What follows belongs to an exercise in optimizing a design on an open flow for small area and a short achievable clock period; a production flow would make more cautious choices.
At most, simulation tests tie the RTL to the original design; equivalence was not proved.
Not every run is shown, and edits may drop behaviour that the tests do not exercise.
The RTL of runs 5 and 6 was laid out without a check of its function.
No activity file was given, so power comes from the tool's default toggle rates.

==> design/flow/design.v <==
`timescale 1ns / 10ps
`timescale 1ns / 10ps
module PC1(
       clk,
		 rst,       
		 nextPC,		 
		 currPC);
		 input clk,rst;		 
		 input [16 - 1:0]nextPC;		  
		 output reg [16 - 1:0]currPC;
always @( posedge clk)
begin
if (rst) begin
	 currPC <= 0;
	end else begin
	 currPC <= nextPC;
	end
end
endmodule	
`timescale 1ns / 10ps
module control(
  input [3:0] inst,
  output reg wen,
  output reg memread,
  output reg memwrite,
  output reg Branch,
  output reg alusrc,
  output reg memtoreg,
  output reg [3:0] aluop,
  output reg jr,
  output reg jump,
  output reg jal,
  output reg regdst
  );
  always@(*)
  begin
  wen = 1'b0;
  aluop = inst;
  alusrc = 1'b0;
  memtoreg = 1'b1;
  memread = 1'b0;
  memwrite = 1'b0;
  Branch = 1'b0;
  jal = 1'b0;
  jump = 1'b0;
  jr = 1'b0;
  regdst = 1'b0;
	begin
    case(inst)
    4'b0000: begin
        wen=1'b1;
        aluop=inst;
		  alusrc=1'b0;
        memtoreg=1'b1;   
		  memread= 1'b0;
		  memwrite = 1'b0;
		  Branch=1'b0;
		  jal = 1'b0;
		  jump = 1'b0;
		  jr = 1'b0;
      end
	  4'b0001: begin
        wen=1'b1;
		  aluop=inst;
		  alusrc=1'b0;
		  memtoreg=1'b1;
		  memread= 1'b0;
		  memwrite = 1'b0;
		  Branch=1'b0;
		  jal = 1'b0;
		  jump = 1'b0;
		  jr = 1'b0;
	  end
     4'b0010: begin
			 wen=1'b1;
			 aluop=inst;
			 alusrc=1'b0;
			 memtoreg=1'b1;
			 memread= 1'b0;
			 memwrite = 1'b0;
			 Branch=1'b0;
			 jal = 1'b0;
		    jump = 1'b0;
		    jr = 1'b0;
        end
        4'b0011: begin
          wen=1'b1;
          aluop=inst;
			 alusrc=1'b0;
			 memtoreg=1'b1;
			 memread= 1'b0;
			 memwrite = 1'b0;
			 Branch=1'b0;
			 jal = 1'b0;
		    jump = 1'b0;
		    jr = 1'b0;
        end
        4'b0100: begin
          wen=1'b1;
          aluop=inst;
          alusrc=1'b1;
          memtoreg=1'b1;
          memread= 1'b0;
			 memwrite = 1'b0;
          Branch=1'b0;     
			 jal = 1'b0;
		    jump = 1'b0;
		    jr = 1'b0;			 
        end
        4'b0101: begin
          wen=1'b1;
          aluop=inst;
          alusrc=1'b1;
          memtoreg=1'b1;
          memread= 1'b0;
			 memwrite = 1'b0;
			 Branch=1'b0;
			 jal = 1'b0;
		    jump = 1'b0;
		    jr = 1'b0;
        end
        4'b0110: begin
          wen=1'b1;
          aluop=inst;
          alusrc=1'b0;
          memtoreg=1'b1;
          memread= 1'b0;
			 memwrite = 1'b0;
			 Branch=1'b0;
			 jal = 1'b0;
		    jump = 1'b0;
		    jr = 1'b0;
        end
        4'b0111: begin
          wen=1'b1;
          aluop=inst;
          alusrc=1'b0;
          memtoreg=1'b1;
          memread= 1'b0;
			 memwrite = 1'b0;
          Branch=1'b0;
			 jal = 1'b0;
		    jump = 1'b0;
	    	 jr = 1'b0;
        end
          4'b1000: begin
                  wen=1'b1;
                     aluop = inst;
                     alusrc=1'b1;
                     memtoreg=1'b0;
                     memread= 1'b1;
						   memwrite = 1'b0;
							Branch=1'b0;
							jal = 1'b0;
		               jump = 1'b0;
		               jr = 1'b0;
          end
          4'b1001: begin
                wen=1'b0;
                  aluop = inst;
                  alusrc=1'b1;
                  memtoreg=1'b1;
                  memread= 1'b0;
						memwrite = 1'b1;
						Branch=1'b0;
						jal = 1'b0;
		  jump = 1'b0;
		  jr = 1'b0;
		  regdst = 1'b1;
          end
          4'b1010: begin
                wen = 1'b0;
                  aluop = inst;
                  alusrc=1'b0;
                  memtoreg=1'b1;
                  Branch=1'b1;
                  memread= 1'b0;
						memwrite = 1'b0;
						jal = 1'b0;
		            jump = 1'b0;
		            jr = 1'b0;
						regdst = 1'b1;
          end
		    4'b1011: begin
			 wen = 1'b0;
          aluop = inst;
          alusrc=1'b0;
          memtoreg=1'b1;
          Branch=1'b0;
          memread= 1'b0;
			 memwrite = 1'b0;
			 jal = 1'b0;
		    jump = 1'b1;
		    jr = 1'b0;
          end
			 4'b1100: begin 
			 wen = 1'b0;
			 aluop = inst;
			 alusrc=1'b0;
			 memtoreg=1'b1;
			 Branch=1'b0;
			 memread= 1'b0;
			 memwrite = 1'b0;
			 jal = 1'b0;
		    jump = 1'b0;
		    jr = 1'b1;
          end
			 4'b1101: begin
			 wen = 1'b1;
			 aluop = inst;
			 alusrc=1'b0;
			 memtoreg=1'b1;
			 Branch=1'b0;
			 memread= 1'b0;
			 memwrite = 1'b0;
			 jal = 1'b1;
		    jump = 1'b1;
		    jr = 1'b0;
          end
    endcase
	 end
  end
endmodule
`timescale 1ns / 10ps
module alu(
   a,    
   b,    
   op,    
   imm,    
   out,
   zero    
   );
   input [16-1:0] a, b;
   input [3:0] op;
   input [16-1:0] imm;
   output [16-1:0] out;
   output reg zero;
	reg [16-1:0] out;
always @(a or b or op or imm)
begin
   zero = (a==b);
   case(op)
       4'b0000: out = a+b;
       4'b0001: out = a - b;
       4'b0010: out = a & b;
       4'b0011:  out = a^b;
       4'b0100: out = a << imm;
       4'b0101: out = a >> imm;
       4'b0110: out = a<=b;
       4'b0111: out = a*b;
		 4'b1000: out = a+b;
		 4'b1001: out = a+b;
       default: out = 0;
   endcase
end
endmodule
`timescale 1ns / 10ps
module regfile (
	clk,
	rst,
	wen,
	raddr1, 
	raddr2, 
	waddr, 
	wdata, 
	rdata1,
	rdata2
	);
	input clk;
	input rst;
	input wen;
	input [4-1:0] raddr1; 
	input [4-1:0] raddr2; 
	input [4-1:0] waddr; 
	input [16-1:0] wdata; 
	output [16-1:0] rdata1;
	output [16-1:0] rdata2;
	reg [16-1:0] regdata [0:16-1];
integer i;
	always@(posedge clk)
		begin
			if(rst)
				begin
					for (i=0; i<16; i=i+1)
						regdata[i] <=0;
					regdata[1] <=5; 
				end
			else
				regdata[waddr] <= (wen == 1) ? wdata : regdata[waddr];
		end
	assign rdata1 =  regdata[raddr1];
	assign rdata2 =  regdata[raddr2];
endmodule 
`timescale 1ns / 1ps
module sign_extend(in, out);
input[3:0] in;
output[15:0] out;
assign out = {{12{in[3]}}, in[3:0]};
endmodule
`timescale 1ns / 10ps
module ID_EXE_stage (
	input  clk,
   input  rst,	
	input [3:0]aluop_in,
	input Branch_in,
	input [16-1:0]PCOUT_in,
	input [16-1:0] s_ext_in,
	input [16-1:0] rdata1_in,
	input [16-1:0]b_in,
	input [16-1:0] rdata2_in,
	input [4-1:0]waddr_in,
	input wen_in,
	input memread_in,
	input memwrite_in,
	input memtoreg_in,
   input jal_in,
	output reg [3:0] aluop_out,
	output reg Branch_out,
	output reg [16-1:0]PCOUT_out,
	output reg [16-1:0] s_ext_out,
	output reg [16-1:0] rdata1_out,
	output reg [16-1:0]b_out,
	output reg [16-1:0] rdata2_out,
	output reg [4-1:0]waddr_out,
	output reg wen_out,
	output reg memread_out,
	output reg memwrite_out,
	output reg memtoreg_out,
	output reg jal_out
);
always @ (posedge clk) begin
	if(rst) begin
		Branch_out <= 0;
		wen_out <= 0;
		memread_out <= 0;
		memwrite_out <= 0;
		jal_out <= 0;
	end
		 else
		 begin
		 aluop_out <= aluop_in;
		 Branch_out  <= Branch_in;
		 PCOUT_out <= PCOUT_in;
		 s_ext_out  <= s_ext_in;
		 rdata1_out    <= rdata1_in;
		 b_out <= b_in;
		 rdata2_out <= rdata2_in;
		 waddr_out <= waddr_in;
		 wen_out <= wen_in;
		 memread_out <= memread_in;
		 memwrite_out <= memwrite_in;
	    memtoreg_out <= memtoreg_in;
		 jal_out<=jal_in;
	end
end
endmodule
`timescale 1ns / 10ps
module EXE_MEM_stage (
	input  clk,  
	input  rst,
	input [16-1:0]aluout_in,
	input [16-1:0] rdata2_in,
	input [4-1:0]waddr_in,
	input wen_in,
	input memread_in,
	input memwrite_in,
	input memtoreg_in,
   input jal_in,
	input [16-1:0]PCOUT_in,
	output reg [16-1:0]aluout_out,
	output reg [16-1:0] rdata2_out,
	output reg [4-1:0]waddr_out,
	output reg wen_out,
	output reg memread_out,
	output reg memwrite_out,
	output reg memtoreg_out,
	output reg jal_out,
	output reg [16-1:0]PCOUT_out
);
always @ (posedge clk) begin
	if(rst) begin
		 wen_out <= 0;
		 memread_out <= 0;
		 memwrite_out <= 0;
		 jal_out <= 0;
	end
	else
		 begin
		 aluout_out  <= aluout_in;
		 rdata2_out <= rdata2_in;
		 waddr_out  <= waddr_in;
		 wen_out    <= wen_in;
		 memread_out <= memread_in;
		 memwrite_out <= memwrite_in;
	    memtoreg_out <= memtoreg_in;
       jal_out<=jal_in;		 
		 PCOUT_out<=PCOUT_in;
	end
end
endmodule
`timescale 1ns / 1ps
`timescale 1ns / 10ps
module MEM_WBstage(
    input [16-1:0]data_out_in,
    input [16-1:0]aluout_in,
    input [4-1:0]waddr_in,
    input wen_in,
    input memtoreg_in,
	 input clk,
	 input rst,
	 input jal_in,
	 input [16-1:0]PCOUT_in,
    output reg [16-1:0]data_out_out,
    output reg [16-1:0]aluout_out,
    output reg [4-1:0]waddr_out,
    output reg wen_out,
    output reg memtoreg_out,
	 output reg jal_out,
	 output reg [16-1:0]PCOUT_out
    );
always @ (posedge clk) 
	if(rst) begin
		 wen_out <= 0;
		 jal_out <= 0;
	end
	else
		 begin
		 data_out_out <=  data_out_in;
		 aluout_out   <=  aluout_in;
		 waddr_out    <=  waddr_in;
		 wen_out      <=  wen_in;
		 memtoreg_out <=  memtoreg_in;
		 jal_out <= jal_in;
		 PCOUT_out <= PCOUT_in;
	    end
endmodule
`timescale 1ns / 1ps
`timescale 1ns / 10ps
module pipelined_regfile_2stage(clk, rst, imem_addr, imem_data, dmem_addr, dmem_wdata, dmem_we, dmem_re, dmem_rdata, wb_en, wb_addr, wb_data);
input clk;
input rst;
output [16-1:0] imem_addr;
input  [16-1:0] imem_data;
output [16-1:0] dmem_addr;
output [16-1:0] dmem_wdata;
output dmem_we;
output dmem_re;
input  [16-1:0] dmem_rdata;
output wb_en;
output [4-1:0] wb_addr;
output [16-1:0] wb_data;
wire [16-1:0] s_ext ;
wire [16-1:0]PCOUT;
wire [16-1:0] rdata1;
wire [16-1:0] rdata2;
wire [16-1:0] aluout;
wire [16-1:0]INST;
wire [3:0] aluop;
wire Branch;
wire regdst;
wire alusrc;
wire memtoreg;
wire jump;
wire jr;
wire jal;
wire PCsrc;
wire [3:0] raddr2; 
wire zero;                               
wire [15:0] data_out ; 
wire [16-1:0]PCIN;
wire memwrite;
wire memread;
wire [16-1:0]MemToRegRes;
wire [4-1:0]waddr;
wire [16-1:0]wdata;
wire [3:0] aluop_ID_EXE;
wire Branch_ID_EXE;
wire [16-1:0]PCOUT_ID_EXE;
wire [16-1:0]s_ext_ID_EXE;
wire [16-1:0]rdata1_ID_EXE;
wire [16-1:0]b_ID_EXE;
wire [16-1:0]rdata2_ID_EXE;
wire [4-1:0]waddr_ID_EXE;
wire wen_ID_EXE;
wire memread_ID_EXE;
wire memwrite_ID_EXE;
wire memtoreg_ID_EXE;
wire jal_ID_EXE;
wire [16-1:0] aluout_EXE_MEM;
wire [16-1:0]PCOUT_EXE_MEM;
wire [16-1:0]rdata2_EXE_MEM;
wire [4-1:0]waddr_EXE_MEM;
wire wen_EXE_MEM;
wire memread_EXE_MEM;
wire memwrite_EXE_MEM;
wire memtoreg_EXE_MEM;
wire jal_EXE_MEM;
wire [16-1:0]data_out_MEM_WB;
wire [16-1:0]aluout_MEM_WB;
wire [16-1:0]PCOUT_MEM_WB;
wire [4-1:0]waddr_MEM_WB;
wire wen_MEM_WB;
wire memtoreg_MEM_WB;
wire [16-1:0]PCIN1;
wire wen;
wire jal_MEM_WB;
PC1 pc(.clk(clk),.rst(rst),.nextPC(PCIN),.currPC(PCOUT));
assign PCIN1 = PCsrc ? PCOUT_ID_EXE + s_ext_ID_EXE : PCOUT + 16'b1;  
assign imem_addr = PCOUT;
assign INST = imem_data;
control C0 (.inst(INST[15:12]),.wen(wen), .aluop(aluop),.regdst(regdst),.alusrc(alusrc),.memtoreg(memtoreg),.memread(memread),.memwrite(memwrite),.Branch(Branch),.jump(jump),.jal(jal),.jr(jr));
assign raddr2 = (regdst) ? INST[11:8] : INST[3:0] ;   
regfile  RF0 ( .clk(clk), .rst(rst), .wen(wen_MEM_WB), .raddr1(INST[7:4]), .raddr2(raddr2), .waddr(waddr), .wdata(wdata), .rdata1(rdata1), .rdata2(rdata2));
sign_extend S (.in(INST[3:0]), .out(s_ext));
wire [16-1:0]b;
assign b = (alusrc) ? s_ext : rdata2; 
ID_EXE_stage PIPE1 (.clk(clk),.rst(rst),.aluop_in(aluop),.Branch_in(Branch),.PCOUT_in(PCOUT),.s_ext_in(s_ext),.jal_in(jal),.rdata1_in(rdata1),.b_in(b),.rdata2_in(rdata2),.waddr_in(INST[11:8]),.wen_in(wen),.memwrite_in(memwrite),.memread_in(memread),.memtoreg_in(memtoreg),.aluop_out(aluop_ID_EXE),.Branch_out(Branch_ID_EXE),.PCOUT_out(PCOUT_ID_EXE),.s_ext_out(s_ext_ID_EXE),.rdata1_out(rdata1_ID_EXE),.b_out(b_ID_EXE),.rdata2_out(rdata2_ID_EXE),.waddr_out(waddr_ID_EXE),.wen_out(wen_ID_EXE),.memwrite_out(memwrite_ID_EXE),.memread_out(memread_ID_EXE),.memtoreg_out(memtoreg_ID_EXE),.jal_out(jal_ID_EXE));
alu ALU0 ( .a(rdata1_ID_EXE), .b(b_ID_EXE), .op(aluop_ID_EXE), .imm(s_ext_ID_EXE), .out(aluout),.zero(zero));
EXE_MEM_stage PIPE2 (.clk(clk),.rst(rst),.aluout_in(aluout),.rdata2_in(rdata2_ID_EXE),.PCOUT_in(PCOUT_ID_EXE),.jal_in(jal_ID_EXE),.waddr_in(waddr_ID_EXE),.wen_in(wen_ID_EXE),.memread_in(memread_ID_EXE),.memwrite_in(memwrite_ID_EXE),.memtoreg_in(memtoreg_ID_EXE),.aluout_out(aluout_EXE_MEM),.rdata2_out(rdata2_EXE_MEM),.PCOUT_out(PCOUT_EXE_MEM),.waddr_out(waddr_EXE_MEM),.wen_out(wen_EXE_MEM),.memread_out(memread_EXE_MEM),.memwrite_out(memwrite_EXE_MEM),.memtoreg_out(memtoreg_EXE_MEM),.jal_out(jal_EXE_MEM));
assign dmem_addr = aluout_EXE_MEM;
assign dmem_wdata = rdata2_EXE_MEM;
assign dmem_we = memwrite_EXE_MEM;
assign dmem_re = memread_EXE_MEM;
assign data_out = dmem_rdata;
assign MemToRegRes = (memtoreg_MEM_WB) ? aluout_MEM_WB : data_out_MEM_WB;
assign PCsrc = Branch_ID_EXE & zero;
MEM_WBstage PIPE3 (.clk(clk),.rst(rst),.data_out_in(data_out),.aluout_in(aluout_EXE_MEM),.PCOUT_in(PCOUT_EXE_MEM),.jal_in(jal_EXE_MEM),.waddr_in(waddr_EXE_MEM),.wen_in(wen_EXE_MEM),.memtoreg_in(memtoreg_EXE_MEM),.data_out_out(data_out_MEM_WB),.aluout_out(aluout_MEM_WB),.waddr_out(waddr_MEM_WB),.wen_out(wen_MEM_WB),.memtoreg_out(memtoreg_MEM_WB), .jal_out(jal_MEM_WB),.PCOUT_out(PCOUT_MEM_WB));
wire [16-1:0]jumpres;
assign jumpres = jump ? {PCOUT[15:12],INST[11:0]} : PCIN1;
assign PCIN = jr ? rdata1 : jumpres;
assign wdata = jal_MEM_WB ? PCOUT_MEM_WB : MemToRegRes;
assign waddr = jal_MEM_WB ? 4'b1111 : waddr_MEM_WB; 
assign wb_en = wen_MEM_WB;
assign wb_addr = waddr;
assign wb_data = wdata;
endmodule
==> design/flow/run.sh <==
#!/bin/bash
# synth_recipe.tcl (not shown) runs the flow's synth.tcl, then flattens the netlist and writes it again
# the make line also repeats each setting of config.mk as NAME=value (left out here)
make -C /OpenROAD-flow-scripts/flow DESIGN_CONFIG=/design/flow/config.mk WORK_HOME=/design/flow/orfs CLKGATE_MAP_FILE= SYNTH_SCRIPT=/design/flow/synth_recipe.tcl finish
==> design/flow/config.mk <==
export PLATFORM = sky130hd
export DESIGN_NAME = pipelined_regfile_2stage
export DESIGN_NICKNAME = pipelined_regfile_2stage
export VERILOG_FILES = /design/flow/design.v
export SDC_FILE = /design/flow/constraint.sdc
export NUM_CORES = 4
export LEC_CHECK = 0
export CAP_MARGIN = 20
export CORE_MARGIN = 2
export CORE_UTILIZATION = 40
export SLEW_MARGIN = 20
==> design/flow/constraint.sdc <==
create_clock -name core_clock -period 7.0 [get_ports {clk}]
set_input_delay 1.4000 -clock core_clock [delete_from_list [all_inputs] [get_ports {clk}]]
set_output_delay 1.4000 -clock core_clock [all_outputs]
set_load 0.01 [all_outputs]
run_1/metal_density.png
27 x 27 tiles, from dark blue (low) to red (high), scaled to the fullest tile. Values are wire area over tile area, all layers added.
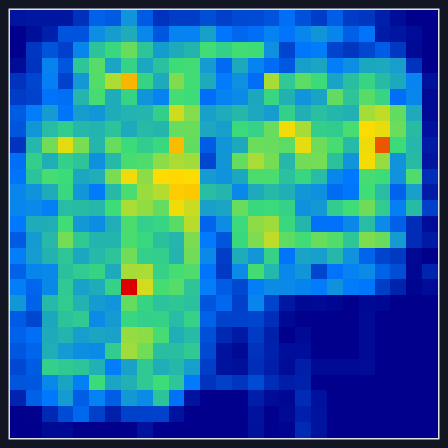
mean over tiles: 0.20
nearly empty tiles: 14%
emptiest ninth of the die: bottom right
tiles over half the peak: 17%
fullest tile: 0.70

run_1/clock_tree.png
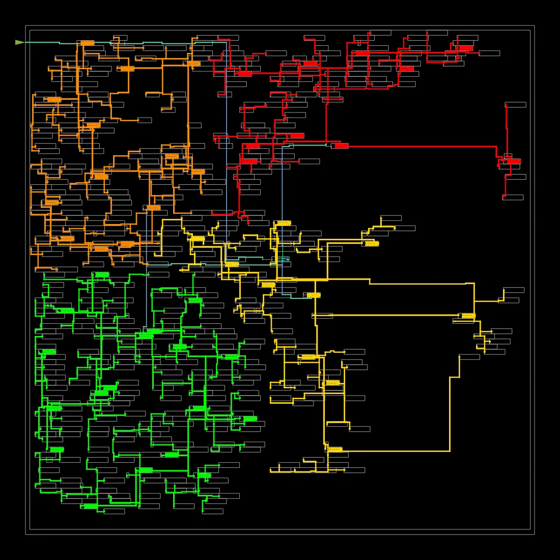
cts bufs inserted: 52
Root Driver: clkbuf_16
Sinks on Clock Net: 466

==> flow_metrics.env, run 1 <==
export IMPL_place_port_buffers=104
export IMPL_p_clk_mw=2.81
export IMPL_path_depth=18
export IMPL_final_setup_tns_ps=0
export IMPL_worstPathMaxFanout=15
export IMPL_end_kind="flop"
export IMPL_timing_slew_headroom_pct=22.7
export IMPL_p_total_mw=9.87
export IMPL_crit_top_cell="fa_1"
export IMPL_ioPinCount=105
export IMPL_ys_types=76
export IMPL_netlist_area_leader_share_pct=46.9
export IMPL_async_flop_share_pct=0
export IMPL_cts_tree="built"
export IMPL_grt_overflow_total=0
export IMPL_synth_area_leaders="edfxtp_1 47%, mux4_2 12%, fa_1 5.9%"
export IMPL_grt_pass1_wl_um=133000
export IMPL_synth_nets=2567
export IMPL_synth_top_family_by_area="multiplexers"
export IMPL_cts_resized=0
export IMPL_path_delay_family="adder cells"
export IMPL_core_area_sq_um=69800
export IMPL_synth_mux_area_share_pct=14.4
export IMPL_maxCapViolCount=0
export IMPL_grt_pass1_vias=20000
export IMPL_outcome="no timing/DRC/antenna violations"
export IMPL_critical_path_max_stage_delay_ps=780
export IMPL_initial_utilization_pct=40.3
export IMPL_ant_nets=0
export IMPL_critPathLaunchType="flop"
export IMPL_grt_total_usage_pct=25.0
export IMPL_row_count=97
export IMPL_synthXorXnorAreaFrac_pct=2.03
run_1/power_grid.png
Pins as bars on the die edge. Tap cells in grey.
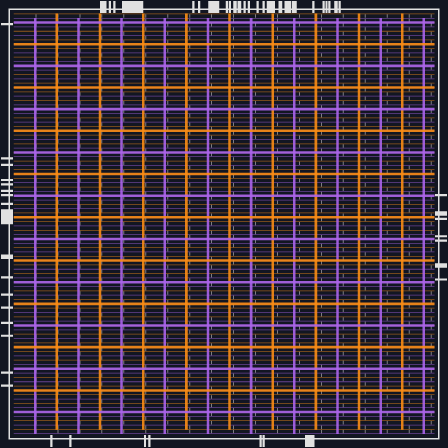
| colour | net |
|---|---|
| orange | VDD |
| purple | VSS |
signal pins: 105
met1 rails: 98
met4 straps: 19
rows: 97
met5 straps: 19

-- run 1: state kept, by name, summed over array words and instances (netlist names), 4 cells and up --
signal / count
PIPE1.aluop_out: 4
PIPE1.waddr_out: 4
PIPE1.rdata2_out: 16
PIPE2.waddr_out: 4
PIPE2.PCOUT_out: 16
PIPE1.rdata1_out: 16
PIPE3.PCOUT_out: 16
PIPE3.waddr_out: 4
PIPE3.aluout_out: 16
RF0.regdata: 256
PIPE3.data_out_out: 16
PIPE2.aluout_out: 16
PIPE2.rdata2_out: 16
PIPE1.b_out: 16
PIPE1.s_ext_out: 4
PIPE1.PCOUT_out: 16
pc.currPC: 16
-- run 1: layout make-up --
cell class | count | area share (%)
antenna | 1 | 0.00784
clock buffer | 71 | 4.52
clock inverter | 26 | 0.984
inverter | 172 | 2.05
multi-input combinational | 1558 | 41.3
sequential | 466 | 43.0
tap | 940 | 3.69
timing repair buffer | 153 | 4.47
-- run 1: final timing paths --
check | start | end | slack, ps
worst min register to register | PIPE2.waddr_out[1]$_DFFE_PN_ | PIPE3.waddr_out[1]$_DFFE_PN_ | 420
worst max-delay path | PIPE1.rdata1_out[5]$_DFFE_PN_ | PIPE2.aluout_out[15]$_DFFE_PN_ | 730
worst min-delay path | PIPE2.waddr_out[1]$_DFFE_PN_ | PIPE3.waddr_out[1]$_DFFE_PN_ | 420
worst max register to register | PIPE1.rdata1_out[5]$_DFFE_PN_ | PIPE2.aluout_out[15]$_DFFE_PN_ | 730
-- run 1: stage by stage --
stage | instance area, sq um | util, %
5_1_grt | 31900 | 45.7
4_1_cts | 31900 | 45.7
6_report | 31900 | 45.7
3_5_place_dp | 30200 | 43.2
3_3_place_gp | 30100 | 43.2
2_1_floorplan | 28100 | -
-- run 1: routing by layer --
layer	track usage [%]	share of wire, %	vias up
li1	-	-	8612
met1	33.6	41	10100
met2	40.8	48	906
met3	4.67	8.1	191
met4	8.59	3.5	4
met5	0	0.030	-
-- run 1: worst reg2reg max path, stage by stage, from the launching register on --
cell	delay, ps
edfxtp_1	780
ha_1	500
fa_1	480
inv_1	80
fa_1	430
fa_1	430
fa_1	500
inv_1	60
fa_1	520
inv_1	50
fa_1	470
inv_1	40
ha_1	330
and2_1	180
o21a_1	160
a211oi_1	380
a21oi_1	140
xnor2_1	150
a221o_1	340
run_1/routing.png
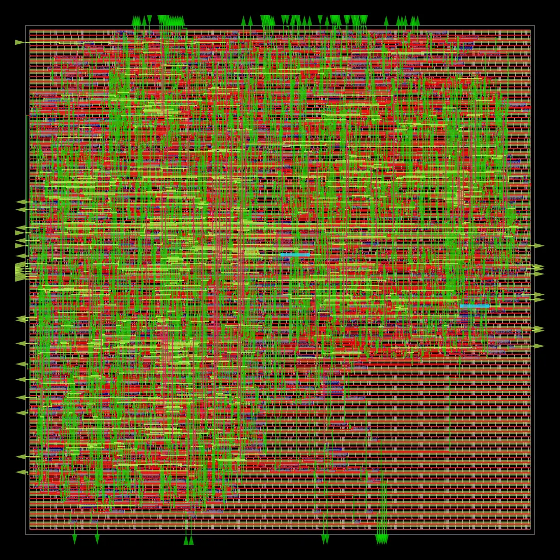

## Run 2: files that changed since run 1, shown whole
==> design/flow/design.v <==
`timescale 1ns / 10ps
`timescale 1ns / 10ps
module alu (
  input  [15:0] a,       
  input  [15:0] b,       
  input  [3:0]  op,
  input  [3:0]  imm,
  output reg [15:0] out,
  output [15:0] carry,   
  output        zero     
);
  wire [15:0] sext = {{12{imm[3]}}, imm};
  wire sub = (op == 4'b0001) | (op == 4'b0110);
  wire [15:0] bb = (op == 4'b1000 || op == 4'b1001) ? sext : b;
  wire [16:0] sum = {1'b0, a} + {1'b0, sub ? ~bb : bb} + {16'd0, sub};
  assign zero = (a == b);
  wire le = ~sum[16] | zero;        
  wire [15:0] ms;
  mul_csa M (.a(a), .b(b), .s(ms), .c(carry));
  wire [15:0] shl = imm[3] ? 16'd0 : a << imm[2:0];
  wire [15:0] shr = imm[3] ? 16'd0 : a >> imm[2:0];
  always @(*) begin
    case (op)
      4'b0000, 4'b0001, 4'b1000, 4'b1001: out = sum[15:0];
      4'b0010: out = a & b;
      4'b0011: out = a ^ b;
      4'b0100: out = shl;
      4'b0101: out = shr;
      4'b0110: out = {15'd0, le};
      4'b0111: out = ms;
      default: out = 16'd0;
    endcase
  end
endmodule
module mul_csa (
  input  [15:0] a,
  input  [15:0] b,
  output [15:0] s,
  output [15:0] c
);
  wire [15:0] pp0 = a[15:0] & {16{b[0]}};
  wire [14:0] pp1 = a[14:0] & {15{b[1]}};
  wire [13:0] pp2 = a[13:0] & {14{b[2]}};
  wire [12:0] pp3 = a[12:0] & {13{b[3]}};
  wire [11:0] pp4 = a[11:0] & {12{b[4]}};
  wire [10:0] pp5 = a[10:0] & {11{b[5]}};
  wire [9:0] pp6 = a[9:0] & {10{b[6]}};
  wire [8:0] pp7 = a[8:0] & {9{b[7]}};
  wire [7:0] pp8 = a[7:0] & {8{b[8]}};
  wire [6:0] pp9 = a[6:0] & {7{b[9]}};
  wire [5:0] pp10 = a[5:0] & {6{b[10]}};
  wire [4:0] pp11 = a[4:0] & {5{b[11]}};
  wire [3:0] pp12 = a[3:0] & {4{b[12]}};
  wire [2:0] pp13 = a[2:0] & {3{b[13]}};
  wire [1:0] pp14 = a[1:0] & {2{b[14]}};
  wire [0:0] pp15 = a[0:0] & {1{b[15]}};
  wire s0 = pp0[13] ^ pp1[12];
  wire c0 = pp0[13] & pp1[12];
  wire s1 = pp0[14] ^ pp1[13] ^ pp2[12];
  wire c1 = (pp0[14] & pp1[13]) | (pp0[14] & pp2[12]) | (pp1[13] & pp2[12]);
  wire s2 = pp3[11] ^ pp4[10];
  wire c2 = pp3[11] & pp4[10];
  wire s3 = pp0[15] ^ pp1[14] ^ pp2[13];
  wire c3 = (pp0[15] & pp1[14]) | (pp0[15] & pp2[13]) | (pp1[14] & pp2[13]);
  wire s4 = pp3[12] ^ pp4[11] ^ pp5[10];
  wire c4 = (pp3[12] & pp4[11]) | (pp3[12] & pp5[10]) | (pp4[11] & pp5[10]);
  wire s5 = pp6[9] ^ pp7[8];
  wire c5 = pp6[9] & pp7[8];
  wire s6 = pp0[9] ^ pp1[8];
  wire c6 = pp0[9] & pp1[8];
  wire s7 = pp0[10] ^ pp1[9] ^ pp2[8];
  wire c7 = (pp0[10] & pp1[9]) | (pp0[10] & pp2[8]) | (pp1[9] & pp2[8]);
  wire s8 = pp3[7] ^ pp4[6];
  wire c8 = pp3[7] & pp4[6];
  wire s9 = pp0[11] ^ pp1[10] ^ pp2[9];
  wire c9 = (pp0[11] & pp1[10]) | (pp0[11] & pp2[9]) | (pp1[10] & pp2[9]);
  wire s10 = pp3[8] ^ pp4[7] ^ pp5[6];
  wire c10 = (pp3[8] & pp4[7]) | (pp3[8] & pp5[6]) | (pp4[7] & pp5[6]);
  wire s11 = pp6[5] ^ pp7[4];
  wire c11 = pp6[5] & pp7[4];
  wire s12 = pp0[12] ^ pp1[11] ^ pp2[10];
  wire c12 = (pp0[12] & pp1[11]) | (pp0[12] & pp2[10]) | (pp1[11] & pp2[10]);
  wire s13 = pp3[9] ^ pp4[8] ^ pp5[7];
  wire c13 = (pp3[9] & pp4[8]) | (pp3[9] & pp5[7]) | (pp4[8] & pp5[7]);
  wire s14 = pp6[6] ^ pp7[5] ^ pp8[4];
  wire c14 = (pp6[6] & pp7[5]) | (pp6[6] & pp8[4]) | (pp7[5] & pp8[4]);
  wire s15 = pp9[3] ^ pp10[2];
  wire c15 = pp9[3] & pp10[2];
  wire s16 = pp2[11] ^ pp3[10] ^ pp4[9];
  wire c16 = (pp2[11] & pp3[10]) | (pp2[11] & pp4[9]) | (pp3[10] & pp4[9]);
  wire s17 = pp5[8] ^ pp6[7] ^ pp7[6];
  wire c17 = (pp5[8] & pp6[7]) | (pp5[8] & pp7[6]) | (pp6[7] & pp7[6]);
  wire s18 = pp8[5] ^ pp9[4] ^ pp10[3];
  wire c18 = (pp8[5] & pp9[4]) | (pp8[5] & pp10[3]) | (pp9[4] & pp10[3]);
  wire s19 = pp11[2] ^ pp12[1] ^ pp13[0];
  wire c19 = (pp11[2] & pp12[1]) | (pp11[2] & pp13[0]) | (pp12[1] & pp13[0]);
  wire s20 = pp5[9] ^ pp6[8] ^ pp7[7];
  wire c20 = (pp5[9] & pp6[8]) | (pp5[9] & pp7[7]) | (pp6[8] & pp7[7]);
  wire s21 = pp8[6] ^ pp9[5] ^ pp10[4];
  wire c21 = (pp8[6] & pp9[5]) | (pp8[6] & pp10[4]) | (pp9[5] & pp10[4]);
  wire s22 = pp11[3] ^ pp12[2] ^ pp13[1];
  wire c22 = (pp11[3] & pp12[2]) | (pp11[3] & pp13[1]) | (pp12[2] & pp13[1]);
  wire s23 = pp14[0] ^ c0 ^ s1;
  wire c23 = (pp14[0] & c0) | (pp14[0] & s1) | (c0 & s1);
  wire s24 = pp8[7] ^ pp9[6] ^ pp10[5];
  wire c24 = (pp8[7] & pp9[6]) | (pp8[7] & pp10[5]) | (pp9[6] & pp10[5]);
  wire s25 = pp11[4] ^ pp12[3] ^ pp13[2];
  wire c25 = (pp11[4] & pp12[3]) | (pp11[4] & pp13[2]) | (pp12[3] & pp13[2]);
  wire s26 = pp14[1] ^ pp15[0] ^ c1;
  wire c26 = (pp14[1] & pp15[0]) | (pp14[1] & c1) | (pp15[0] & c1);
  wire s27 = c2 ^ s3 ^ s4;
  wire c27 = (c2 & s3) | (c2 & s4) | (s3 & s4);
  wire s28 = pp0[6] ^ pp1[5];
  wire c28 = pp0[6] & pp1[5];
  wire s29 = pp0[7] ^ pp1[6] ^ pp2[5];
  wire c29 = (pp0[7] & pp1[6]) | (pp0[7] & pp2[5]) | (pp1[6] & pp2[5]);
  wire s30 = pp3[4] ^ pp4[3];
  wire c30 = pp3[4] & pp4[3];
  wire s31 = pp0[8] ^ pp1[7] ^ pp2[6];
  wire c31 = (pp0[8] & pp1[7]) | (pp0[8] & pp2[6]) | (pp1[7] & pp2[6]);
  wire s32 = pp3[5] ^ pp4[4] ^ pp5[3];
  wire c32 = (pp3[5] & pp4[4]) | (pp3[5] & pp5[3]) | (pp4[4] & pp5[3]);
  wire s33 = pp6[2] ^ pp7[1];
  wire c33 = pp6[2] & pp7[1];
  wire s34 = pp2[7] ^ pp3[6] ^ pp4[5];
  wire c34 = (pp2[7] & pp3[6]) | (pp2[7] & pp4[5]) | (pp3[6] & pp4[5]);
  wire s35 = pp5[4] ^ pp6[3] ^ pp7[2];
  wire c35 = (pp5[4] & pp6[3]) | (pp5[4] & pp7[2]) | (pp6[3] & pp7[2]);
  wire s36 = pp8[1] ^ pp9[0] ^ s6;
  wire c36 = (pp8[1] & pp9[0]) | (pp8[1] & s6) | (pp9[0] & s6);
  wire s37 = pp5[5] ^ pp6[4] ^ pp7[3];
  wire c37 = (pp5[5] & pp6[4]) | (pp5[5] & pp7[3]) | (pp6[4] & pp7[3]);
  wire s38 = pp8[2] ^ pp9[1] ^ pp10[0];
  wire c38 = (pp8[2] & pp9[1]) | (pp8[2] & pp10[0]) | (pp9[1] & pp10[0]);
  wire s39 = c6 ^ s7 ^ s8;
  wire c39 = (c6 & s7) | (c6 & s8) | (s7 & s8);
  wire s40 = pp8[3] ^ pp9[2] ^ pp10[1];
  wire c40 = (pp8[3] & pp9[2]) | (pp8[3] & pp10[1]) | (pp9[2] & pp10[1]);
  wire s41 = pp11[0] ^ c7 ^ c8;
  wire c41 = (pp11[0] & c7) | (pp11[0] & c8) | (c7 & c8);
  wire s42 = s9 ^ s10 ^ s11;
  wire c42 = (s9 & s10) | (s9 & s11) | (s10 & s11);
  wire s43 = pp11[1] ^ pp12[0] ^ c9;
  wire c43 = (pp11[1] & pp12[0]) | (pp11[1] & c9) | (pp12[0] & c9);
  wire s44 = c10 ^ c11 ^ s12;
  wire c44 = (c10 & c11) | (c10 & s12) | (c11 & s12);
  wire s45 = s13 ^ s14 ^ s15;
  wire c45 = (s13 & s14) | (s13 & s15) | (s14 & s15);
  wire s46 = s0 ^ c12 ^ c13;
  wire c46 = (s0 & c12) | (s0 & c13) | (c12 & c13);
  wire s47 = c14 ^ c15 ^ s16;
  wire c47 = (c14 & c15) | (c14 & s16) | (c15 & s16);
  wire s48 = s17 ^ s18 ^ s19;
  wire c48 = (s17 & s18) | (s17 & s19) | (s18 & s19);
  wire s49 = s2 ^ c16 ^ c17;
  wire c49 = (s2 & c16) | (s2 & c17) | (c16 & c17);
  wire s50 = c18 ^ c19 ^ s20;
  wire c50 = (c18 & c19) | (c18 & s20) | (c19 & s20);
  wire s51 = s21 ^ s22 ^ s23;
  wire c51 = (s21 & s22) | (s21 & s23) | (s22 & s23);
  wire s52 = s5 ^ c20 ^ c21;
  wire c52 = (s5 & c20) | (s5 & c21) | (c20 & c21);
  wire s53 = c22 ^ c23 ^ s24;
  wire c53 = (c22 & c23) | (c22 & s24) | (c23 & s24);
  wire s54 = s25 ^ s26 ^ s27;
  wire c54 = (s25 & s26) | (s25 & s27) | (s26 & s27);
  wire s55 = pp0[4] ^ pp1[3];
  wire c55 = pp0[4] & pp1[3];
  wire s56 = pp0[5] ^ pp1[4] ^ pp2[3];
  wire c56 = (pp0[5] & pp1[4]) | (pp0[5] & pp2[3]) | (pp1[4] & pp2[3]);
  wire s57 = pp3[2] ^ pp4[1];
  wire c57 = pp3[2] & pp4[1];
  wire s58 = pp2[4] ^ pp3[3] ^ pp4[2];
  wire c58 = (pp2[4] & pp3[3]) | (pp2[4] & pp4[2]) | (pp3[3] & pp4[2]);
  wire s59 = pp5[1] ^ pp6[0] ^ s28;
  wire c59 = (pp5[1] & pp6[0]) | (pp5[1] & s28) | (pp6[0] & s28);
  wire s60 = pp5[2] ^ pp6[1] ^ pp7[0];
  wire c60 = (pp5[2] & pp6[1]) | (pp5[2] & pp7[0]) | (pp6[1] & pp7[0]);
  wire s61 = c28 ^ s29 ^ s30;
  wire c61 = (c28 & s29) | (c28 & s30) | (s29 & s30);
  wire s62 = pp8[0] ^ c29 ^ c30;
  wire c62 = (pp8[0] & c29) | (pp8[0] & c30) | (c29 & c30);
  wire s63 = s31 ^ s32 ^ s33;
  wire c63 = (s31 & s32) | (s31 & s33) | (s32 & s33);
  wire s64 = c31 ^ c32 ^ c33;
  wire c64 = (c31 & c32) | (c31 & c33) | (c32 & c33);
  wire s65 = s34 ^ s35 ^ s36;
  wire c65 = (s34 & s35) | (s34 & s36) | (s35 & s36);
  wire s66 = c34 ^ c35 ^ c36;
  wire c66 = (c34 & c35) | (c34 & c36) | (c35 & c36);
  wire s67 = s37 ^ s38 ^ s39;
  wire c67 = (s37 & s38) | (s37 & s39) | (s38 & s39);
  wire s68 = c37 ^ c38 ^ c39;
  wire c68 = (c37 & c38) | (c37 & c39) | (c38 & c39);
  wire s69 = s40 ^ s41 ^ s42;
  wire c69 = (s40 & s41) | (s40 & s42) | (s41 & s42);
  wire s70 = c40 ^ c41 ^ c42;
  wire c70 = (c40 & c41) | (c40 & c42) | (c41 & c42);
  wire s71 = s43 ^ s44 ^ s45;
  wire c71 = (s43 & s44) | (s43 & s45) | (s44 & s45);
  wire s72 = c43 ^ c44 ^ c45;
  wire c72 = (c43 & c44) | (c43 & c45) | (c44 & c45);
  wire s73 = s46 ^ s47 ^ s48;
  wire c73 = (s46 & s47) | (s46 & s48) | (s47 & s48);
  wire s74 = c46 ^ c47 ^ c48;
  wire c74 = (c46 & c47) | (c46 & c48) | (c47 & c48);
  wire s75 = s49 ^ s50 ^ s51;
  wire c75 = (s49 & s50) | (s49 & s51) | (s50 & s51);
  wire s76 = c49 ^ c50 ^ c51;
  wire c76 = (c49 & c50) | (c49 & c51) | (c50 & c51);
  wire s77 = s52 ^ s53 ^ s54;
  wire c77 = (s52 & s53) | (s52 & s54) | (s53 & s54);
  wire s78 = pp0[3] ^ pp1[2];
  wire c78 = pp0[3] & pp1[2];
  wire s79 = pp2[2] ^ pp3[1] ^ pp4[0];
  wire c79 = (pp2[2] & pp3[1]) | (pp2[2] & pp4[0]) | (pp3[1] & pp4[0]);
  wire s80 = pp5[0] ^ c55 ^ s56;
  wire c80 = (pp5[0] & c55) | (pp5[0] & s56) | (c55 & s56);
  wire s81 = c56 ^ c57 ^ s58;
  wire c81 = (c56 & c57) | (c56 & s58) | (c57 & s58);
  wire s82 = c58 ^ c59 ^ s60;
  wire c82 = (c58 & c59) | (c58 & s60) | (c59 & s60);
  wire s83 = c60 ^ c61 ^ s62;
  wire c83 = (c60 & c61) | (c60 & s62) | (c61 & s62);
  wire s84 = c62 ^ c63 ^ s64;
  wire c84 = (c62 & c63) | (c62 & s64) | (c63 & s64);
  wire s85 = c64 ^ c65 ^ s66;
  wire c85 = (c64 & c65) | (c64 & s66) | (c65 & s66);
  wire s86 = c66 ^ c67 ^ s68;
  wire c86 = (c66 & c67) | (c66 & s68) | (c67 & s68);
  wire s87 = c68 ^ c69 ^ s70;
  wire c87 = (c68 & c69) | (c68 & s70) | (c69 & s70);
  wire s88 = c70 ^ c71 ^ s72;
  wire c88 = (c70 & c71) | (c70 & s72) | (c71 & s72);
  wire s89 = c72 ^ c73 ^ s74;
  wire c89 = (c72 & c73) | (c72 & s74) | (c73 & s74);
  wire s90 = c74 ^ c75 ^ s76;
  wire c90 = (c74 & c75) | (c74 & s76) | (c75 & s76);
  wire s91 = pp0[2] ^ pp1[1];
  wire c91 = pp0[2] & pp1[1];
  wire s92 = pp2[1] ^ pp3[0] ^ s78;
  wire c92 = (pp2[1] & pp3[0]) | (pp2[1] & s78) | (pp3[0] & s78);
  wire s93 = s55 ^ c78 ^ s79;
  wire c93 = (s55 & c78) | (s55 & s79) | (c78 & s79);
  wire s94 = s57 ^ c79 ^ s80;
  wire c94 = (s57 & c79) | (s57 & s80) | (c79 & s80);
  wire s95 = s59 ^ c80 ^ s81;
  wire c95 = (s59 & c80) | (s59 & s81) | (c80 & s81);
  wire s96 = s61 ^ c81 ^ s82;
  wire c96 = (s61 & c81) | (s61 & s82) | (c81 & s82);
  wire s97 = s63 ^ c82 ^ s83;
  wire c97 = (s63 & c82) | (s63 & s83) | (c82 & s83);
  wire s98 = s65 ^ c83 ^ s84;
  wire c98 = (s65 & c83) | (s65 & s84) | (c83 & s84);
  wire s99 = s67 ^ c84 ^ s85;
  wire c99 = (s67 & c84) | (s67 & s85) | (c84 & s85);
  wire s100 = s69 ^ c85 ^ s86;
  wire c100 = (s69 & c85) | (s69 & s86) | (c85 & s86);
  wire s101 = s71 ^ c86 ^ s87;
  wire c101 = (s71 & c86) | (s71 & s87) | (c86 & s87);
  wire s102 = s73 ^ c87 ^ s88;
  wire c102 = (s73 & c87) | (s73 & s88) | (c87 & s88);
  wire s103 = s75 ^ c88 ^ s89;
  wire c103 = (s75 & c88) | (s75 & s89) | (c88 & s89);
  wire s104 = s77 ^ c89 ^ s90;
  wire c104 = (s77 & c89) | (s77 & s90) | (c89 & s90);
  assign s = {c103, c102, c101, c100, c99, c98, c97, c96, c95, c94, c93, c92, c91, pp2[0], pp0[1], pp0[0]};
  assign c = {s104, s103, s102, s101, s100, s99, s98, s97, s96, s95, s94, s93, s92, s91, pp1[0], 1'b0};
endmodule
`timescale 1ns / 10ps
module regfile (
  input              clk,
  input              rst,
  input              wen,
  input  [3:0]       raddr1,
  input  [3:0]       raddr2,
  input  [3:0]       waddr,
  input  [15:0]      wdata,
  output [15:0]      rdata1,
  output [15:0]      rdata2
);
  reg [15:0] regdata [0:15];
  wire [15:0] wd = rst ? 16'd0 : wdata;
  genvar i;
  generate
    for (i = 0; i < 16; i = i + 1) begin : r
      wire we = rst | (wen & (waddr == i));
      always @(posedge clk)
        if (we) regdata[i] <= (i == 1) ? (wd | {13'd0, rst, 1'b0, rst}) : wd;
    end
  endgenerate
  assign rdata1 = regdata[raddr1];
  assign rdata2 = regdata[raddr2];
endmodule
`timescale 1ns / 1ps
`timescale 1ns / 10ps
module pipelined_regfile_2stage(clk, rst, imem_addr, imem_data, dmem_addr, dmem_wdata, dmem_we, dmem_re, dmem_rdata, wb_en, wb_addr, wb_data);
input clk;
input rst;
output [15:0] imem_addr;
input  [15:0] imem_data;
output [15:0] dmem_addr;
output [15:0] dmem_wdata;
output dmem_we;
output dmem_re;
input  [15:0] dmem_rdata;
output wb_en;
output [3:0] wb_addr;
output [15:0] wb_data;
reg  [15:0] pc;
wire [15:0] inst = imem_data;
wire [3:0]  op = inst[15:12];
wire        regdst = (op == 4'b1001) | (op == 4'b1010);
wire        jump = (op == 4'b1011) | (op == 4'b1101);
wire        jr = (op == 4'b1100);
wire [15:0] rdata1, rdata2;
wire [3:0]  raddr2 = regdst ? inst[11:8] : inst[3:0];
reg         wb_wen;
reg  [3:0]  wb_rd;
reg  [15:0] wb_val;
regfile RF0 (.clk(clk), .rst(rst), .wen(wb_wen), .raddr1(inst[7:4]), .raddr2(raddr2),
             .waddr(wb_rd), .wdata(wb_val), .rdata1(rdata1), .rdata2(rdata2));
reg         ex_v;
reg  [3:0]  ex_op, ex_imm, ex_rd;
reg  [15:0] ex_a, ex_b, ex_pc;
always @(posedge clk) begin
  ex_v   <= ~rst;
  ex_op  <= op;
  ex_imm <= inst[3:0];
  ex_rd  <= inst[11:8];
  ex_a   <= rdata1;
  ex_b   <= rdata2;
  ex_pc  <= pc;
end
wire [15:0] aluout, alucarry;
wire        zero;
alu ALU0 (.a(ex_a), .b(ex_b), .op(ex_op), .imm(ex_imm), .out(aluout), .carry(alucarry), .zero(zero));
wire ex_jal = (ex_op == 4'b1101);
wire ex_mul = (ex_op == 4'b0111);
wire taken  = ex_v & (ex_op == 4'b1010) & zero;
wire [15:0] btarget = ex_pc + {{12{ex_imm[3]}}, ex_imm};
wire [15:0] pc_next = jr ? rdata1 :
                      jump ? {pc[15:12], inst[11:0]} :
                      taken ? btarget : pc + 16'd1;
always @(posedge clk)
  pc <= rst ? 16'd0 : pc_next;
assign imem_addr = pc;
reg         mem_wen, mem_re, mem_we, mem_mul;
reg  [3:0]  mem_rd;
reg  [15:0] mem_res, mem_aux;
always @(posedge clk) begin
  mem_wen <= ~rst & ex_v & ((ex_op <= 4'b1000) | ex_jal);
  mem_re  <= ~rst & ex_v & (ex_op == 4'b1000);
  mem_we  <= ~rst & ex_v & (ex_op == 4'b1001);
  mem_mul <= ex_mul;
  mem_rd  <= ex_jal ? 4'd15 : ex_rd;
  mem_res <= ex_jal ? ex_pc : aluout;
  mem_aux <= ex_mul ? alucarry : ex_b;
end
assign dmem_addr  = mem_res;
assign dmem_wdata = mem_aux;
assign dmem_we    = mem_we;
assign dmem_re    = mem_re;
wire [15:0] mem_val = mem_re ? dmem_rdata : mem_mul ? mem_res + mem_aux : mem_res;
always @(posedge clk) begin
  wb_wen <= ~rst & mem_wen;
  wb_rd  <= mem_rd;
  wb_val <= mem_val;
end
assign wb_en   = wb_wen;
assign wb_addr = wb_rd;
assign wb_data = wb_val;
endmodule
==> design/flow/config.mk <==
export PLATFORM = sky130hd
export DESIGN_NAME = pipelined_regfile_2stage
export DESIGN_NICKNAME = pipelined_regfile_2stage
export VERILOG_FILES = /design/flow/design.v
export SDC_FILE = /design/flow/constraint.sdc
export NUM_CORES = 4
export LEC_CHECK = 0
export CAP_MARGIN = 20
export CORE_MARGIN = 2
export CORE_UTILIZATION = 40
export SETUP_SLACK_MARGIN = 2.5
export SLEW_MARGIN = 20
run_2/routing.png
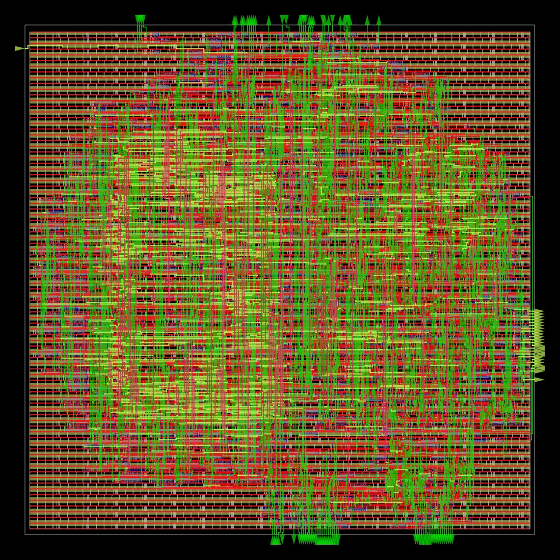
met2 wire length: 40700 um
max layer used: met4
Routed met1 length: 32800 um

run_2/clock_tree.png
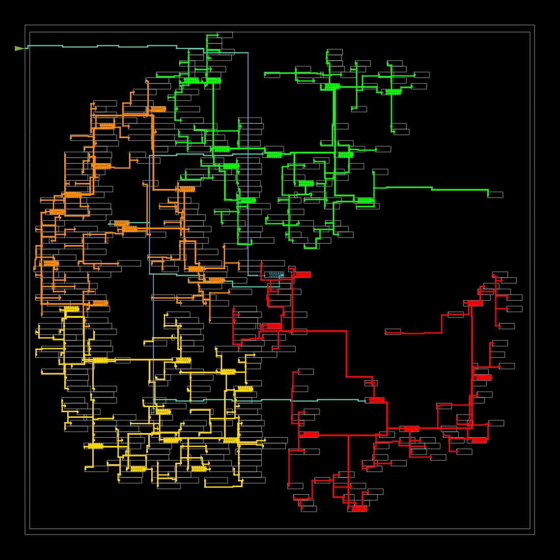
Sinks on Clock Net: 394
CTS H-tree lvls: 2

==> run 2 against run 1 <==
Still clean; non-clock buffer count grew 27; critical path depth decreased by 8; clock skew down 38 ps; first-iteration DRC count increased by 23%; via count shrank 4.6%; maximum frequency grew 41%; largest cell class is now multi-input combinational cells.
==> flow_metrics.env, run 2 <==
export IMPL_drive_above_1_share_pct=11.1
export IMPL_timing_slew_headroom_pct=17.8
export IMPL_row_count=87
export IMPL_grt_overflow_total=0
export IMPL_p_total_mw=8.44
export IMPL_final_area_sq_um=26500
export IMPL_ys_types=86
export IMPL_cts_tree="built"
export IMPL_largest_register="RF0.regdata"
export IMPL_netlist_area_leader_share_pct=33.7
export IMPL_diodes=0
export IMPL_post_route_util_pct=46.9
export IMPL_critical_path_max_stage_delay_ps=720
export IMPL_yosys_top_cells_count="256 x edfxtp_1, 183 x nand2_1, 166 x a22oi_1"
export IMPL_final_setup_tns_ps=0
export IMPL_maxCapViolCount=0
export IMPL_outcome="no timing/DRC/antenna violations"
export IMPL_vias_per_cell=6.39
export IMPL_die_x_um=243
export IMPL_grt_total_usage_pct=29.6
export IMPL_cts_root_buffer="clkbuf_16"
export IMPL_crit_top_cell="fa_1"
export IMPL_synth_most_common_cell="edfxtp_1"
export IMPL_grt_pass1_vias=18800
export IMPL_synth_area_leaders="edfxtp_1 34%, dfxtp_1 12%, fa_1 7.1%"
export IMPL_critPathLaunchType="flop"
export IMPL_largest_reg_flops=256
export IMPL_place_port_buffers=104
export IMPL_synth_nets=2273
export IMPL_ioPinCount=105
export IMPL_numCtsBuffers=44
export IMPL_placed_area_sq_um=25000
export IMPL_initial_utilization_pct=40.4
export IMPL_end_kind="flop"
export IMPL_grt_max_degree=47
export IMPL_slew_violations=0
export IMPL_dieArea_sq_um=58900
export IMPL_core_area_sq_um=56400
export IMPL_numPlacedInstances=2881
export IMPL_worstPathMaxFanout=9
export IMPL_drc=0
export IMPL_wire_per_inst_um=29.9
export IMPL_async_flop_share_pct=0
export IMPL_grt_pass1_wl_um=129000
export IMPL_ant_nets=0
## run 2: cell count changes after synthesis, moves of 53 or more
cell and change:
a22oi_1 +157, dfxtp_1 +111, edfxtp_1 -183, inv_1 -86, mux4_2 -140, nor2_1 -265
o21ai_0 +53
## run 2: worst paths after layout
path	startpoint	end	slack, ps	cells after the start
max	ex_b[10]$_DFF_P_	mem_res[15]$_DFF_P_	2550	10
min	mem_rd[2]$_SDFF_PP1_	wb_rd[2]$_DFF_P_	320	0
max reg2reg	ex_b[10]$_DFF_P_	mem_res[15]$_DFF_P_	2550	10
min reg2reg	mem_rd[2]$_SDFF_PP1_	wb_rd[2]$_DFF_P_	320	0
## run 2: critical path: cells and delay by family (launching register included)
kind | cells | cell delay [ps]
AOI/OAI and AO/OA | 3 | 760
DFF | 1 | 720
buffers and inverters | 1 | 60
adders and majority gates | 5 | 2530
and+or+nand+nor | 1 | 170
## run 2: timing repair
| item | in CTS | in global routing |
|---|---|---|
| setup endpoints to repair | 1 | 2 |
| resized for setup | 3 | 6 |
| buffers inserted | 0 | 0 |
## run 2: routing by layer
| metal | global-route usage (%) | up-vias | wire (um) |
|---|---|---|---|
| met5 | 0 | - | 0 |
| met4 | 16.7 | 0 | 6210 |
| met3 | 6.41 | 413 | 8890 |
| met2 | 47.4 | 1323 | 40700 |
| met1 | 37.0 | 9197 | 32800 |
| li1 | - | 7996 | - |
## run 2: cell type report
class | count | area (sq um) | area share [%]
well taps | 756 | 946 | 3.57
clock inverters | 21 | 180 | 0.681
flip-flops and latches | 394 | 10500 | 39.5
inverters | 87 | 327 | 1.23
multi-input cells | 1464 | 11600 | 43.9
clock buffers | 61 | 1260 | 4.75
repair buffers | 180 | 1670 | 6.31
## run 2: cells by family (layout without fill, tap and decap cells)
group | count (synthesis) | after routing | synth area share (%)
simple gates | 594 | 594 | 14.3
compound gates | 567 | 567 | 18.1
flops | 394 | 394 | 45.8
buf+inv | 224 | 349 | 4.07
fa+ha+maj | 157 | 157 | 11.3
xor+xnor | 92 | 92 | 3.53
mux | 54 | 54 | 2.92
## run 2: power groups by stage
stage / Clock [mW] / Sequential, mW / Combinational, mW
2_1_floorplan: 0 / 3.21 / 1.74
3_3_place_gp: 0 / 3.42 / 2.66
3_5_place_dp: 0 / 3.41 / 2.71
4_1_cts: 2.31 / 3.37 / 2.72
5_1_grt: 2.41 / 3.41 / 2.98
6_report: 2.30 / 3.39 / 2.75
run_2/metal_density.png
24 x 24 tiles, from dark blue (low) to red (high), scaled to the fullest tile. Values are wire area over tile area, all layers added.
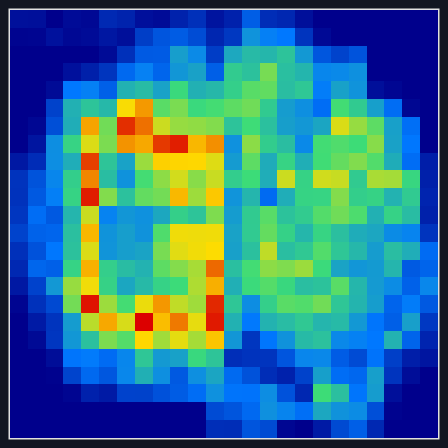

==> run 3: changes to the inputs <==
--- a/design/flow/config.mk
+++ b/design/flow/config.mk
@@ -8,5 +8,4 @@
 export CAP_MARGIN = 20
 export CORE_MARGIN = 2
 export CORE_UTILIZATION = 40
-export SETUP_SLACK_MARGIN = 2.5
 export SLEW_MARGIN = 20
run_3/metal_density.png
24 x 24 tiles, from dark blue (low) to red (high), scaled to the fullest tile. Values are wire area over tile area, all layers added.
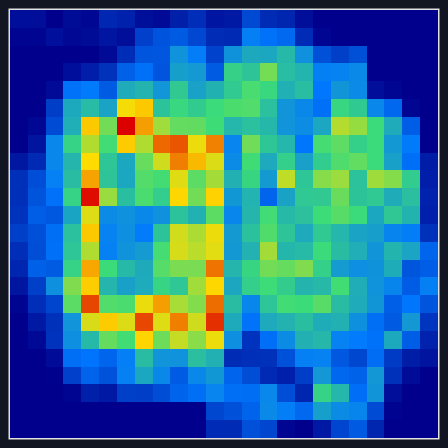
densest ninth of the die: middle
tiles over half the peak: 19%
fullest tile: 0.86
nearly empty tiles: 17%
mean over tiles: 0.26

==> run 3 against run 2 <==
Now fails the layout checks on antenna rules; synthesized area is the same; global-route usage unchanged; die area did not move; clock skew up 2.1 ps; sequential share of layout area about the same; via count increased by 0.46%; sequential cell count unchanged; critical endpoint unchanged.
==> flow_metrics.env, run 3 <==
export IMPL_cts_resized=0
export IMPL_synth_most_common_cell="edfxtp_1"
export IMPL_synth_edff_count=256
export IMPL_drc=0
export IMPL_ir_drop_uv=206
export IMPL_p_clk_mw=2.30
export IMPL_grt_total_usage_pct=29.6
export IMPL_place_port_buffers=104
export IMPL_post_route_util_pct=46.9
export IMPL_grt_pass1_vias=18800
export IMPL_ys_types=86
export IMPL_wl_met2_um=40700
export IMPL_met3WireLength_um=8840
export IMPL_slew_violations=0
export IMPL_dr_first_iter_drc_count=2808
export IMPL_highest_layer="met4"
export IMPL_ioPinCount=105
export IMPL_seq_power_mw=3.38
export IMPL_cts_root_buffer="clkbuf_16"
export IMPL_netlist_area_leader_share_pct=33.7
export IMPL_grt_overflow_total=0
export IMPL_p_total_mw=8.44
export IMPL_r2r_start="ex_b[1]$_DFF_P_"
export IMPL_synth_area_leaders="edfxtp_1 34%, dfxtp_1 12%, fa_1 7.1%"
export IMPL_maxCapViolCount=0
export IMPL_cts_tree="built"
export IMPL_critPathLaunchType="flop"
export IMPL_critPathRequiredTime_ps=7390
export IMPL_grt_pass1_wl_um=129000
export IMPL_async_flop_share_pct=0
export IMPL_dieArea_sq_um=58900
export IMPL_crit_end="mem_res[15]$_DFF_P_"
export IMPL_final_setup_tns_ps=0
export IMPL_die_x_um=243
export IMPL_grt_max_degree=47
export IMPL_comb_power_mw=2.75
export IMPL_row_count=87
export IMPL_m1WireLength_um=32900
export IMPL_critical_path_max_stage_delay_ps=970
export IMPL_cts_sinks=394
export IMPL_regToRegSetupSlack_ps=2280
export IMPL_core_area_sq_um=56400
export IMPL_r2r_end="mem_res[15]$_DFF_P_"
export IMPL_layout_failed_checks="antenna rules"
export IMPL_largest_register="RF0.regdata"
export IMPL_end_kind="flop"
export IMPL_outcome="complete, but fails checks"
export IMPL_synth_nets=2273
export IMPL_worstPathMaxFanout=16
export IMPL_post_cts_buffers=0
export IMPL_htree_levels=2
export IMPL_crit_top_cell="fa_1"
export IMPL_largest_reg_flops=256
export IMPL_maxPowerGroup="sequential cells"
export IMPL_initial_utilization_pct=40.4
export IMPL_yosys_top_cells_count="256 x edfxtp_1, 183 x nand2_1, 166 x a22oi_1"
export IMPL_timing_slew_headroom_pct=19.5
export IMPL_cp_startpoint="ex_b[1]$_DFF_P_"
export IMPL_ant_nets=1
run_3/clock_tree.png
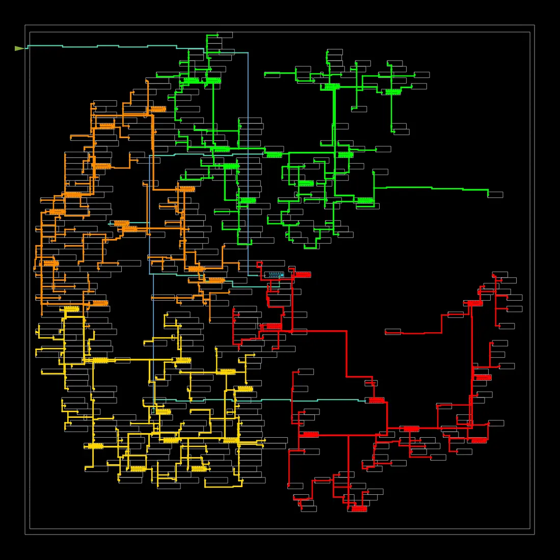
cts bufs inserted: 44
FF+latch count: 394

==> run 3: cell counts after synthesis <==
No cell type changed its count.
==> run 3: metrics by stage <==
step	cells	instance area (sq um)	hold WS, ps
final	2968	26500	323
after detailed placement	2881	25000	314
after global routing	2963	26500	328
after global placement	2870	24900	310
after CTS	2963	26400	326
after floorplan	2082	22800	310
==> run 3: metal layers <==
metal / GRT usage (%) / up-vias
met4: 16.7 / 0
li1: - / 8011
met5: 0 / -
met2: 47.4 / 1352
met3: 6.41 / 416
met1: 37.0 / 9237
==> run 3: how the worst min path moves through the flow <==
stage | slack [ps] | startpoint | cells after the start | to
final | 320 | mem_rd[2]$_SDFF_PP1_ | 0 | wb_rd[2]$_DFF_P_
after global routing | 330 | mem_rd[1]$_SDFF_PP1_ | 0 | wb_rd[1]$_DFF_P_
after CTS | 330 | mem_rd[1]$_SDFF_PP1_ | 0 | wb_rd[1]$_DFF_P_
after detailed placement | 310 | mem_rd[1]$_SDFF_PP1_ | 0 | wb_rd[1]$_DFF_P_
after global placement | 310 | mem_rd[2]$_SDFF_PP1_ | 0 | wb_rd[2]$_DFF_P_
after floorplan | 310 | mem_rd[0]$_SDFF_PP1_ | 0 | wb_rd[0]$_DFF_P_
==> run 3: area by class of cell <==
| cell class | count | area, sq um | area share (%) |
|---|---|---|---|
| diodes | 5 | 12.5 | 0.0473 |
| clock buffers | 61 | 1260 | 4.75 |
| clock inverters | 21 | 180 | 0.681 |
| inverters | 87 | 327 | 1.23 |
| multi-input cells | 1464 | 11600 | 43.9 |
| flip-flops and latches | 394 | 10500 | 39.5 |
| well taps | 756 | 946 | 3.57 |
| repair buffers | 180 | 1670 | 6.31 |
==> run 3: worst max-delay path, delay by kind of cell (launching register included) <==
kind | cells | cell delay, ps
buffers and inverters | 2 | 150
AO/OA/AOI/OAI | 3 | 760
flip-flops | 1 | 970
AND/OR/NAND/NOR | 1 | 260
adder cells (fa/ha/maj) | 5 | 2360
==> run 3: kinds of logic after synthesis <==
kind of cell             after synthesis  share of synthesized area (%)
buffers and inverters                224                           4.07
AND/OR/NAND/NOR                      594                           14.3
flip-flops                           394                           45.8
AO/OA/AOI/OAI                        567                           18.1
multiplexers                          54                           2.92
XOR/XNOR                              92                           3.53
adder cells (fa/ha/maj)              157                           11.3
run_3/io_fan.png
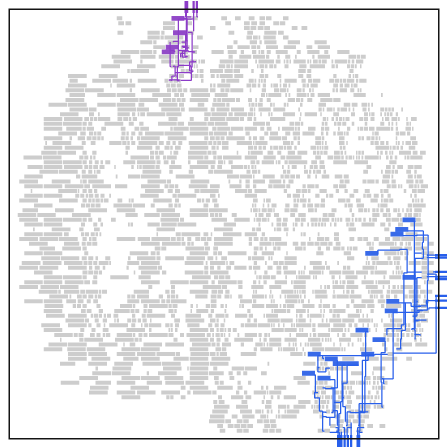

==> run 4: changes to the inputs <==
--- a/design/flow/config.mk
+++ b/design/flow/config.mk
@@ -8,4 +8,6 @@
 export CAP_MARGIN = 20
 export CORE_MARGIN = 2
 export CORE_UTILIZATION = 40
+export CTS_BUF_LIST = sky130_fd_sc_hd__clkbuf_4 sky130_fd_sc_hd__clkbuf_8
+export SETUP_SLACK_MARGIN = 2.5
 export SLEW_MARGIN = 20
run_4/io_fan.png
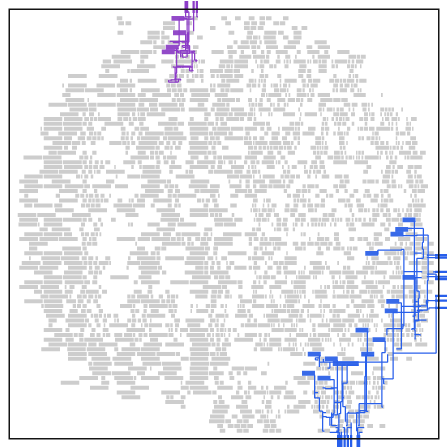
| colour | port | direction | end cells | buffers | wire |
|---|---|---|---|---|---|
| blue | `dmem_addr` | output | 16 | 16 | 1070 um |
| purple | `wb_addr` | output | 4 | 4 | 265 um |

==> run 4 against run 3 <==
The run now finishes clean; wire length up 0.41%; non-clock buffer count unchanged; largest cell class unchanged; critical path depth down 1; hold slack worse by 2.1 ps; global-route usage up 0.086 points; highest routed layer is now met5; sequential cell count unchanged; sequential share of layout area about the same.
==> flow_metrics.env, run 4 <==
export IMPL_netlist_area_leader_share_pct=33.7
export IMPL_r2r_start="ex_b[10]$_DFF_P_"
export IMPL_largest_reg_flops=256
export IMPL_grt_pass1_vias=19000
export IMPL_dr_first_iter_drc_count=2655
export IMPL_grt_overflow_total=0
export IMPL_worstPathMaxFanout=9
export IMPL_dieArea_sq_um=58900
export IMPL_vias_per_cell=6.35
export IMPL_synth_mux_area_share_pct=2.92
export IMPL_row_count=87
export IMPL_post_route_util_pct=47.0
export IMPL_timing_slew_headroom_pct=23.7
export IMPL_outcome="no timing/DRC/antenna violations"
export IMPL_placed_area_sq_um=25000
export IMPL_crit_top_cell="fa_1"
export IMPL_synth_top_family_by_area="compound AO/OA/AOI/OAI gates"
export IMPL_synth_most_common_cell="edfxtp_1"
export IMPL_core_area_sq_um=56400
export IMPL_grt_pass1_wl_um=129000
export IMPL_synth_nets=2273
export IMPL_numPlacedInstances=2881
export IMPL_synthSimpleGateAreaFrac_pct=14.3
export IMPL_place_port_buffers=104
export IMPL_ir_drop_uv=176
export IMPL_synth_edff_count=256
export IMPL_largest_register="RF0.regdata"
export IMPL_finalNonFillerCells=3016
export IMPL_hold_slack_ps=321
export IMPL_die_x_um=243
export IMPL_p_total_mw=8.38
export IMPL_ant_nets=0
export IMPL_synth_compound_gate_area_share_pct=18.1
export IMPL_final_seq_area_sq_um=10500
export IMPL_cp_startpoint="ex_b[10]$_DFF_P_"
export IMPL_critical_path_max_stage_delay_ps=750
export IMPL_end_kind="flop"
export IMPL_synth_area_leaders="edfxtp_1 34%, dfxtp_1 12%, fa_1 7.1%"
export IMPL_hp_start="mem_rd[2]$_SDFF_PP1_"
export IMPL_ys_types=86
export IMPL_post_cts_buffers=0
export IMPL_drive_above_1_share_pct=13.1
export IMPL_synth_adder_area_share_pct=11.3
export IMPL_final_area_sq_um=26500
export IMPL_grt_max_degree=47
export IMPL_ioPinCount=105
export IMPL_maxCapViolCount=0
export IMPL_yosys_top_cells_count="256 x edfxtp_1, 183 x nand2_1, 166 x a22oi_1"
export IMPL_grt_total_usage_pct=29.7
export IMPL_synthXorXnorAreaFrac_pct=3.53
export IMPL_critPathLaunchType="flop"
export IMPL_htree_levels=3
run_4/clock_tree.png
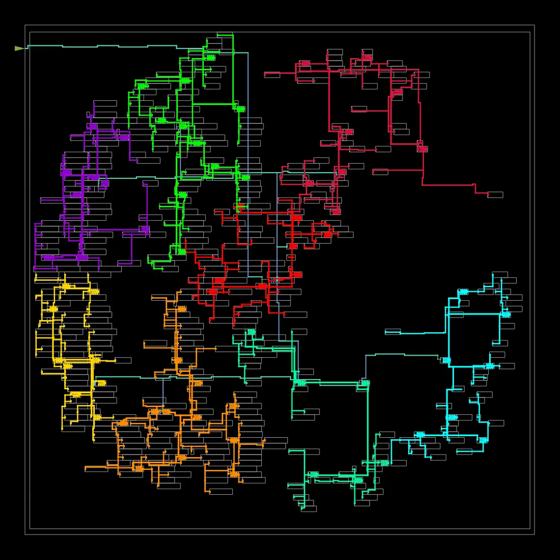
cts bufs inserted: 71
Root Driver: clkbuf_8

-- run 4: cell count changes in the layout (fill, tap and decap cells not counted), moves of 2 or more --
cell,previous run,this run
inv_8,0,2
dfxtp_1,137,126
clkbuf_8,5,80
clkbuf_1,10,0
diode_2,5,3
clkinv_2,7,11
clkbuf_16,46,0
dfxtp_2,1,12
clkbuf_4,0,16
clkinv_1,5,16
-- run 4: final timing paths --
| path | endpoint | slack (ps) | cells after the start |
|---|---|---|---|
| worst max-delay path | mem_res[15]$_DFF_P_ | 2530 | 10 |
| worst min-delay path | wb_rd[2]$_DFF_P_ | 320 | 0 |
| worst max register to register | mem_res[15]$_DFF_P_ | 2530 | 10 |
| worst min register to register | wb_rd[2]$_DFF_P_ | 320 | 0 |
-- run 4: kinds of logic after synthesis --
family | Yosys count
AND/OR/NAND/NOR | 594
buffers and inverters | 224
adder cells (fa/ha/maj) | 157
flip-flops | 394
XOR/XNOR | 92
AO/OA/AOI/OAI | 567
multiplexers | 54
-- run 4: worst max-delay path, delay by kind of cell (launching register included) --
family                     cells  cell delay [ps]
AOI/OAI and AO/OA              3              750
adders and majority gates      5             2530
and+or+nand+nor                1              170
DFF                            1              750
buffers and inverters          1               60
-- run 4: layer usage --
layer	vias to the layer above	wire length, um	global-route usage (%)
li1	8082	-	-
met3	406	8930	7.88
met2	1322	40900	47.4
met5	-	13	0
met4	2	6110	17.5
met1	9345	33000	36.0
-- run 4: repair_timing --
item | CTS | global route
endpoints found under the setup margin | 1 | 3
gates cloned | 0 | 0
pin swaps | 0 | 0
gates resized for setup | 4 | 7
-- run 4: layout make-up --
type	instances	area share [%]
Timing Repair Buffer	180	6.29
Antenna cell	3	0.0283
Multi-Input combinational cell	1464	43.8
Sequential cell	394	39.5
Clock inverter	36	0.991
Inverter	87	1.23
Tap cell	756	3.57
Clock buffer	96	4.60
-- run 4: report_power, final --
part           leakage, nW  internal [mW]  total [mW]  switching, mW
Clock                0.778           1.23        2.24           1.01
Sequential            3.78           2.93        3.39          0.454
Combinational         5.42           1.17        2.75           1.58
Total                 9.98           5.33        8.38           3.05
run_4/metal_density.png
24 x 24 tiles, from dark blue (low) to red (high), scaled to the fullest tile. Values are wire area over tile area, all layers added.
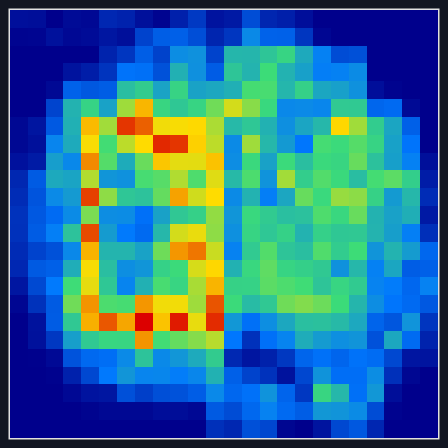

==> run 5: a larger rewrite; changed files in full <==
==> design/flow/design.v <==
`timescale 1ns / 10ps
`timescale 1ns / 10ps
module alu (
  input  [15:0] a,       
  input  [15:0] b,       
  input  [15:0] pc,      
  input  [3:0]  op,
  input  [3:0]  imm,
  output [15:0] out,
  output [15:0] aux,
  output [15:0] x2,      
  output [15:0] x3,
  output        cin,
  output        zero     
);
  wire [15:0] sext = {{12{imm[3]}}, imm};
  wire [15:0] addr = a + sext;
  assign zero = (a == b);
  wire [15:0] ms, mc, m2, m3;
  mul_csa M (.a(a), .b(b), .v0(ms), .v1(mc), .v2(m2), .v3(m3));
  wire sel_a   = (op == 4'b0000) | (op == 4'b0001) | (op == 4'b0110);
  wire sel_and = (op == 4'b0010);
  wire sel_xor = (op == 4'b0011);
  wire sel_mul = (op == 4'b0111) | (op == 4'b0100) | (op == 4'b0101);
  wire sel_adr = (op == 4'b1000) | (op == 4'b1001);
  wire sel_pc  = (op == 4'b1101);
  wire sub     = (op == 4'b0001) | (op == 4'b0110);
  assign out = ({16{sel_a}}   & a)
             | ({16{sel_and}} & (a & b))
             | ({16{sel_xor}} & (a ^ b))
             | ({16{sel_mul}} & ms)
             | ({16{sel_adr}} & addr)
             | ({16{sel_pc}}  & pc);
  assign aux = sel_mul ? mc : ({16{sel_a | sel_adr}} & (b ^ {16{sub}}));
  assign x2 = {16{sel_mul}} & m2;
  assign x3 = {16{sel_mul}} & m3;
  assign cin = sub;
endmodule
module mul_csa (
  input  [15:0] a,
  input  [15:0] b,
  output [15:0] v0,
  output [15:0] v1,
  output [15:0] v2,
  output [15:0] v3
);
  wire [15:0] pp0 = a[15:0] & {16{b[0]}};
  wire [14:0] pp1 = a[14:0] & {15{b[1]}};
  wire [13:0] pp2 = a[13:0] & {14{b[2]}};
  wire [12:0] pp3 = a[12:0] & {13{b[3]}};
  wire [11:0] pp4 = a[11:0] & {12{b[4]}};
  wire [10:0] pp5 = a[10:0] & {11{b[5]}};
  wire [9:0] pp6 = a[9:0] & {10{b[6]}};
  wire [8:0] pp7 = a[8:0] & {9{b[7]}};
  wire [7:0] pp8 = a[7:0] & {8{b[8]}};
  wire [6:0] pp9 = a[6:0] & {7{b[9]}};
  wire [5:0] pp10 = a[5:0] & {6{b[10]}};
  wire [4:0] pp11 = a[4:0] & {5{b[11]}};
  wire [3:0] pp12 = a[3:0] & {4{b[12]}};
  wire [2:0] pp13 = a[2:0] & {3{b[13]}};
  wire [1:0] pp14 = a[1:0] & {2{b[14]}};
  wire [0:0] pp15 = a[0:0] & {1{b[15]}};
  wire s0 = pp0[13] ^ pp1[12];
  wire c0 = pp0[13] & pp1[12];
  wire s1 = pp0[14] ^ pp1[13] ^ pp2[12];
  wire c1 = (pp0[14] & pp1[13]) | (pp0[14] & pp2[12]) | (pp1[13] & pp2[12]);
  wire s2 = pp3[11] ^ pp4[10];
  wire c2 = pp3[11] & pp4[10];
  wire s3 = pp0[15] ^ pp1[14] ^ pp2[13];
  wire c3 = (pp0[15] & pp1[14]) | (pp0[15] & pp2[13]) | (pp1[14] & pp2[13]);
  wire s4 = pp3[12] ^ pp4[11] ^ pp5[10];
  wire c4 = (pp3[12] & pp4[11]) | (pp3[12] & pp5[10]) | (pp4[11] & pp5[10]);
  wire s5 = pp6[9] ^ pp7[8];
  wire c5 = pp6[9] & pp7[8];
  wire s6 = pp0[9] ^ pp1[8];
  wire c6 = pp0[9] & pp1[8];
  wire s7 = pp0[10] ^ pp1[9] ^ pp2[8];
  wire c7 = (pp0[10] & pp1[9]) | (pp0[10] & pp2[8]) | (pp1[9] & pp2[8]);
  wire s8 = pp3[7] ^ pp4[6];
  wire c8 = pp3[7] & pp4[6];
  wire s9 = pp0[11] ^ pp1[10] ^ pp2[9];
  wire c9 = (pp0[11] & pp1[10]) | (pp0[11] & pp2[9]) | (pp1[10] & pp2[9]);
  wire s10 = pp3[8] ^ pp4[7] ^ pp5[6];
  wire c10 = (pp3[8] & pp4[7]) | (pp3[8] & pp5[6]) | (pp4[7] & pp5[6]);
  wire s11 = pp6[5] ^ pp7[4];
  wire c11 = pp6[5] & pp7[4];
  wire s12 = pp0[12] ^ pp1[11] ^ pp2[10];
  wire c12 = (pp0[12] & pp1[11]) | (pp0[12] & pp2[10]) | (pp1[11] & pp2[10]);
  wire s13 = pp3[9] ^ pp4[8] ^ pp5[7];
  wire c13 = (pp3[9] & pp4[8]) | (pp3[9] & pp5[7]) | (pp4[8] & pp5[7]);
  wire s14 = pp6[6] ^ pp7[5] ^ pp8[4];
  wire c14 = (pp6[6] & pp7[5]) | (pp6[6] & pp8[4]) | (pp7[5] & pp8[4]);
  wire s15 = pp9[3] ^ pp10[2];
  wire c15 = pp9[3] & pp10[2];
  wire s16 = pp2[11] ^ pp3[10] ^ pp4[9];
  wire c16 = (pp2[11] & pp3[10]) | (pp2[11] & pp4[9]) | (pp3[10] & pp4[9]);
  wire s17 = pp5[8] ^ pp6[7] ^ pp7[6];
  wire c17 = (pp5[8] & pp6[7]) | (pp5[8] & pp7[6]) | (pp6[7] & pp7[6]);
  wire s18 = pp8[5] ^ pp9[4] ^ pp10[3];
  wire c18 = (pp8[5] & pp9[4]) | (pp8[5] & pp10[3]) | (pp9[4] & pp10[3]);
  wire s19 = pp11[2] ^ pp12[1] ^ pp13[0];
  wire c19 = (pp11[2] & pp12[1]) | (pp11[2] & pp13[0]) | (pp12[1] & pp13[0]);
  wire s20 = pp5[9] ^ pp6[8] ^ pp7[7];
  wire c20 = (pp5[9] & pp6[8]) | (pp5[9] & pp7[7]) | (pp6[8] & pp7[7]);
  wire s21 = pp8[6] ^ pp9[5] ^ pp10[4];
  wire c21 = (pp8[6] & pp9[5]) | (pp8[6] & pp10[4]) | (pp9[5] & pp10[4]);
  wire s22 = pp11[3] ^ pp12[2] ^ pp13[1];
  wire c22 = (pp11[3] & pp12[2]) | (pp11[3] & pp13[1]) | (pp12[2] & pp13[1]);
  wire s23 = pp14[0] ^ c0 ^ s1;
  wire c23 = (pp14[0] & c0) | (pp14[0] & s1) | (c0 & s1);
  wire s24 = pp8[7] ^ pp9[6] ^ pp10[5];
  wire c24 = (pp8[7] & pp9[6]) | (pp8[7] & pp10[5]) | (pp9[6] & pp10[5]);
  wire s25 = pp11[4] ^ pp12[3] ^ pp13[2];
  wire c25 = (pp11[4] & pp12[3]) | (pp11[4] & pp13[2]) | (pp12[3] & pp13[2]);
  wire s26 = pp14[1] ^ pp15[0] ^ c1;
  wire c26 = (pp14[1] & pp15[0]) | (pp14[1] & c1) | (pp15[0] & c1);
  wire s27 = c2 ^ s3 ^ s4;
  wire c27 = (c2 & s3) | (c2 & s4) | (s3 & s4);
  wire s28 = pp0[6] ^ pp1[5];
  wire c28 = pp0[6] & pp1[5];
  wire s29 = pp0[7] ^ pp1[6] ^ pp2[5];
  wire c29 = (pp0[7] & pp1[6]) | (pp0[7] & pp2[5]) | (pp1[6] & pp2[5]);
  wire s30 = pp3[4] ^ pp4[3];
  wire c30 = pp3[4] & pp4[3];
  wire s31 = pp0[8] ^ pp1[7] ^ pp2[6];
  wire c31 = (pp0[8] & pp1[7]) | (pp0[8] & pp2[6]) | (pp1[7] & pp2[6]);
  wire s32 = pp3[5] ^ pp4[4] ^ pp5[3];
  wire c32 = (pp3[5] & pp4[4]) | (pp3[5] & pp5[3]) | (pp4[4] & pp5[3]);
  wire s33 = pp6[2] ^ pp7[1];
  wire c33 = pp6[2] & pp7[1];
  wire s34 = pp2[7] ^ pp3[6] ^ pp4[5];
  wire c34 = (pp2[7] & pp3[6]) | (pp2[7] & pp4[5]) | (pp3[6] & pp4[5]);
  wire s35 = pp5[4] ^ pp6[3] ^ pp7[2];
  wire c35 = (pp5[4] & pp6[3]) | (pp5[4] & pp7[2]) | (pp6[3] & pp7[2]);
  wire s36 = pp8[1] ^ pp9[0] ^ s6;
  wire c36 = (pp8[1] & pp9[0]) | (pp8[1] & s6) | (pp9[0] & s6);
  wire s37 = pp5[5] ^ pp6[4] ^ pp7[3];
  wire c37 = (pp5[5] & pp6[4]) | (pp5[5] & pp7[3]) | (pp6[4] & pp7[3]);
  wire s38 = pp8[2] ^ pp9[1] ^ pp10[0];
  wire c38 = (pp8[2] & pp9[1]) | (pp8[2] & pp10[0]) | (pp9[1] & pp10[0]);
  wire s39 = c6 ^ s7 ^ s8;
  wire c39 = (c6 & s7) | (c6 & s8) | (s7 & s8);
  wire s40 = pp8[3] ^ pp9[2] ^ pp10[1];
  wire c40 = (pp8[3] & pp9[2]) | (pp8[3] & pp10[1]) | (pp9[2] & pp10[1]);
  wire s41 = pp11[0] ^ c7 ^ c8;
  wire c41 = (pp11[0] & c7) | (pp11[0] & c8) | (c7 & c8);
  wire s42 = s9 ^ s10 ^ s11;
  wire c42 = (s9 & s10) | (s9 & s11) | (s10 & s11);
  wire s43 = pp11[1] ^ pp12[0] ^ c9;
  wire c43 = (pp11[1] & pp12[0]) | (pp11[1] & c9) | (pp12[0] & c9);
  wire s44 = c10 ^ c11 ^ s12;
  wire c44 = (c10 & c11) | (c10 & s12) | (c11 & s12);
  wire s45 = s13 ^ s14 ^ s15;
  wire c45 = (s13 & s14) | (s13 & s15) | (s14 & s15);
  wire s46 = s0 ^ c12 ^ c13;
  wire c46 = (s0 & c12) | (s0 & c13) | (c12 & c13);
  wire s47 = c14 ^ c15 ^ s16;
  wire c47 = (c14 & c15) | (c14 & s16) | (c15 & s16);
  wire s48 = s17 ^ s18 ^ s19;
  wire c48 = (s17 & s18) | (s17 & s19) | (s18 & s19);
  wire s49 = s2 ^ c16 ^ c17;
  wire c49 = (s2 & c16) | (s2 & c17) | (c16 & c17);
  wire s50 = c18 ^ c19 ^ s20;
  wire c50 = (c18 & c19) | (c18 & s20) | (c19 & s20);
  wire s51 = s21 ^ s22 ^ s23;
  wire c51 = (s21 & s22) | (s21 & s23) | (s22 & s23);
  wire s52 = s5 ^ c20 ^ c21;
  wire c52 = (s5 & c20) | (s5 & c21) | (c20 & c21);
  wire s53 = c22 ^ c23 ^ s24;
  wire c53 = (c22 & c23) | (c22 & s24) | (c23 & s24);
  wire s54 = s25 ^ s26 ^ s27;
  wire c54 = (s25 & s26) | (s25 & s27) | (s26 & s27);
  wire s55 = pp0[4] ^ pp1[3];
  wire c55 = pp0[4] & pp1[3];
  wire s56 = pp0[5] ^ pp1[4] ^ pp2[3];
  wire c56 = (pp0[5] & pp1[4]) | (pp0[5] & pp2[3]) | (pp1[4] & pp2[3]);
  wire s57 = pp3[2] ^ pp4[1];
  wire c57 = pp3[2] & pp4[1];
  wire s58 = pp2[4] ^ pp3[3] ^ pp4[2];
  wire c58 = (pp2[4] & pp3[3]) | (pp2[4] & pp4[2]) | (pp3[3] & pp4[2]);
  wire s59 = pp5[1] ^ pp6[0] ^ s28;
  wire c59 = (pp5[1] & pp6[0]) | (pp5[1] & s28) | (pp6[0] & s28);
  wire s60 = pp5[2] ^ pp6[1] ^ pp7[0];
  wire c60 = (pp5[2] & pp6[1]) | (pp5[2] & pp7[0]) | (pp6[1] & pp7[0]);
  wire s61 = c28 ^ s29 ^ s30;
  wire c61 = (c28 & s29) | (c28 & s30) | (s29 & s30);
  wire s62 = pp8[0] ^ c29 ^ c30;
  wire c62 = (pp8[0] & c29) | (pp8[0] & c30) | (c29 & c30);
  wire s63 = s31 ^ s32 ^ s33;
  wire c63 = (s31 & s32) | (s31 & s33) | (s32 & s33);
  wire s64 = c31 ^ c32 ^ c33;
  wire c64 = (c31 & c32) | (c31 & c33) | (c32 & c33);
  wire s65 = s34 ^ s35 ^ s36;
  wire c65 = (s34 & s35) | (s34 & s36) | (s35 & s36);
  wire s66 = c34 ^ c35 ^ c36;
  wire c66 = (c34 & c35) | (c34 & c36) | (c35 & c36);
  wire s67 = s37 ^ s38 ^ s39;
  wire c67 = (s37 & s38) | (s37 & s39) | (s38 & s39);
  wire s68 = c37 ^ c38 ^ c39;
  wire c68 = (c37 & c38) | (c37 & c39) | (c38 & c39);
  wire s69 = s40 ^ s41 ^ s42;
  wire c69 = (s40 & s41) | (s40 & s42) | (s41 & s42);
  wire s70 = c40 ^ c41 ^ c42;
  wire c70 = (c40 & c41) | (c40 & c42) | (c41 & c42);
  wire s71 = s43 ^ s44 ^ s45;
  wire c71 = (s43 & s44) | (s43 & s45) | (s44 & s45);
  wire s72 = c43 ^ c44 ^ c45;
  wire c72 = (c43 & c44) | (c43 & c45) | (c44 & c45);
  wire s73 = s46 ^ s47 ^ s48;
  wire c73 = (s46 & s47) | (s46 & s48) | (s47 & s48);
  wire s74 = c46 ^ c47 ^ c48;
  wire c74 = (c46 & c47) | (c46 & c48) | (c47 & c48);
  wire s75 = s49 ^ s50 ^ s51;
  wire c75 = (s49 & s50) | (s49 & s51) | (s50 & s51);
  wire s76 = c49 ^ c50 ^ c51;
  wire c76 = (c49 & c50) | (c49 & c51) | (c50 & c51);
  wire s77 = s52 ^ s53 ^ s54;
  wire c77 = (s52 & s53) | (s52 & s54) | (s53 & s54);
  assign v0 = {c74, c72, c70, c68, c66, c64, c62, c60, c58, c56, pp5[0], pp2[2], pp0[3], pp0[2], pp0[1], pp0[0]};
  assign v1 = {c75, c73, c71, c69, c67, c65, c63, c61, c59, c57, c55, pp3[1], pp1[2], pp1[1], pp1[0], 1'b0};
  assign v2 = {s76, s74, s72, s70, s68, s66, s64, s62, s60, s58, s56, pp4[0], pp2[1], pp2[0], 1'b0, 1'b0};
  assign v3 = {s77, s75, s73, s71, s69, s67, s65, s63, s61, s59, s57, s55, pp3[0], 1'b0, 1'b0, 1'b0};
endmodule
module mem_add (
  input  [15:0] v0,
  input  [15:0] v1,
  input  [15:0] v2,
  input  [15:0] v3,
  input         cin,
  output [15:0] sum,
  output        hi
);
  wire ms0 = v0[3] ^ v1[3];
  wire mc0 = v0[3] & v1[3];
  wire ms1 = v0[4] ^ v1[4] ^ v2[4];
  wire mc1 = (v0[4] & v1[4]) | (v0[4] & v2[4]) | (v1[4] & v2[4]);
  wire ms2 = v0[5] ^ v1[5] ^ v2[5];
  wire mc2 = (v0[5] & v1[5]) | (v0[5] & v2[5]) | (v1[5] & v2[5]);
  wire ms3 = v0[6] ^ v1[6] ^ v2[6];
  wire mc3 = (v0[6] & v1[6]) | (v0[6] & v2[6]) | (v1[6] & v2[6]);
  wire ms4 = v0[7] ^ v1[7] ^ v2[7];
  wire mc4 = (v0[7] & v1[7]) | (v0[7] & v2[7]) | (v1[7] & v2[7]);
  wire ms5 = v0[8] ^ v1[8] ^ v2[8];
  wire mc5 = (v0[8] & v1[8]) | (v0[8] & v2[8]) | (v1[8] & v2[8]);
  wire ms6 = v0[9] ^ v1[9] ^ v2[9];
  wire mc6 = (v0[9] & v1[9]) | (v0[9] & v2[9]) | (v1[9] & v2[9]);
  wire ms7 = v0[10] ^ v1[10] ^ v2[10];
  wire mc7 = (v0[10] & v1[10]) | (v0[10] & v2[10]) | (v1[10] & v2[10]);
  wire ms8 = v0[11] ^ v1[11] ^ v2[11];
  wire mc8 = (v0[11] & v1[11]) | (v0[11] & v2[11]) | (v1[11] & v2[11]);
  wire ms9 = v0[12] ^ v1[12] ^ v2[12];
  wire mc9 = (v0[12] & v1[12]) | (v0[12] & v2[12]) | (v1[12] & v2[12]);
  wire ms10 = v0[13] ^ v1[13] ^ v2[13];
  wire mc10 = (v0[13] & v1[13]) | (v0[13] & v2[13]) | (v1[13] & v2[13]);
  wire ms11 = v0[14] ^ v1[14] ^ v2[14];
  wire mc11 = (v0[14] & v1[14]) | (v0[14] & v2[14]) | (v1[14] & v2[14]);
  wire ms12 = v0[15] ^ v1[15] ^ v2[15];
  wire mc12 = (v0[15] & v1[15]) | (v0[15] & v2[15]) | (v1[15] & v2[15]);
  wire ms13 = v0[2] ^ v1[2];
  wire mc13 = v0[2] & v1[2];
  wire ms14 = v2[3] ^ v3[3] ^ ms0;
  wire mc14 = (v2[3] & v3[3]) | (v2[3] & ms0) | (v3[3] & ms0);
  wire ms15 = v3[4] ^ mc0 ^ ms1;
  wire mc15 = (v3[4] & mc0) | (v3[4] & ms1) | (mc0 & ms1);
  wire ms16 = v3[5] ^ mc1 ^ ms2;
  wire mc16 = (v3[5] & mc1) | (v3[5] & ms2) | (mc1 & ms2);
  wire ms17 = v3[6] ^ mc2 ^ ms3;
  wire mc17 = (v3[6] & mc2) | (v3[6] & ms3) | (mc2 & ms3);
  wire ms18 = v3[7] ^ mc3 ^ ms4;
  wire mc18 = (v3[7] & mc3) | (v3[7] & ms4) | (mc3 & ms4);
  wire ms19 = v3[8] ^ mc4 ^ ms5;
  wire mc19 = (v3[8] & mc4) | (v3[8] & ms5) | (mc4 & ms5);
  wire ms20 = v3[9] ^ mc5 ^ ms6;
  wire mc20 = (v3[9] & mc5) | (v3[9] & ms6) | (mc5 & ms6);
  wire ms21 = v3[10] ^ mc6 ^ ms7;
  wire mc21 = (v3[10] & mc6) | (v3[10] & ms7) | (mc6 & ms7);
  wire ms22 = v3[11] ^ mc7 ^ ms8;
  wire mc22 = (v3[11] & mc7) | (v3[11] & ms8) | (mc7 & ms8);
  wire ms23 = v3[12] ^ mc8 ^ ms9;
  wire mc23 = (v3[12] & mc8) | (v3[12] & ms9) | (mc8 & ms9);
  wire ms24 = v3[13] ^ mc9 ^ ms10;
  wire mc24 = (v3[13] & mc9) | (v3[13] & ms10) | (mc9 & ms10);
  wire ms25 = v3[14] ^ mc10 ^ ms11;
  wire mc25 = (v3[14] & mc10) | (v3[14] & ms11) | (mc10 & ms11);
  wire ms26 = v3[15] ^ mc11 ^ ms12;
  wire mc26 = (v3[15] & mc11) | (v3[15] & ms12) | (mc11 & ms12);
  wire [16:0] t = {1'b0, {mc25, mc24, mc23, mc22, mc21, mc20, mc19, mc18, mc17, mc16, mc15, mc14, mc13, v2[2], v0[1], v1[0]}} + {1'b0, {ms26, ms25, ms24, ms23, ms22, ms21, ms20, ms19, ms18, ms17, ms16, ms15, ms14, ms13, v1[1], v0[0]}} + {16'd0, cin};
  assign sum = t[15:0];
  assign hi = t[16] ^ mc12 ^ mc26;
endmodule
`timescale 1ns / 10ps
module regfile (
  input              clk,
  input              rst,
  input              wen,
  input  [3:0]       raddr1,
  input  [3:0]       raddr2,
  input  [3:0]       waddr,
  input  [15:0]      wdata,
  output [15:0]      rdata1,
  output [15:0]      rdata2
);
  reg [15:0] regdata [0:15];
  wire [15:0] wd = rst ? 16'd0 : wdata;
  genvar i;
  generate
    for (i = 0; i < 16; i = i + 1) begin : r
      wire we = rst | (wen & (waddr == i));
      always @(posedge clk)
        if (we) regdata[i] <= (i == 1) ? (wd | {13'd0, rst, 1'b0, rst}) : wd;
    end
  endgenerate
  assign rdata1 = regdata[raddr1];
  assign rdata2 = regdata[raddr2];
endmodule
`timescale 1ns / 1ps
`timescale 1ns / 10ps
module pipelined_regfile_2stage(clk, rst, imem_addr, imem_data, dmem_addr, dmem_wdata, dmem_we, dmem_re, dmem_rdata, wb_en, wb_addr, wb_data);
input clk;
input rst;
output [15:0] imem_addr;
input  [15:0] imem_data;
output [15:0] dmem_addr;
output [15:0] dmem_wdata;
output dmem_we;
output dmem_re;
input  [15:0] dmem_rdata;
output wb_en;
output [3:0] wb_addr;
output [15:0] wb_data;
reg  [15:0] pc;
wire [15:0] inst = imem_data;
wire [3:0]  op = inst[15:12];
wire        regdst = (op == 4'b1001) | (op == 4'b1010);
wire        jump = (op == 4'b1011) | (op == 4'b1101);
wire        jr = (op == 4'b1100);
wire        shl = (op == 4'b0100);
wire        shr = (op == 4'b0101);
wire [15:0] rdata1, rdata2;
wire [3:0]  raddr2 = regdst ? inst[11:8] : inst[3:0];
reg         wb_wen;
reg  [3:0]  wb_rd;
reg  [15:0] wb_val;
regfile RF0 (.clk(clk), .rst(rst), .wen(wb_wen), .raddr1(inst[7:4]), .raddr2(raddr2),
             .waddr(wb_rd), .wdata(wb_val), .rdata1(rdata1), .rdata2(rdata2));
function [15:0] rev16(input [15:0] x);
  integer k;
  for (k = 0; k < 16; k = k + 1) rev16[k] = x[15-k];
endfunction
wire [15:0] pow2 = inst[3] ? 16'd0 : (16'd1 << inst[2:0]);
reg         ex_v;
reg  [3:0]  ex_op, ex_imm, ex_rd;
reg  [15:0] ex_a, ex_b, ex_pc;
always @(posedge clk) begin
  ex_v   <= ~rst;
  ex_op  <= op;
  ex_imm <= inst[3:0];
  ex_rd  <= (op == 4'b1101) ? 4'd15 : inst[11:8];
  ex_a   <= shr ? rev16(rdata1) : rdata1;
  ex_b   <= (shl | shr) ? pow2 : rdata2;
  ex_pc  <= pc;
end
wire [15:0] ex_out, ex_aux, ex_x2, ex_x3;
wire        ex_cin, zero;
alu ALU0 (.a(ex_a), .b(ex_b), .pc(ex_pc), .op(ex_op), .imm(ex_imm),
          .out(ex_out), .aux(ex_aux), .x2(ex_x2), .x3(ex_x3), .cin(ex_cin), .zero(zero));
wire taken = ex_v & (ex_op == 4'b1010) & zero;
wire [15:0] btarget = ex_pc + {{12{ex_imm[3]}}, ex_imm};
wire [15:0] pc_next = jr ? rdata1 :
                      jump ? {pc[15:12], inst[11:0]} :
                      taken ? btarget : pc + 16'd1;
always @(posedge clk)
  pc <= rst ? 16'd0 : pc_next;
assign imem_addr = pc;
reg         mem_wen, mem_re, mem_we;
reg         mem_cin, mem_com, mem_eq, mem_rev;
reg  [3:0]  mem_rd;
reg  [15:0] mem_res, mem_aux, mem_x2, mem_x3;
always @(posedge clk) begin
  mem_wen <= ~rst & ex_v & ((ex_op <= 4'b1000) | (ex_op == 4'b1101));
  mem_re  <= ~rst & ex_v & (ex_op == 4'b1000);
  mem_we  <= ~rst & ex_v & (ex_op == 4'b1001);
  mem_cin <= ex_cin;
  mem_com <= (ex_op == 4'b0110);
  mem_eq  <= zero;
  mem_rev <= (ex_op == 4'b0101);
  mem_rd  <= ex_rd;
  mem_res <= ex_out;
  mem_aux <= ex_aux;
  mem_x2  <= ex_x2;
  mem_x3  <= ex_x3;
end
assign dmem_addr  = mem_res;
assign dmem_wdata = mem_aux;
assign dmem_we    = mem_we;
assign dmem_re    = mem_re;
wire [15:0] sum;
wire        sum_hi;
mem_add ADD0 (.v0(mem_res), .v1(mem_aux), .v2(mem_x2), .v3(mem_x3), .cin(mem_cin),
              .sum(sum), .hi(sum_hi));
wire        le = ~sum_hi | mem_eq;
wire [15:0] mem_val = mem_re  ? dmem_rdata :
                      mem_com ? {15'd0, le} :
                      mem_rev ? rev16(sum[15:0]) : sum[15:0];
always @(posedge clk) begin
  wb_wen <= ~rst & mem_wen;
  wb_rd  <= mem_rd;
  wb_val <= mem_val;
end
assign wb_en   = wb_wen;
assign wb_addr = wb_rd;
assign wb_data = wb_val;
endmodule
==> design/flow/config.mk <==
export PLATFORM = sky130hd
export DESIGN_NAME = pipelined_regfile_2stage
export DESIGN_NICKNAME = pipelined_regfile_2stage
export VERILOG_FILES = /design/flow/design.v
export SDC_FILE = /design/flow/constraint.sdc
export NUM_CORES = 4
export LEC_CHECK = 0
export CAP_MARGIN = 20
export CORE_MARGIN = 2
export CORE_UTILIZATION = 40
export SETUP_SLACK_MARGIN = 3.6
export SLEW_MARGIN = 20
run_5/metal_density.png
25 x 25 tiles, from dark blue (low) to red (high), scaled to the fullest tile. Values are wire area over tile area, all layers added.
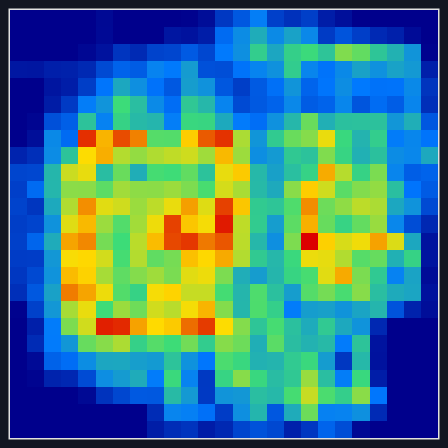
mean over tiles: 0.26
densest ninth of the die: middle
nearly empty tiles: 14%
fullest tile: 0.74
emptiest ninth of the die: top left

run_5/clock_tree.png
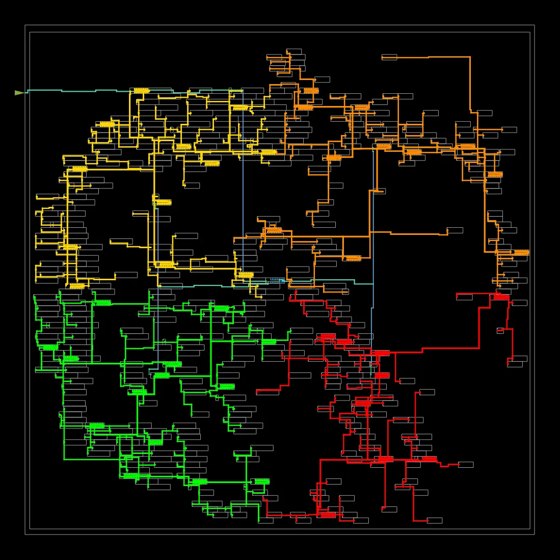
Sinks on Clock Net: 424
cts bufs inserted: 47

==> run 5 against run 4 <==
Critical path type is now in2reg; synthesized area up 4.7%; clock-buffer cell count fell by 38; die area rose by 4.6%; sequential cell count increased by 30; still clean on timing, DRC and antenna; wire length grew 6.2%; sequential power grew 7.7%; clock power is 16% higher; maximum frequency rose by 27%; critical endpoint is now pc[7]$_SDFF_PP0_; non-clock buffer count is 30 higher.
==> flow_metrics.env, run 5 <==
export IMPL_outcome="no timing/DRC/antenna violations"
export IMPL_htree_levels=2
export IMPL_vias_per_cell=6.31
export IMPL_critPathRequiredTime_ps=7420
export IMPL_critical_path_max_stage_delay_ps=860
export IMPL_largest_reg_flops=256
export IMPL_ir_drop_uv=356
export IMPL_timing_slew_headroom_pct=22.5
export IMPL_die_x_um=248
export IMPL_crit_top_cell="buf_4"
export IMPL_power_density_nw_per_um2=313
export IMPL_grt_max_degree=41
export IMPL_place_port_buffers=104
export IMPL_synth_most_common_cell="edfxtp_1"
export IMPL_path_delay_family="compound AO/OA/AOI/OAI gates"
export IMPL_power_leakage_nw=10.6
export IMPL_cts_tree="built"
export IMPL_cp_num_buf_inv=2
export IMPL_synthesis_area_sq_um=23900
export IMPL_syn_instance_count=2265
export IMPL_synth_nets=2458
export IMPL_hold_slack_ps=325
export IMPL_ioPinCount=105
export IMPL_dieArea_sq_um=61700
export IMPL_synth_edff_count=256
export IMPL_grt_overflow_total=0
export IMPL_drc=0
export IMPL_grt_pass1_vias=19800
export IMPL_synth_area_leaders="edfxtp_1 32%, dfxtp_1 14%, fa_1 7.0%"
export IMPL_min_path_cells=0
export IMPL_r2r_cells=13
export IMPL_drive_above_1_share_pct=14.2
export IMPL_row_count=89
export IMPL_core_area_sq_um=59000
export IMPL_async_flop_share_pct=0
export IMPL_largest_register="RF0.regdata"
export IMPL_maxCapViolCount=0
export IMPL_path_depth=9
export IMPL_critPathLaunchType="input pin"
export IMPL_ant_nets=0
export IMPL_cts_root_buffer="clkbuf_16"
export IMPL_dr_first_iter_drc_count=2386
export IMPL_ys_types=82
export IMPL_yosys_top_cells_count="256 x edfxtp_1, 176 x nand2_1, 168 x dfxtp_1"
export IMPL_post_route_util_pct=48.2
export IMPL_grt_total_usage_pct=30.3
export IMPL_netlist_area_leader_share_pct=32.2
export IMPL_initial_utilization_pct=40.4
export IMPL_final_setup_tns_ps=0
export IMPL_grt_pass1_wl_um=135000
[run 5: cell count changes after synthesis, sizes merged, moves of 14 or more]
cell	previous run	this run
a22oi	169	141
dfxtp	138	168
o21ai	82	101
and2	76	97
nor2	97	118
o31ai	7	26
a32oi	2	20
or4	1	15
inv	86	143
o22ai	5	25
xor2	42	21
a22o	33	11
[run 5: stage by stage]
step                std cells  setup slack [ps]  total power, mW  area (sq um)
floorplan                2265              3650             4.96         23900
global placement         3070              2160             6.06         25900
detailed placement       3076              2120             6.08         26000
CTS                      3186              3480             8.79         28100
global route             3202              3540             9.28         28400
finish                   3204              3490             8.90         28400
[run 5: logic make-up after synthesis]
group           Yosys count  synth area share (%)
simple gates            670                  14.5
compound gates          596                  18.0
flops                   424                  46.3
buf+inv                 277                  4.67
fa+ha+maj               159                  11.0
xor+xnor                 83                  3.08
mux                      56                  2.45
[run 5: power by group]
group / leakage, nW / switching [mW] / internal, mW
registers: 4.02 / 0.466 / 3.18
clock network: 0.777 / 1.09 / 1.50
logic: 5.76 / 1.56 / 1.10
total: 10.6 / 3.12 / 5.78
[run 5: worst paths after layout]
check	startpoint	endpoint	slack (ps)
max	imem_data[7]	pc[7]$_SDFF_PP0_	3490
min	ex_rd[2]$_SDFF_PP1_	mem_rd[2]$_DFF_P_	330
max reg2reg	mem_res[6]$_DFF_P_	wb_val[15]$_DFF_P_	3670
min reg2reg	ex_rd[2]$_SDFF_PP1_	mem_rd[2]$_DFF_P_	330
[run 5: final cells by class]
| class | count | area, sq um | share of cell area [%] |
|---|---|---|---|
| clock buffer | 58 | 1240 | 4.35 |
| sequential | 424 | 11100 | 39.0 |
| tap | 773 | 967 | 3.40 |
| clock inverter | 29 | 373 | 1.31 |
| multi-input combinational | 1564 | 12200 | 43.1 |
| inverter | 144 | 548 | 1.93 |
| timing repair buffer | 210 | 1970 | 6.94 |
| antenna | 2 | 5.00 | 0.0176 |
[run 5: repair_timing]
item	CTS	global route
gates resized for setup	82	56
hold buffers	0	0
pin swaps	20	25
endpoints found under the setup margin	62	42
buffers inserted	23	16
[run 5: metal layers]
metal  track usage [%]  vias up  part of all wire, %
met5                 0        -                0.013
li1                  -     8645                    -
met4              17.6        2                  6.5
met1              37.9     9911                   38
met2              48.5     1307                   46
met3              6.36      358                  9.3
run_5/placement_by_type.png
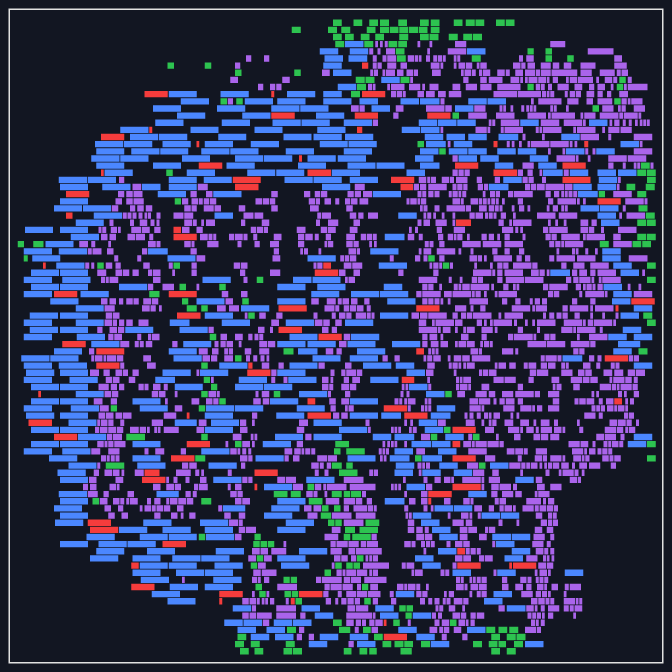

==> run 6: changes to the inputs <==
--- a/design/flow/config.mk
+++ b/design/flow/config.mk
@@ -8,5 +8,7 @@
 export CAP_MARGIN = 20
 export CORE_MARGIN = 2
 export CORE_UTILIZATION = 40
+export CTS_CLUSTER_DIAMETER = 60
+export CTS_CLUSTER_SIZE = 20
 export SETUP_SLACK_MARGIN = 3.6
 export SLEW_MARGIN = 20
run_6/placement_by_type.png
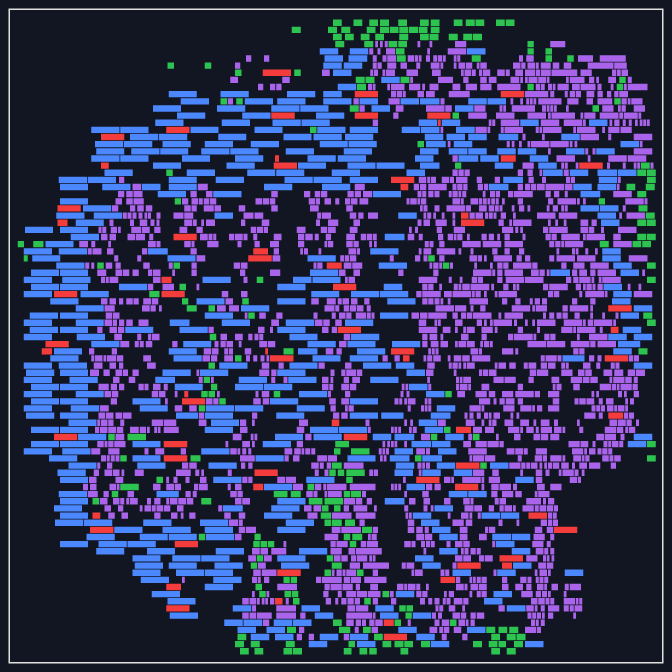
| colour | class | cells | share of their area |
|---|---|---|---|
| purple | combinational and other logic | 1708 | 47% |
| green | remaining buffers and delay cells | 215 | 7.3% |
| blue | sequential cells | 424 | 41% |
| red | clock drivers and dummy loads | 67 | 4.8% |

run_6/metal_density.png
25 x 25 tiles, from dark blue (low) to red (high), scaled to the fullest tile. Values are wire area over tile area, all layers added.
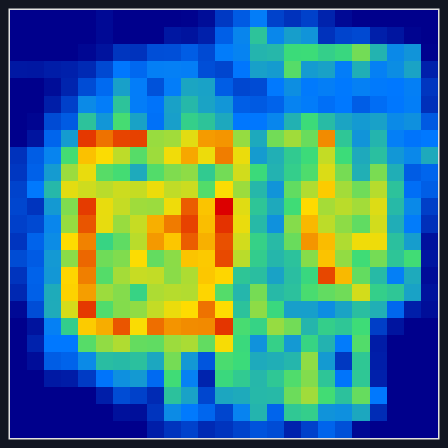
mean over tiles: 0.26
tiles over half the peak: 32%
densest ninth of the die: middle
fullest tile: 0.72

==> run 6 against run 5 <==
Non-clock buffer count grew 5; final cell count shrank 0.47%; critical path depth shrank 1; still clean; final area shrank 0.83%.
==> flow_metrics.env, run 6 <==
export IMPL_ant_nets=0
export IMPL_ioPinCount=105
export IMPL_largest_register="RF0.regdata"
export IMPL_met1_usage_pct=37.9
export IMPL_layout_setup_ws_ps=3630
export IMPL_intPower_mw=5.46
export IMPL_synth_nets=2458
export IMPL_final_area_sq_um=28200
export IMPL_power_leakage_nw=10.5
export IMPL_outcome="no timing/DRC/antenna violations"
export IMPL_busiest_layer="met2"
export IMPL_hold_slack_ps=329
export IMPL_wire_per_inst_um=29.6
export IMPL_placed_area_sq_um=26000
export IMPL_core_area_sq_um=59000
export IMPL_switching_power_mw=3.15
export IMPL_critPathRequiredTime_ps=7520
export IMPL_post_route_util_pct=47.8
export IMPL_numCtsBuffers=38
export IMPL_slew_violations=0
export IMPL_critical_path_max_stage_delay_ps=650
export IMPL_numPlacedInstances=3076
export IMPL_dr_first_iter_drc_count=2254
export IMPL_yosys_top_cells_count="256 x edfxtp_1, 176 x nand2_1, 168 x dfxtp_1"
export IMPL_grt_max_degree=41
export IMPL_timing_slew_headroom_pct=21.8
export IMPL_place_port_buffers=104
export IMPL_ir_drop_uv=352
export IMPL_critPathLaunchType="input pin"
export IMPL_worstPathMaxFanout=12
export IMPL_drive_above_1_share_pct=14.3
export IMPL_pwr_share_clk_pct=26.3
export IMPL_p_sw_share_pct=36.6
export IMPL_end_kind="flop"
export IMPL_grt_use_met2_pct=49.2
export IMPL_drc=0
export IMPL_p_total_mw=8.61
export IMPL_grt_overflow_total=0
export IMPL_grt_pass1_wl_um=135000
export IMPL_crit_chain="dlygate4sd2_1, nand2_1, o31ai_4, buf_8, a22oi_1, nand4_1, o32ai_1, o21ai_1"
export IMPL_async_flop_share_pct=0
export IMPL_netlist_area_leader_share_pct=32.2
export IMPL_cts_root_buffer="clkbuf_16"
export IMPL_crit_slowest_cell="o31ai_4"
export IMPL_initial_utilization_pct=40.4
export IMPL_cts_sinks=424
export IMPL_dpl_worst_slack_ps=2120
export IMPL_largest_reg_flops=256
export IMPL_dieArea_sq_um=61700
export IMPL_grtUsageMet3_pct=6.28
export IMPL_synth_edff_count=256
export IMPL_final_setup_tns_ps=0
export IMPL_ys_types=82
export IMPL_grt_pass1_vias=19700
export IMPL_finalNonFillerCells=3189
export IMPL_sequentialPowerShare_pct=42.3
export IMPL_synth_most_common_cell="edfxtp_1"
export IMPL_power_density_nw_per_um2=305
export IMPL_die_x_um=248
export IMPL_combPwrFrac_pct=31.5
==> run 6: changes by cell type in the layout (fill, tap and decap cells not counted), sizes merged <==
cell	previous run	this run
bufinv	6	1
clkinvlp	3	1
buf	110	115
clkbuf	58	42
dlygate4sd2	5	6
dlymetal6s2s	2	1
clkinv	17	7
inv	147	160
==> run 6: worst max-delay path, delay by kind of cell <==
kind | cells | cell delay, ps
AOI/OAI and AO/OA | 4 | 1010
buffers and inverters | 2 | 880
and+or+nand+nor | 2 | 570
==> run 6: cell type report <==
type                            instances  area, sq um
Antenna cell                            2         5.00
Inverter                              144          546
Fill cell                            5388        30800
Tap cell                              773          967
Clock buffer                           42         1010
Clock inverter                         25          307
Multi-Input combinational cell       1564        12300
Timing Repair Buffer                  215         2000
Sequential cell                       424        11100
==> run 6: path summary, 6_finish.rpt <==
kind | start | end | slack [ps] | cells past startpoint
worst max-delay path | imem_data[1] | ex_b[6]$_DFF_P_ | 3630 | 8
worst min-delay path | ex_rd[3]$_SDFF_PP1_ | mem_rd[3]$_DFF_P_ | 330 | 0
worst max register to register | mem_res[4]$_DFF_P_ | wb_val[0]$_DFF_P_ | 3630 | 11
worst min register to register | ex_rd[3]$_SDFF_PP1_ | mem_rd[3]$_DFF_P_ | 330 | 0
==> run 6: kinds of logic (layout without fill, tap and decap cells) <==
family | after synthesis | count (layout) | synth area share [%]
simple gates | 670 | 670 | 14.5
fa+ha+maj | 159 | 159 | 11.0
other cells | 0 | 2 | 0
flops | 424 | 424 | 46.3
buf+inv | 277 | 426 | 4.67
xor+xnor | 83 | 83 | 3.08
compound gates | 596 | 596 | 18.0
mux | 56 | 56 | 2.45
==> run 6: power by group through the flow <==
stage	logic (mW)	registers [mW]	clock network [mW]
finish	2.71	3.64	2.26
global route	2.94	3.67	2.38
CTS	2.53	3.62	2.29
detailed placement	2.41	3.67	0
global placement	2.37	3.68	0
floorplan	1.51	3.44	0
==> run 6: metal layers <==
layer | up-vias | wire (um)
li1 | 8624 | -
met1 | 9888 | 36200
met2 | 1243 | 44000
met3 | 330 | 8430
met4 | 0 | 5800
met5 | - | 0
==> run 6: repair_timing <==
action,in CTS,in global routing
pin swaps,18,22
setup buffers,31,12
gates resized for setup,85,57
hold buffers,0,0
setup endpoints to repair,62,45
run_6/power_grid.png
Pins as bars on the die edge. Tap cells in grey.
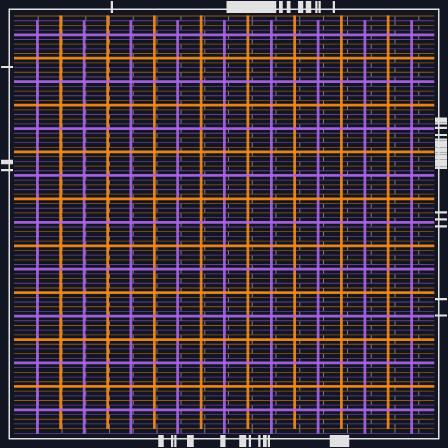

==> run 7: changes to the inputs <==
--- a/design/flow/design.v
+++ b/design/flow/design.v
@@ -293,8 +293,8 @@
   input              clk,
   input              rst,
   input              wen,
-  input  [3:0]       raddr1,
-  input  [3:0]       raddr2,
+  input  [15:0]      rsel1,     
+  input  [15:0]      rsel2,
   input  [3:0]       waddr,
   input  [15:0]      wdata,
   output [15:0]      rdata1,
@@ -310,8 +310,18 @@
         if (we) regdata[i] <= (i == 1) ? (wd | {13'd0, rst, 1'b0, rst}) : wd;
     end
   endgenerate
-  assign rdata1 = regdata[raddr1];
-  assign rdata2 = regdata[raddr2];
+  reg [15:0] rd1, rd2;
+  integer k;
+  always @(*) begin
+    rd1 = 16'd0;
+    rd2 = 16'd0;
+    for (k = 0; k < 16; k = k + 1) begin
+      rd1 = rd1 | ({16{rsel1[k]}} & regdata[k]);
+      rd2 = rd2 | ({16{rsel2[k]}} & regdata[k]);
+    end
+  end
+  assign rdata1 = rd1;
+  assign rdata2 = rd2;
 endmodule
 `timescale 1ns / 1ps
 `timescale 1ns / 10ps
@@ -337,11 +347,14 @@
 wire        shl = (op == 4'b0100);
 wire        shr = (op == 4'b0101);
 wire [15:0] rdata1, rdata2;
-wire [3:0]  raddr2 = regdst ? inst[11:8] : inst[3:0];
+wire [15:0] sel_rs = 16'd1 << inst[7:4];
+wire [15:0] sel_rd = 16'd1 << inst[11:8];
+wire [15:0] sel_rt = 16'd1 << inst[3:0];
+wire [15:0] sel2 = regdst ? sel_rd : sel_rt;
 reg         wb_wen;
 reg  [3:0]  wb_rd;
 reg  [15:0] wb_val;
-regfile RF0 (.clk(clk), .rst(rst), .wen(wb_wen), .raddr1(inst[7:4]), .raddr2(raddr2),
+regfile RF0 (.clk(clk), .rst(rst), .wen(wb_wen), .rsel1(sel_rs), .rsel2(sel2),
              .waddr(wb_rd), .wdata(wb_val), .rdata1(rdata1), .rdata2(rdata2));
 function [15:0] rev16(input [15:0] x);
   integer k;
run_7/power_grid.png
Pins as bars on the die edge. Tap cells in grey.
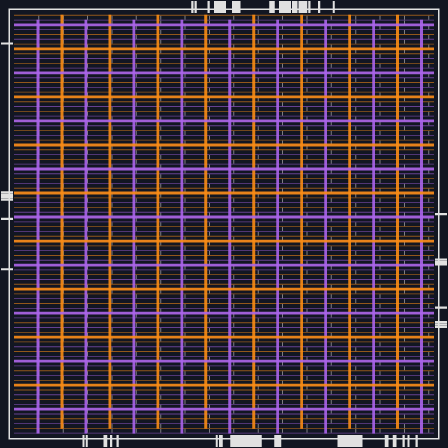
| colour | net |
|---|---|
| purple | VSS |
| orange | VDD |
met1 rails: 88
signal pins: 105
met5 straps: 17
tap cells: 756
met4 straps: 17

==> run 7 against run 6 <==
Still clean on timing, DRC and antenna; via count decreased by 9.1%; maximum frequency fell by 3.5%; synthesized cell count is 13% lower; clock power shrank 4%; synthesized area is 4.8% lower; final area fell by 4.3%; utilization grew 0.17 points; clock-buffer cell count increased by 6; critical path depth rose by 7; register-to-register slack got worse by 120 ps; sequential power rose by 2%; critical path type is now reg2reg; highest routed layer unchanged.
==> flow_metrics.env, run 7 <==
export IMPL_outcome="no timing/DRC/antenna violations"
export IMPL_async_flop_share_pct=0
export IMPL_ant_nets=0
export IMPL_grt_pass1_vias=18200
export IMPL_post_route_util_pct=48.0
export IMPL_drc=0
export IMPL_placed_area_sq_um=24700
export IMPL_maxCapViolCount=0
export IMPL_timing_slew_headroom_pct=25.1
export IMPL_crit_chain="fa_1, inv_2, fa_1, inv_2, ha_4, o21a_1, o31a_1, o31ai_4, o211ai_1, buf_4, buf_4, a31oi_4, xnor2_2, mux2i_1, o31ai_2"
export IMPL_place_port_buffers=104
export IMPL_maxPowerGroup="sequential cells"
export IMPL_min_path_cells=0
export IMPL_sequentialPowerShare_pct=44.7
export IMPL_synthesis_area_sq_um=22700
export IMPL_grt_pass1_wl_um=123000
export IMPL_synth_area_leaders="edfxtp_1 34%, dfxtp_1 15%, fa_1 7.4%"
export IMPL_postCtsHoldBufs=0
export IMPL_ioPinCount=105
export IMPL_critPathRequiredTime_ps=7470
export IMPL_netlist_area_leader_share_pct=33.8
export IMPL_worstPathMaxFanout=3
export IMPL_row_count=87
export IMPL_largest_register="RF0.regdata"
export IMPL_cp_num_buf_inv=4
export IMPL_combPwrFrac_pct=29.2
export IMPL_switching_power_mw=3.00
export IMPL_die_x_um=242
export IMPL_ys_types=77
export IMPL_grt_overflow_total=0
export IMPL_end_kind="flop"
export IMPL_seq_power_mw=3.73
export IMPL_power_density_nw_per_um2=309
export IMPL_core_area_sq_um=56300
export IMPL_numCtsBuffers=38
export IMPL_synth_most_common_cell="edfxtp_1"
export IMPL_ir_drop_uv=186
export IMPL_vias_per_cell=6.26
export IMPL_final_area_sq_um=27000
export IMPL_comb_power_mw=2.43
export IMPL_largest_reg_flops=256
export IMPL_synth_edff_count=256
export IMPL_grt_max_degree=40
export IMPL_synth_nets=2169
export IMPL_dieArea_sq_um=58700
export IMPL_r2r_start="mem_x2[4]$_DFF_P_"
export IMPL_crit_slowest_cell="fa_1"
export IMPL_cts_tree="built"
export IMPL_initial_utilization_pct=40.4
export IMPL_r2r_end="wb_val[3]$_DFF_P_"
export IMPL_yosys_top_cells_count="256 x edfxtp_1, 168 x dfxtp_1, 131 x a22oi_1"
export IMPL_p_sw_share_pct=35.9
export IMPL_num_fill_cells=5017
export IMPL_cp_startpoint="mem_x2[4]$_DFF_P_"
export IMPL_regToRegSetupSlack_ps=3510
export IMPL_pwr_share_clk_pct=26.2
export IMPL_power_leakage_nw=10.1
export IMPL_slew_violations=0
export IMPL_p_clk_mw=2.18
run_7/routing.png
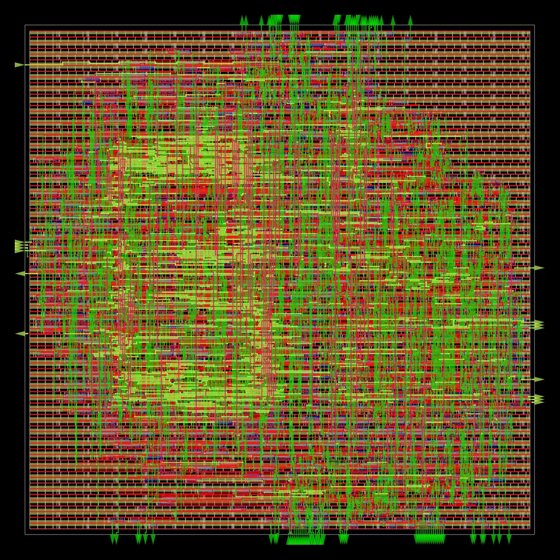
wire per inst: 29.2 um
DR vias: 18300

## run 7: routing by layer
layer,vias to the layer above,track usage [%],routed length [um]
met1,8860,35.4,31900
met5,-,0,0
met4,0,17.2,5870
met3,357,5.51,8100
met2,1265,45.6,39200
li1,7769,-,-
## run 7: worst max-delay path by stage
| stage | end |
|---|---|
| after floorplan | ex_b[11]$_SDFF_PN0_ |
| after global placement | ex_b[12]$_SDFF_PN0_ |
| after detailed placement | ex_b[13]$_SDFF_PN0_ |
| after CTS | wb_val[14]$_DFF_P_ |
| after global routing | wb_val[1]$_DFF_P_ |
| final | wb_val[3]$_DFF_P_ |
## run 7: stage by stage
step | power, mW | setup slack (ps) | hold slack (ps) | instances
3_3_place_gp | 5.97 | 2210 | 310 | 2780
3_5_place_dp | 5.99 | 2190 | 314 | 2781
6_report | 8.35 | 3510 | 327 | 2915
4_1_cts | 8.27 | 3520 | 329 | 2892
5_1_grt | 8.72 | 3350 | 342 | 2914
2_1_floorplan | 4.90 | 3420 | 310 | 1976
## run 7: logic make-up (layout without fill, tap and decap cells)
group           Yosys count  count (layout)  share of synthesized area, %
mux                      40              40                          1.97
simple gates            552             552                          13.8
xor+xnor                 90              90                          3.50
fa+ha+maj               159             159                          11.5
compound gates          515             515                          16.8
buf+inv                 196             378                          3.86
flops                   424             424                          48.6
other cells               0               1                             0
## run 7: final cells by class
class	instances	area, sq um	area share (%)
Antenna cell	1	2.50	0.00927
Clock inverter	22	240	0.890
Multi-Input combinational cell	1356	11300	41.8
Timing Repair Buffer	222	2050	7.59
Clock buffer	48	1050	3.90
Tap cell	756	946	3.50
Inverter	86	323	1.20
Sequential cell	424	11100	41.1
## run 7: worst register-to-register path: stages (launching register included)
cell and delay (ps):
dfxtp_2 330, fa_1 560, inv_2 40, fa_1 500
inv_2 50, ha_4 270, o21a_1 110, o31a_1 210
o31ai_4 80, o211ai_1 160, buf_4 150, buf_4 110
a31oi_4 90, xnor2_2 290, mux2i_1 150, o31ai_2 290
## run 7: what timing repair did
action | CTS | global route
pin swaps | 19 | 24
setup buffers | 40 | 21
gates cloned | 1 | 1
endpoints found under the setup margin | 69 | 37
gates resized for setup | 98 | 51
run_7/placement_by_type.png
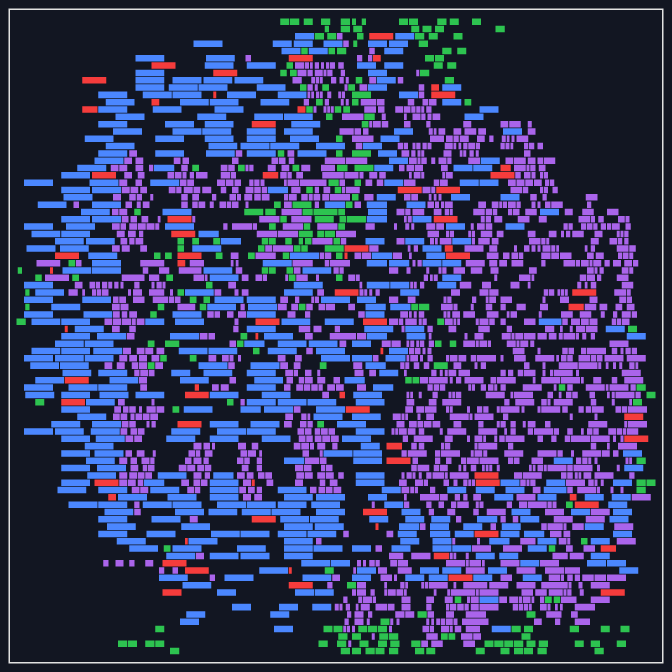

==> run 8: changes to the inputs <==
==> design/flow/flow/run.sh (new file) <==
#!/bin/bash
# The standard layout, with plain buffers (not delay cells) on the ports.
set -euo pipefail
export BUFFER_PORTS_ARGS="-buffer_cell sky130_fd_sc_hd__buf_2"
bash standard.sh > standard.log 2>&1
==> design/flow/standard.sh (new file) <==
#!/bin/bash
# synth_recipe.tcl (not shown) runs the flow's synth.tcl, then flattens the netlist and writes it again
# the make line also repeats each setting of config.mk as NAME=value (left out here)
make -C /OpenROAD-flow-scripts/flow DESIGN_CONFIG=/design/flow/config.mk WORK_HOME=/design/flow/orfs CLKGATE_MAP_FILE= SYNTH_SCRIPT=/design/flow/synth_recipe.tcl "${@:-finish}"
--- a/design/flow/config.mk
+++ b/design/flow/config.mk
@@ -10,5 +10,5 @@
 export CORE_UTILIZATION = 40
 export CTS_CLUSTER_DIAMETER = 60
 export CTS_CLUSTER_SIZE = 20
-export SETUP_SLACK_MARGIN = 3.6
+export SETUP_SLACK_MARGIN = 3.9
 export SLEW_MARGIN = 20
removed: design/flow/run.sh
run_8/placement_by_type.png
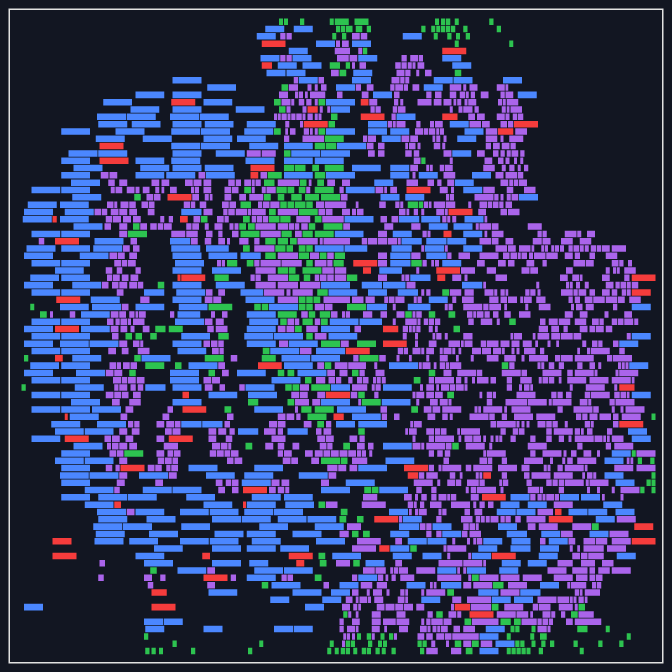
| colour | class | cells | share of their area |
|---|---|---|---|
| red | clock drivers and dummy loads | 71 | 5.0% |
| blue | sequential cells | 424 | 42% |
| green | remaining buffers and delay cells | 287 | 9.0% |
| purple | combinational and other logic | 1443 | 44% |

run_8/metal_density.png
24 x 24 tiles, from dark blue (low) to red (high), scaled to the fullest tile. Values are wire area over tile area, all layers added.
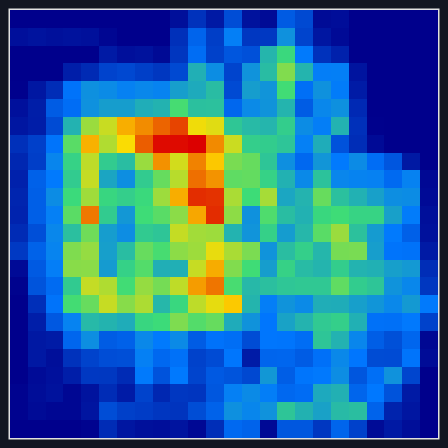
emptiest ninth of the die: top right
nearly empty tiles: 14%
fullest tile: 0.91
mean over tiles: 0.26

==> run 8 against run 7 <==
Combinational power increased by 4%; non-clock buffer count increased by 65; first-iteration DRC count increased by 7.3%; sequential cell count unchanged; hold slack about the same; critical path depth unchanged; sequential power about the same; register-to-register slack got worse by 120 ps; via count increased by 2.7%; critical endpoint is now wb_val[0]$_DFF_P_; highest routed layer unchanged.
==> flow_metrics.env, run 8 <==
export IMPL_placed_area_sq_um=24200
export IMPL_grt_pass1_vias=18000
export IMPL_vias_per_cell=6.28
export IMPL_layout_setup_ws_ps=3390
export IMPL_async_flop_share_pct=0
export IMPL_yosys_top_cells_count="256 x edfxtp_1, 168 x dfxtp_1, 131 x a22oi_1"
export IMPL_grt_total_usage_pct=28.6
export IMPL_numPlacedInstances=2773
export IMPL_row_count=87
export IMPL_ioPinCount=105
export IMPL_cts_root_buffer="clkbuf_16"
export IMPL_synth_top_family_by_area="compound AO/OA/AOI/OAI gates"
export IMPL_synth_mux_area_share_pct=1.97
export IMPL_cts_sinks=424
export IMPL_final_area_sq_um=27600
export IMPL_grt_overflow_total=0
export IMPL_wire_per_inst_um=29.5
export IMPL_synth_adder_area_share_pct=11.5
export IMPL_dpl_worst_slack_ps=2620
export IMPL_r2r_cells=15
export IMPL_grt_max_degree=39
export IMPL_hold_slack_ps=327
export IMPL_synth_area_leaders="edfxtp_1 34%, dfxtp_1 15%, fa_1 7.4%"
export IMPL_initial_utilization_pct=40.4
export IMPL_postCtsHoldBufs=0
export IMPL_largest_reg_flops=256
export IMPL_dr_first_iter_drc_count=2656
export IMPL_syn_instance_count=1976
export IMPL_p_total_mw=8.53
export IMPL_synthSimpleGateAreaFrac_pct=13.8
export IMPL_netlist_area_leader_share_pct=33.8
export IMPL_maxCapViolCount=0
export IMPL_outcome="no timing/DRC/antenna violations"
export IMPL_vias=18700
export IMPL_synth_compound_gate_area_share_pct=16.8
[run 8: cell types whose count changed in the layout (fill, tap and decap cells not counted), sizes merged, moves of 2 or more]
| cell | change |
|---|---|
| clkinv | -7 |
| inv | +12 |
| buf | +164 |
| clkdlybuf4s50 | -93 |
| clkbuf | -11 |
| clkinvlp | +2 |
[run 8: layer usage]
metal	vias up	GRT usage, %	share of wire (%)
li1	7898	-	-
met1	9180	35.0	37
met2	1266	46.4	46
met3	391	6.11	9.4
met4	0	17.1	6.8
met5	-	0.980	0
[run 8: path summary, 6_finish.rpt]
kind | endpoint | startpoint | slack, ps
setup / recovery | wb_val[0]$_DFF_P_ | mem_res[4]$_DFF_P_ | 3390
setup reg to reg | wb_val[0]$_DFF_P_ | mem_res[4]$_DFF_P_ | 3390
hold / removal | wb_rd[3]$_DFF_P_ | mem_rd[3]$_DFF_P_ | 330
hold reg to reg | wb_rd[3]$_DFF_P_ | mem_rd[3]$_DFF_P_ | 330
[run 8: logic make-up after synthesis]
family          after synthesis
fa+ha+maj                   159
flops                       424
compound gates              515
mux                          40
buf+inv                     196
simple gates                552
xor+xnor                     90
[run 8: power breakdown]
group          internal [mW]  switching (mW)
Sequential              3.18           0.532
Clock                   1.15            1.14
Combinational           1.05            1.48
Total                   5.38            3.15
[run 8: layout make-up]
type | count | area, sq um
Antenna cell | 1 | 2.50
Clock buffer | 41 | 983
Clock inverter | 30 | 363
Fill cell | 4914 | 28700
Inverter | 86 | 323
Multi-Input combinational cell | 1357 | 11500
Sequential cell | 424 | 11100
Tap cell | 756 | 946
Timing Repair Buffer | 287 | 2410
[run 8: repair_timing]
action                                  in CTS  in global routing
resized for setup                          110                 96
endpoints found under the setup margin      73                 59
gates cloned                                 1                  4
pin swaps                                   45                 47
setup buffers                               89                 42
[run 8: worst max-delay path, cell delays in order (launching register included)]
cell and delay, ps:
dfxtp_2 350, fa_1 540, inv_1 50, fa_1 500, inv_2 50, ha_4 220
o21a_1 100, o31a_1 140, o31ai_4 230, o211ai_1 130, buf_4 160, a311oi_2 240
buf_4 170, a21oi_2 80, xnor2_2 190, a221oi_2 360

## separate check: timing with driven ports
How much do the figures lean on ideal ports? The routed layouts below were timed once more, with nothing changed but the port constraints.
Step 1 assumes that a clkbuf_16 drives the clock port and a buf_2 every other input.
Step 2 times the ports against the registers' clock, not the clock port: input delays grow and output delays shrink by t, the midpoint of the rising clock arrivals with the driver on.
Slacks: ideal ports / drivers / drivers and shift; pairs: ideal ports / drivers.
run | t (ns) | setup slack, ns | worst setup path at the end | clock arrival spread, ns | slew at the worst register clock pin (ns)
run 1 | 0.682 | 0.731 / 0.731 / 0.731 | register to register | 0.054 / 0.054 | 0.07 / 0.07
run 2 | 0.647 | 2.550 / 2.550 / 2.075 | input to register | 0.015 / 0.015 | 0.07 / 0.07
run 3 | 0.647 | 2.281 / 2.281 / 2.094 | input to register | 0.017 / 0.016 | 0.07 / 0.07
run 4 | 0.730 | 2.531 / 2.531 / 2.093 | input to register | 0.047 / 0.047 | 0.08 / 0.08
run 5 | 0.653 | 3.486 / 3.520 / 2.867 | input to register | 0.022 / 0.022 | 0.07 / 0.07
run 6 | 0.639 | 3.628 / 3.634 / 3.031 | input to register | 0.025 / 0.025 | 0.09 / 0.09
run 7 | 0.625 | 3.507 / 3.507 / 3.041 | input to register | 0.023 / 0.023 | 0.08 / 0.08
run 8 | 0.652 | 3.388 / 3.388 / 3.017 | input to register | 0.028 / 0.028 | 0.08 / 0.08
For run 5, which loses most, drivers alone change the setup slack by +0.034 ns; drivers and shift together by -0.619 ns.
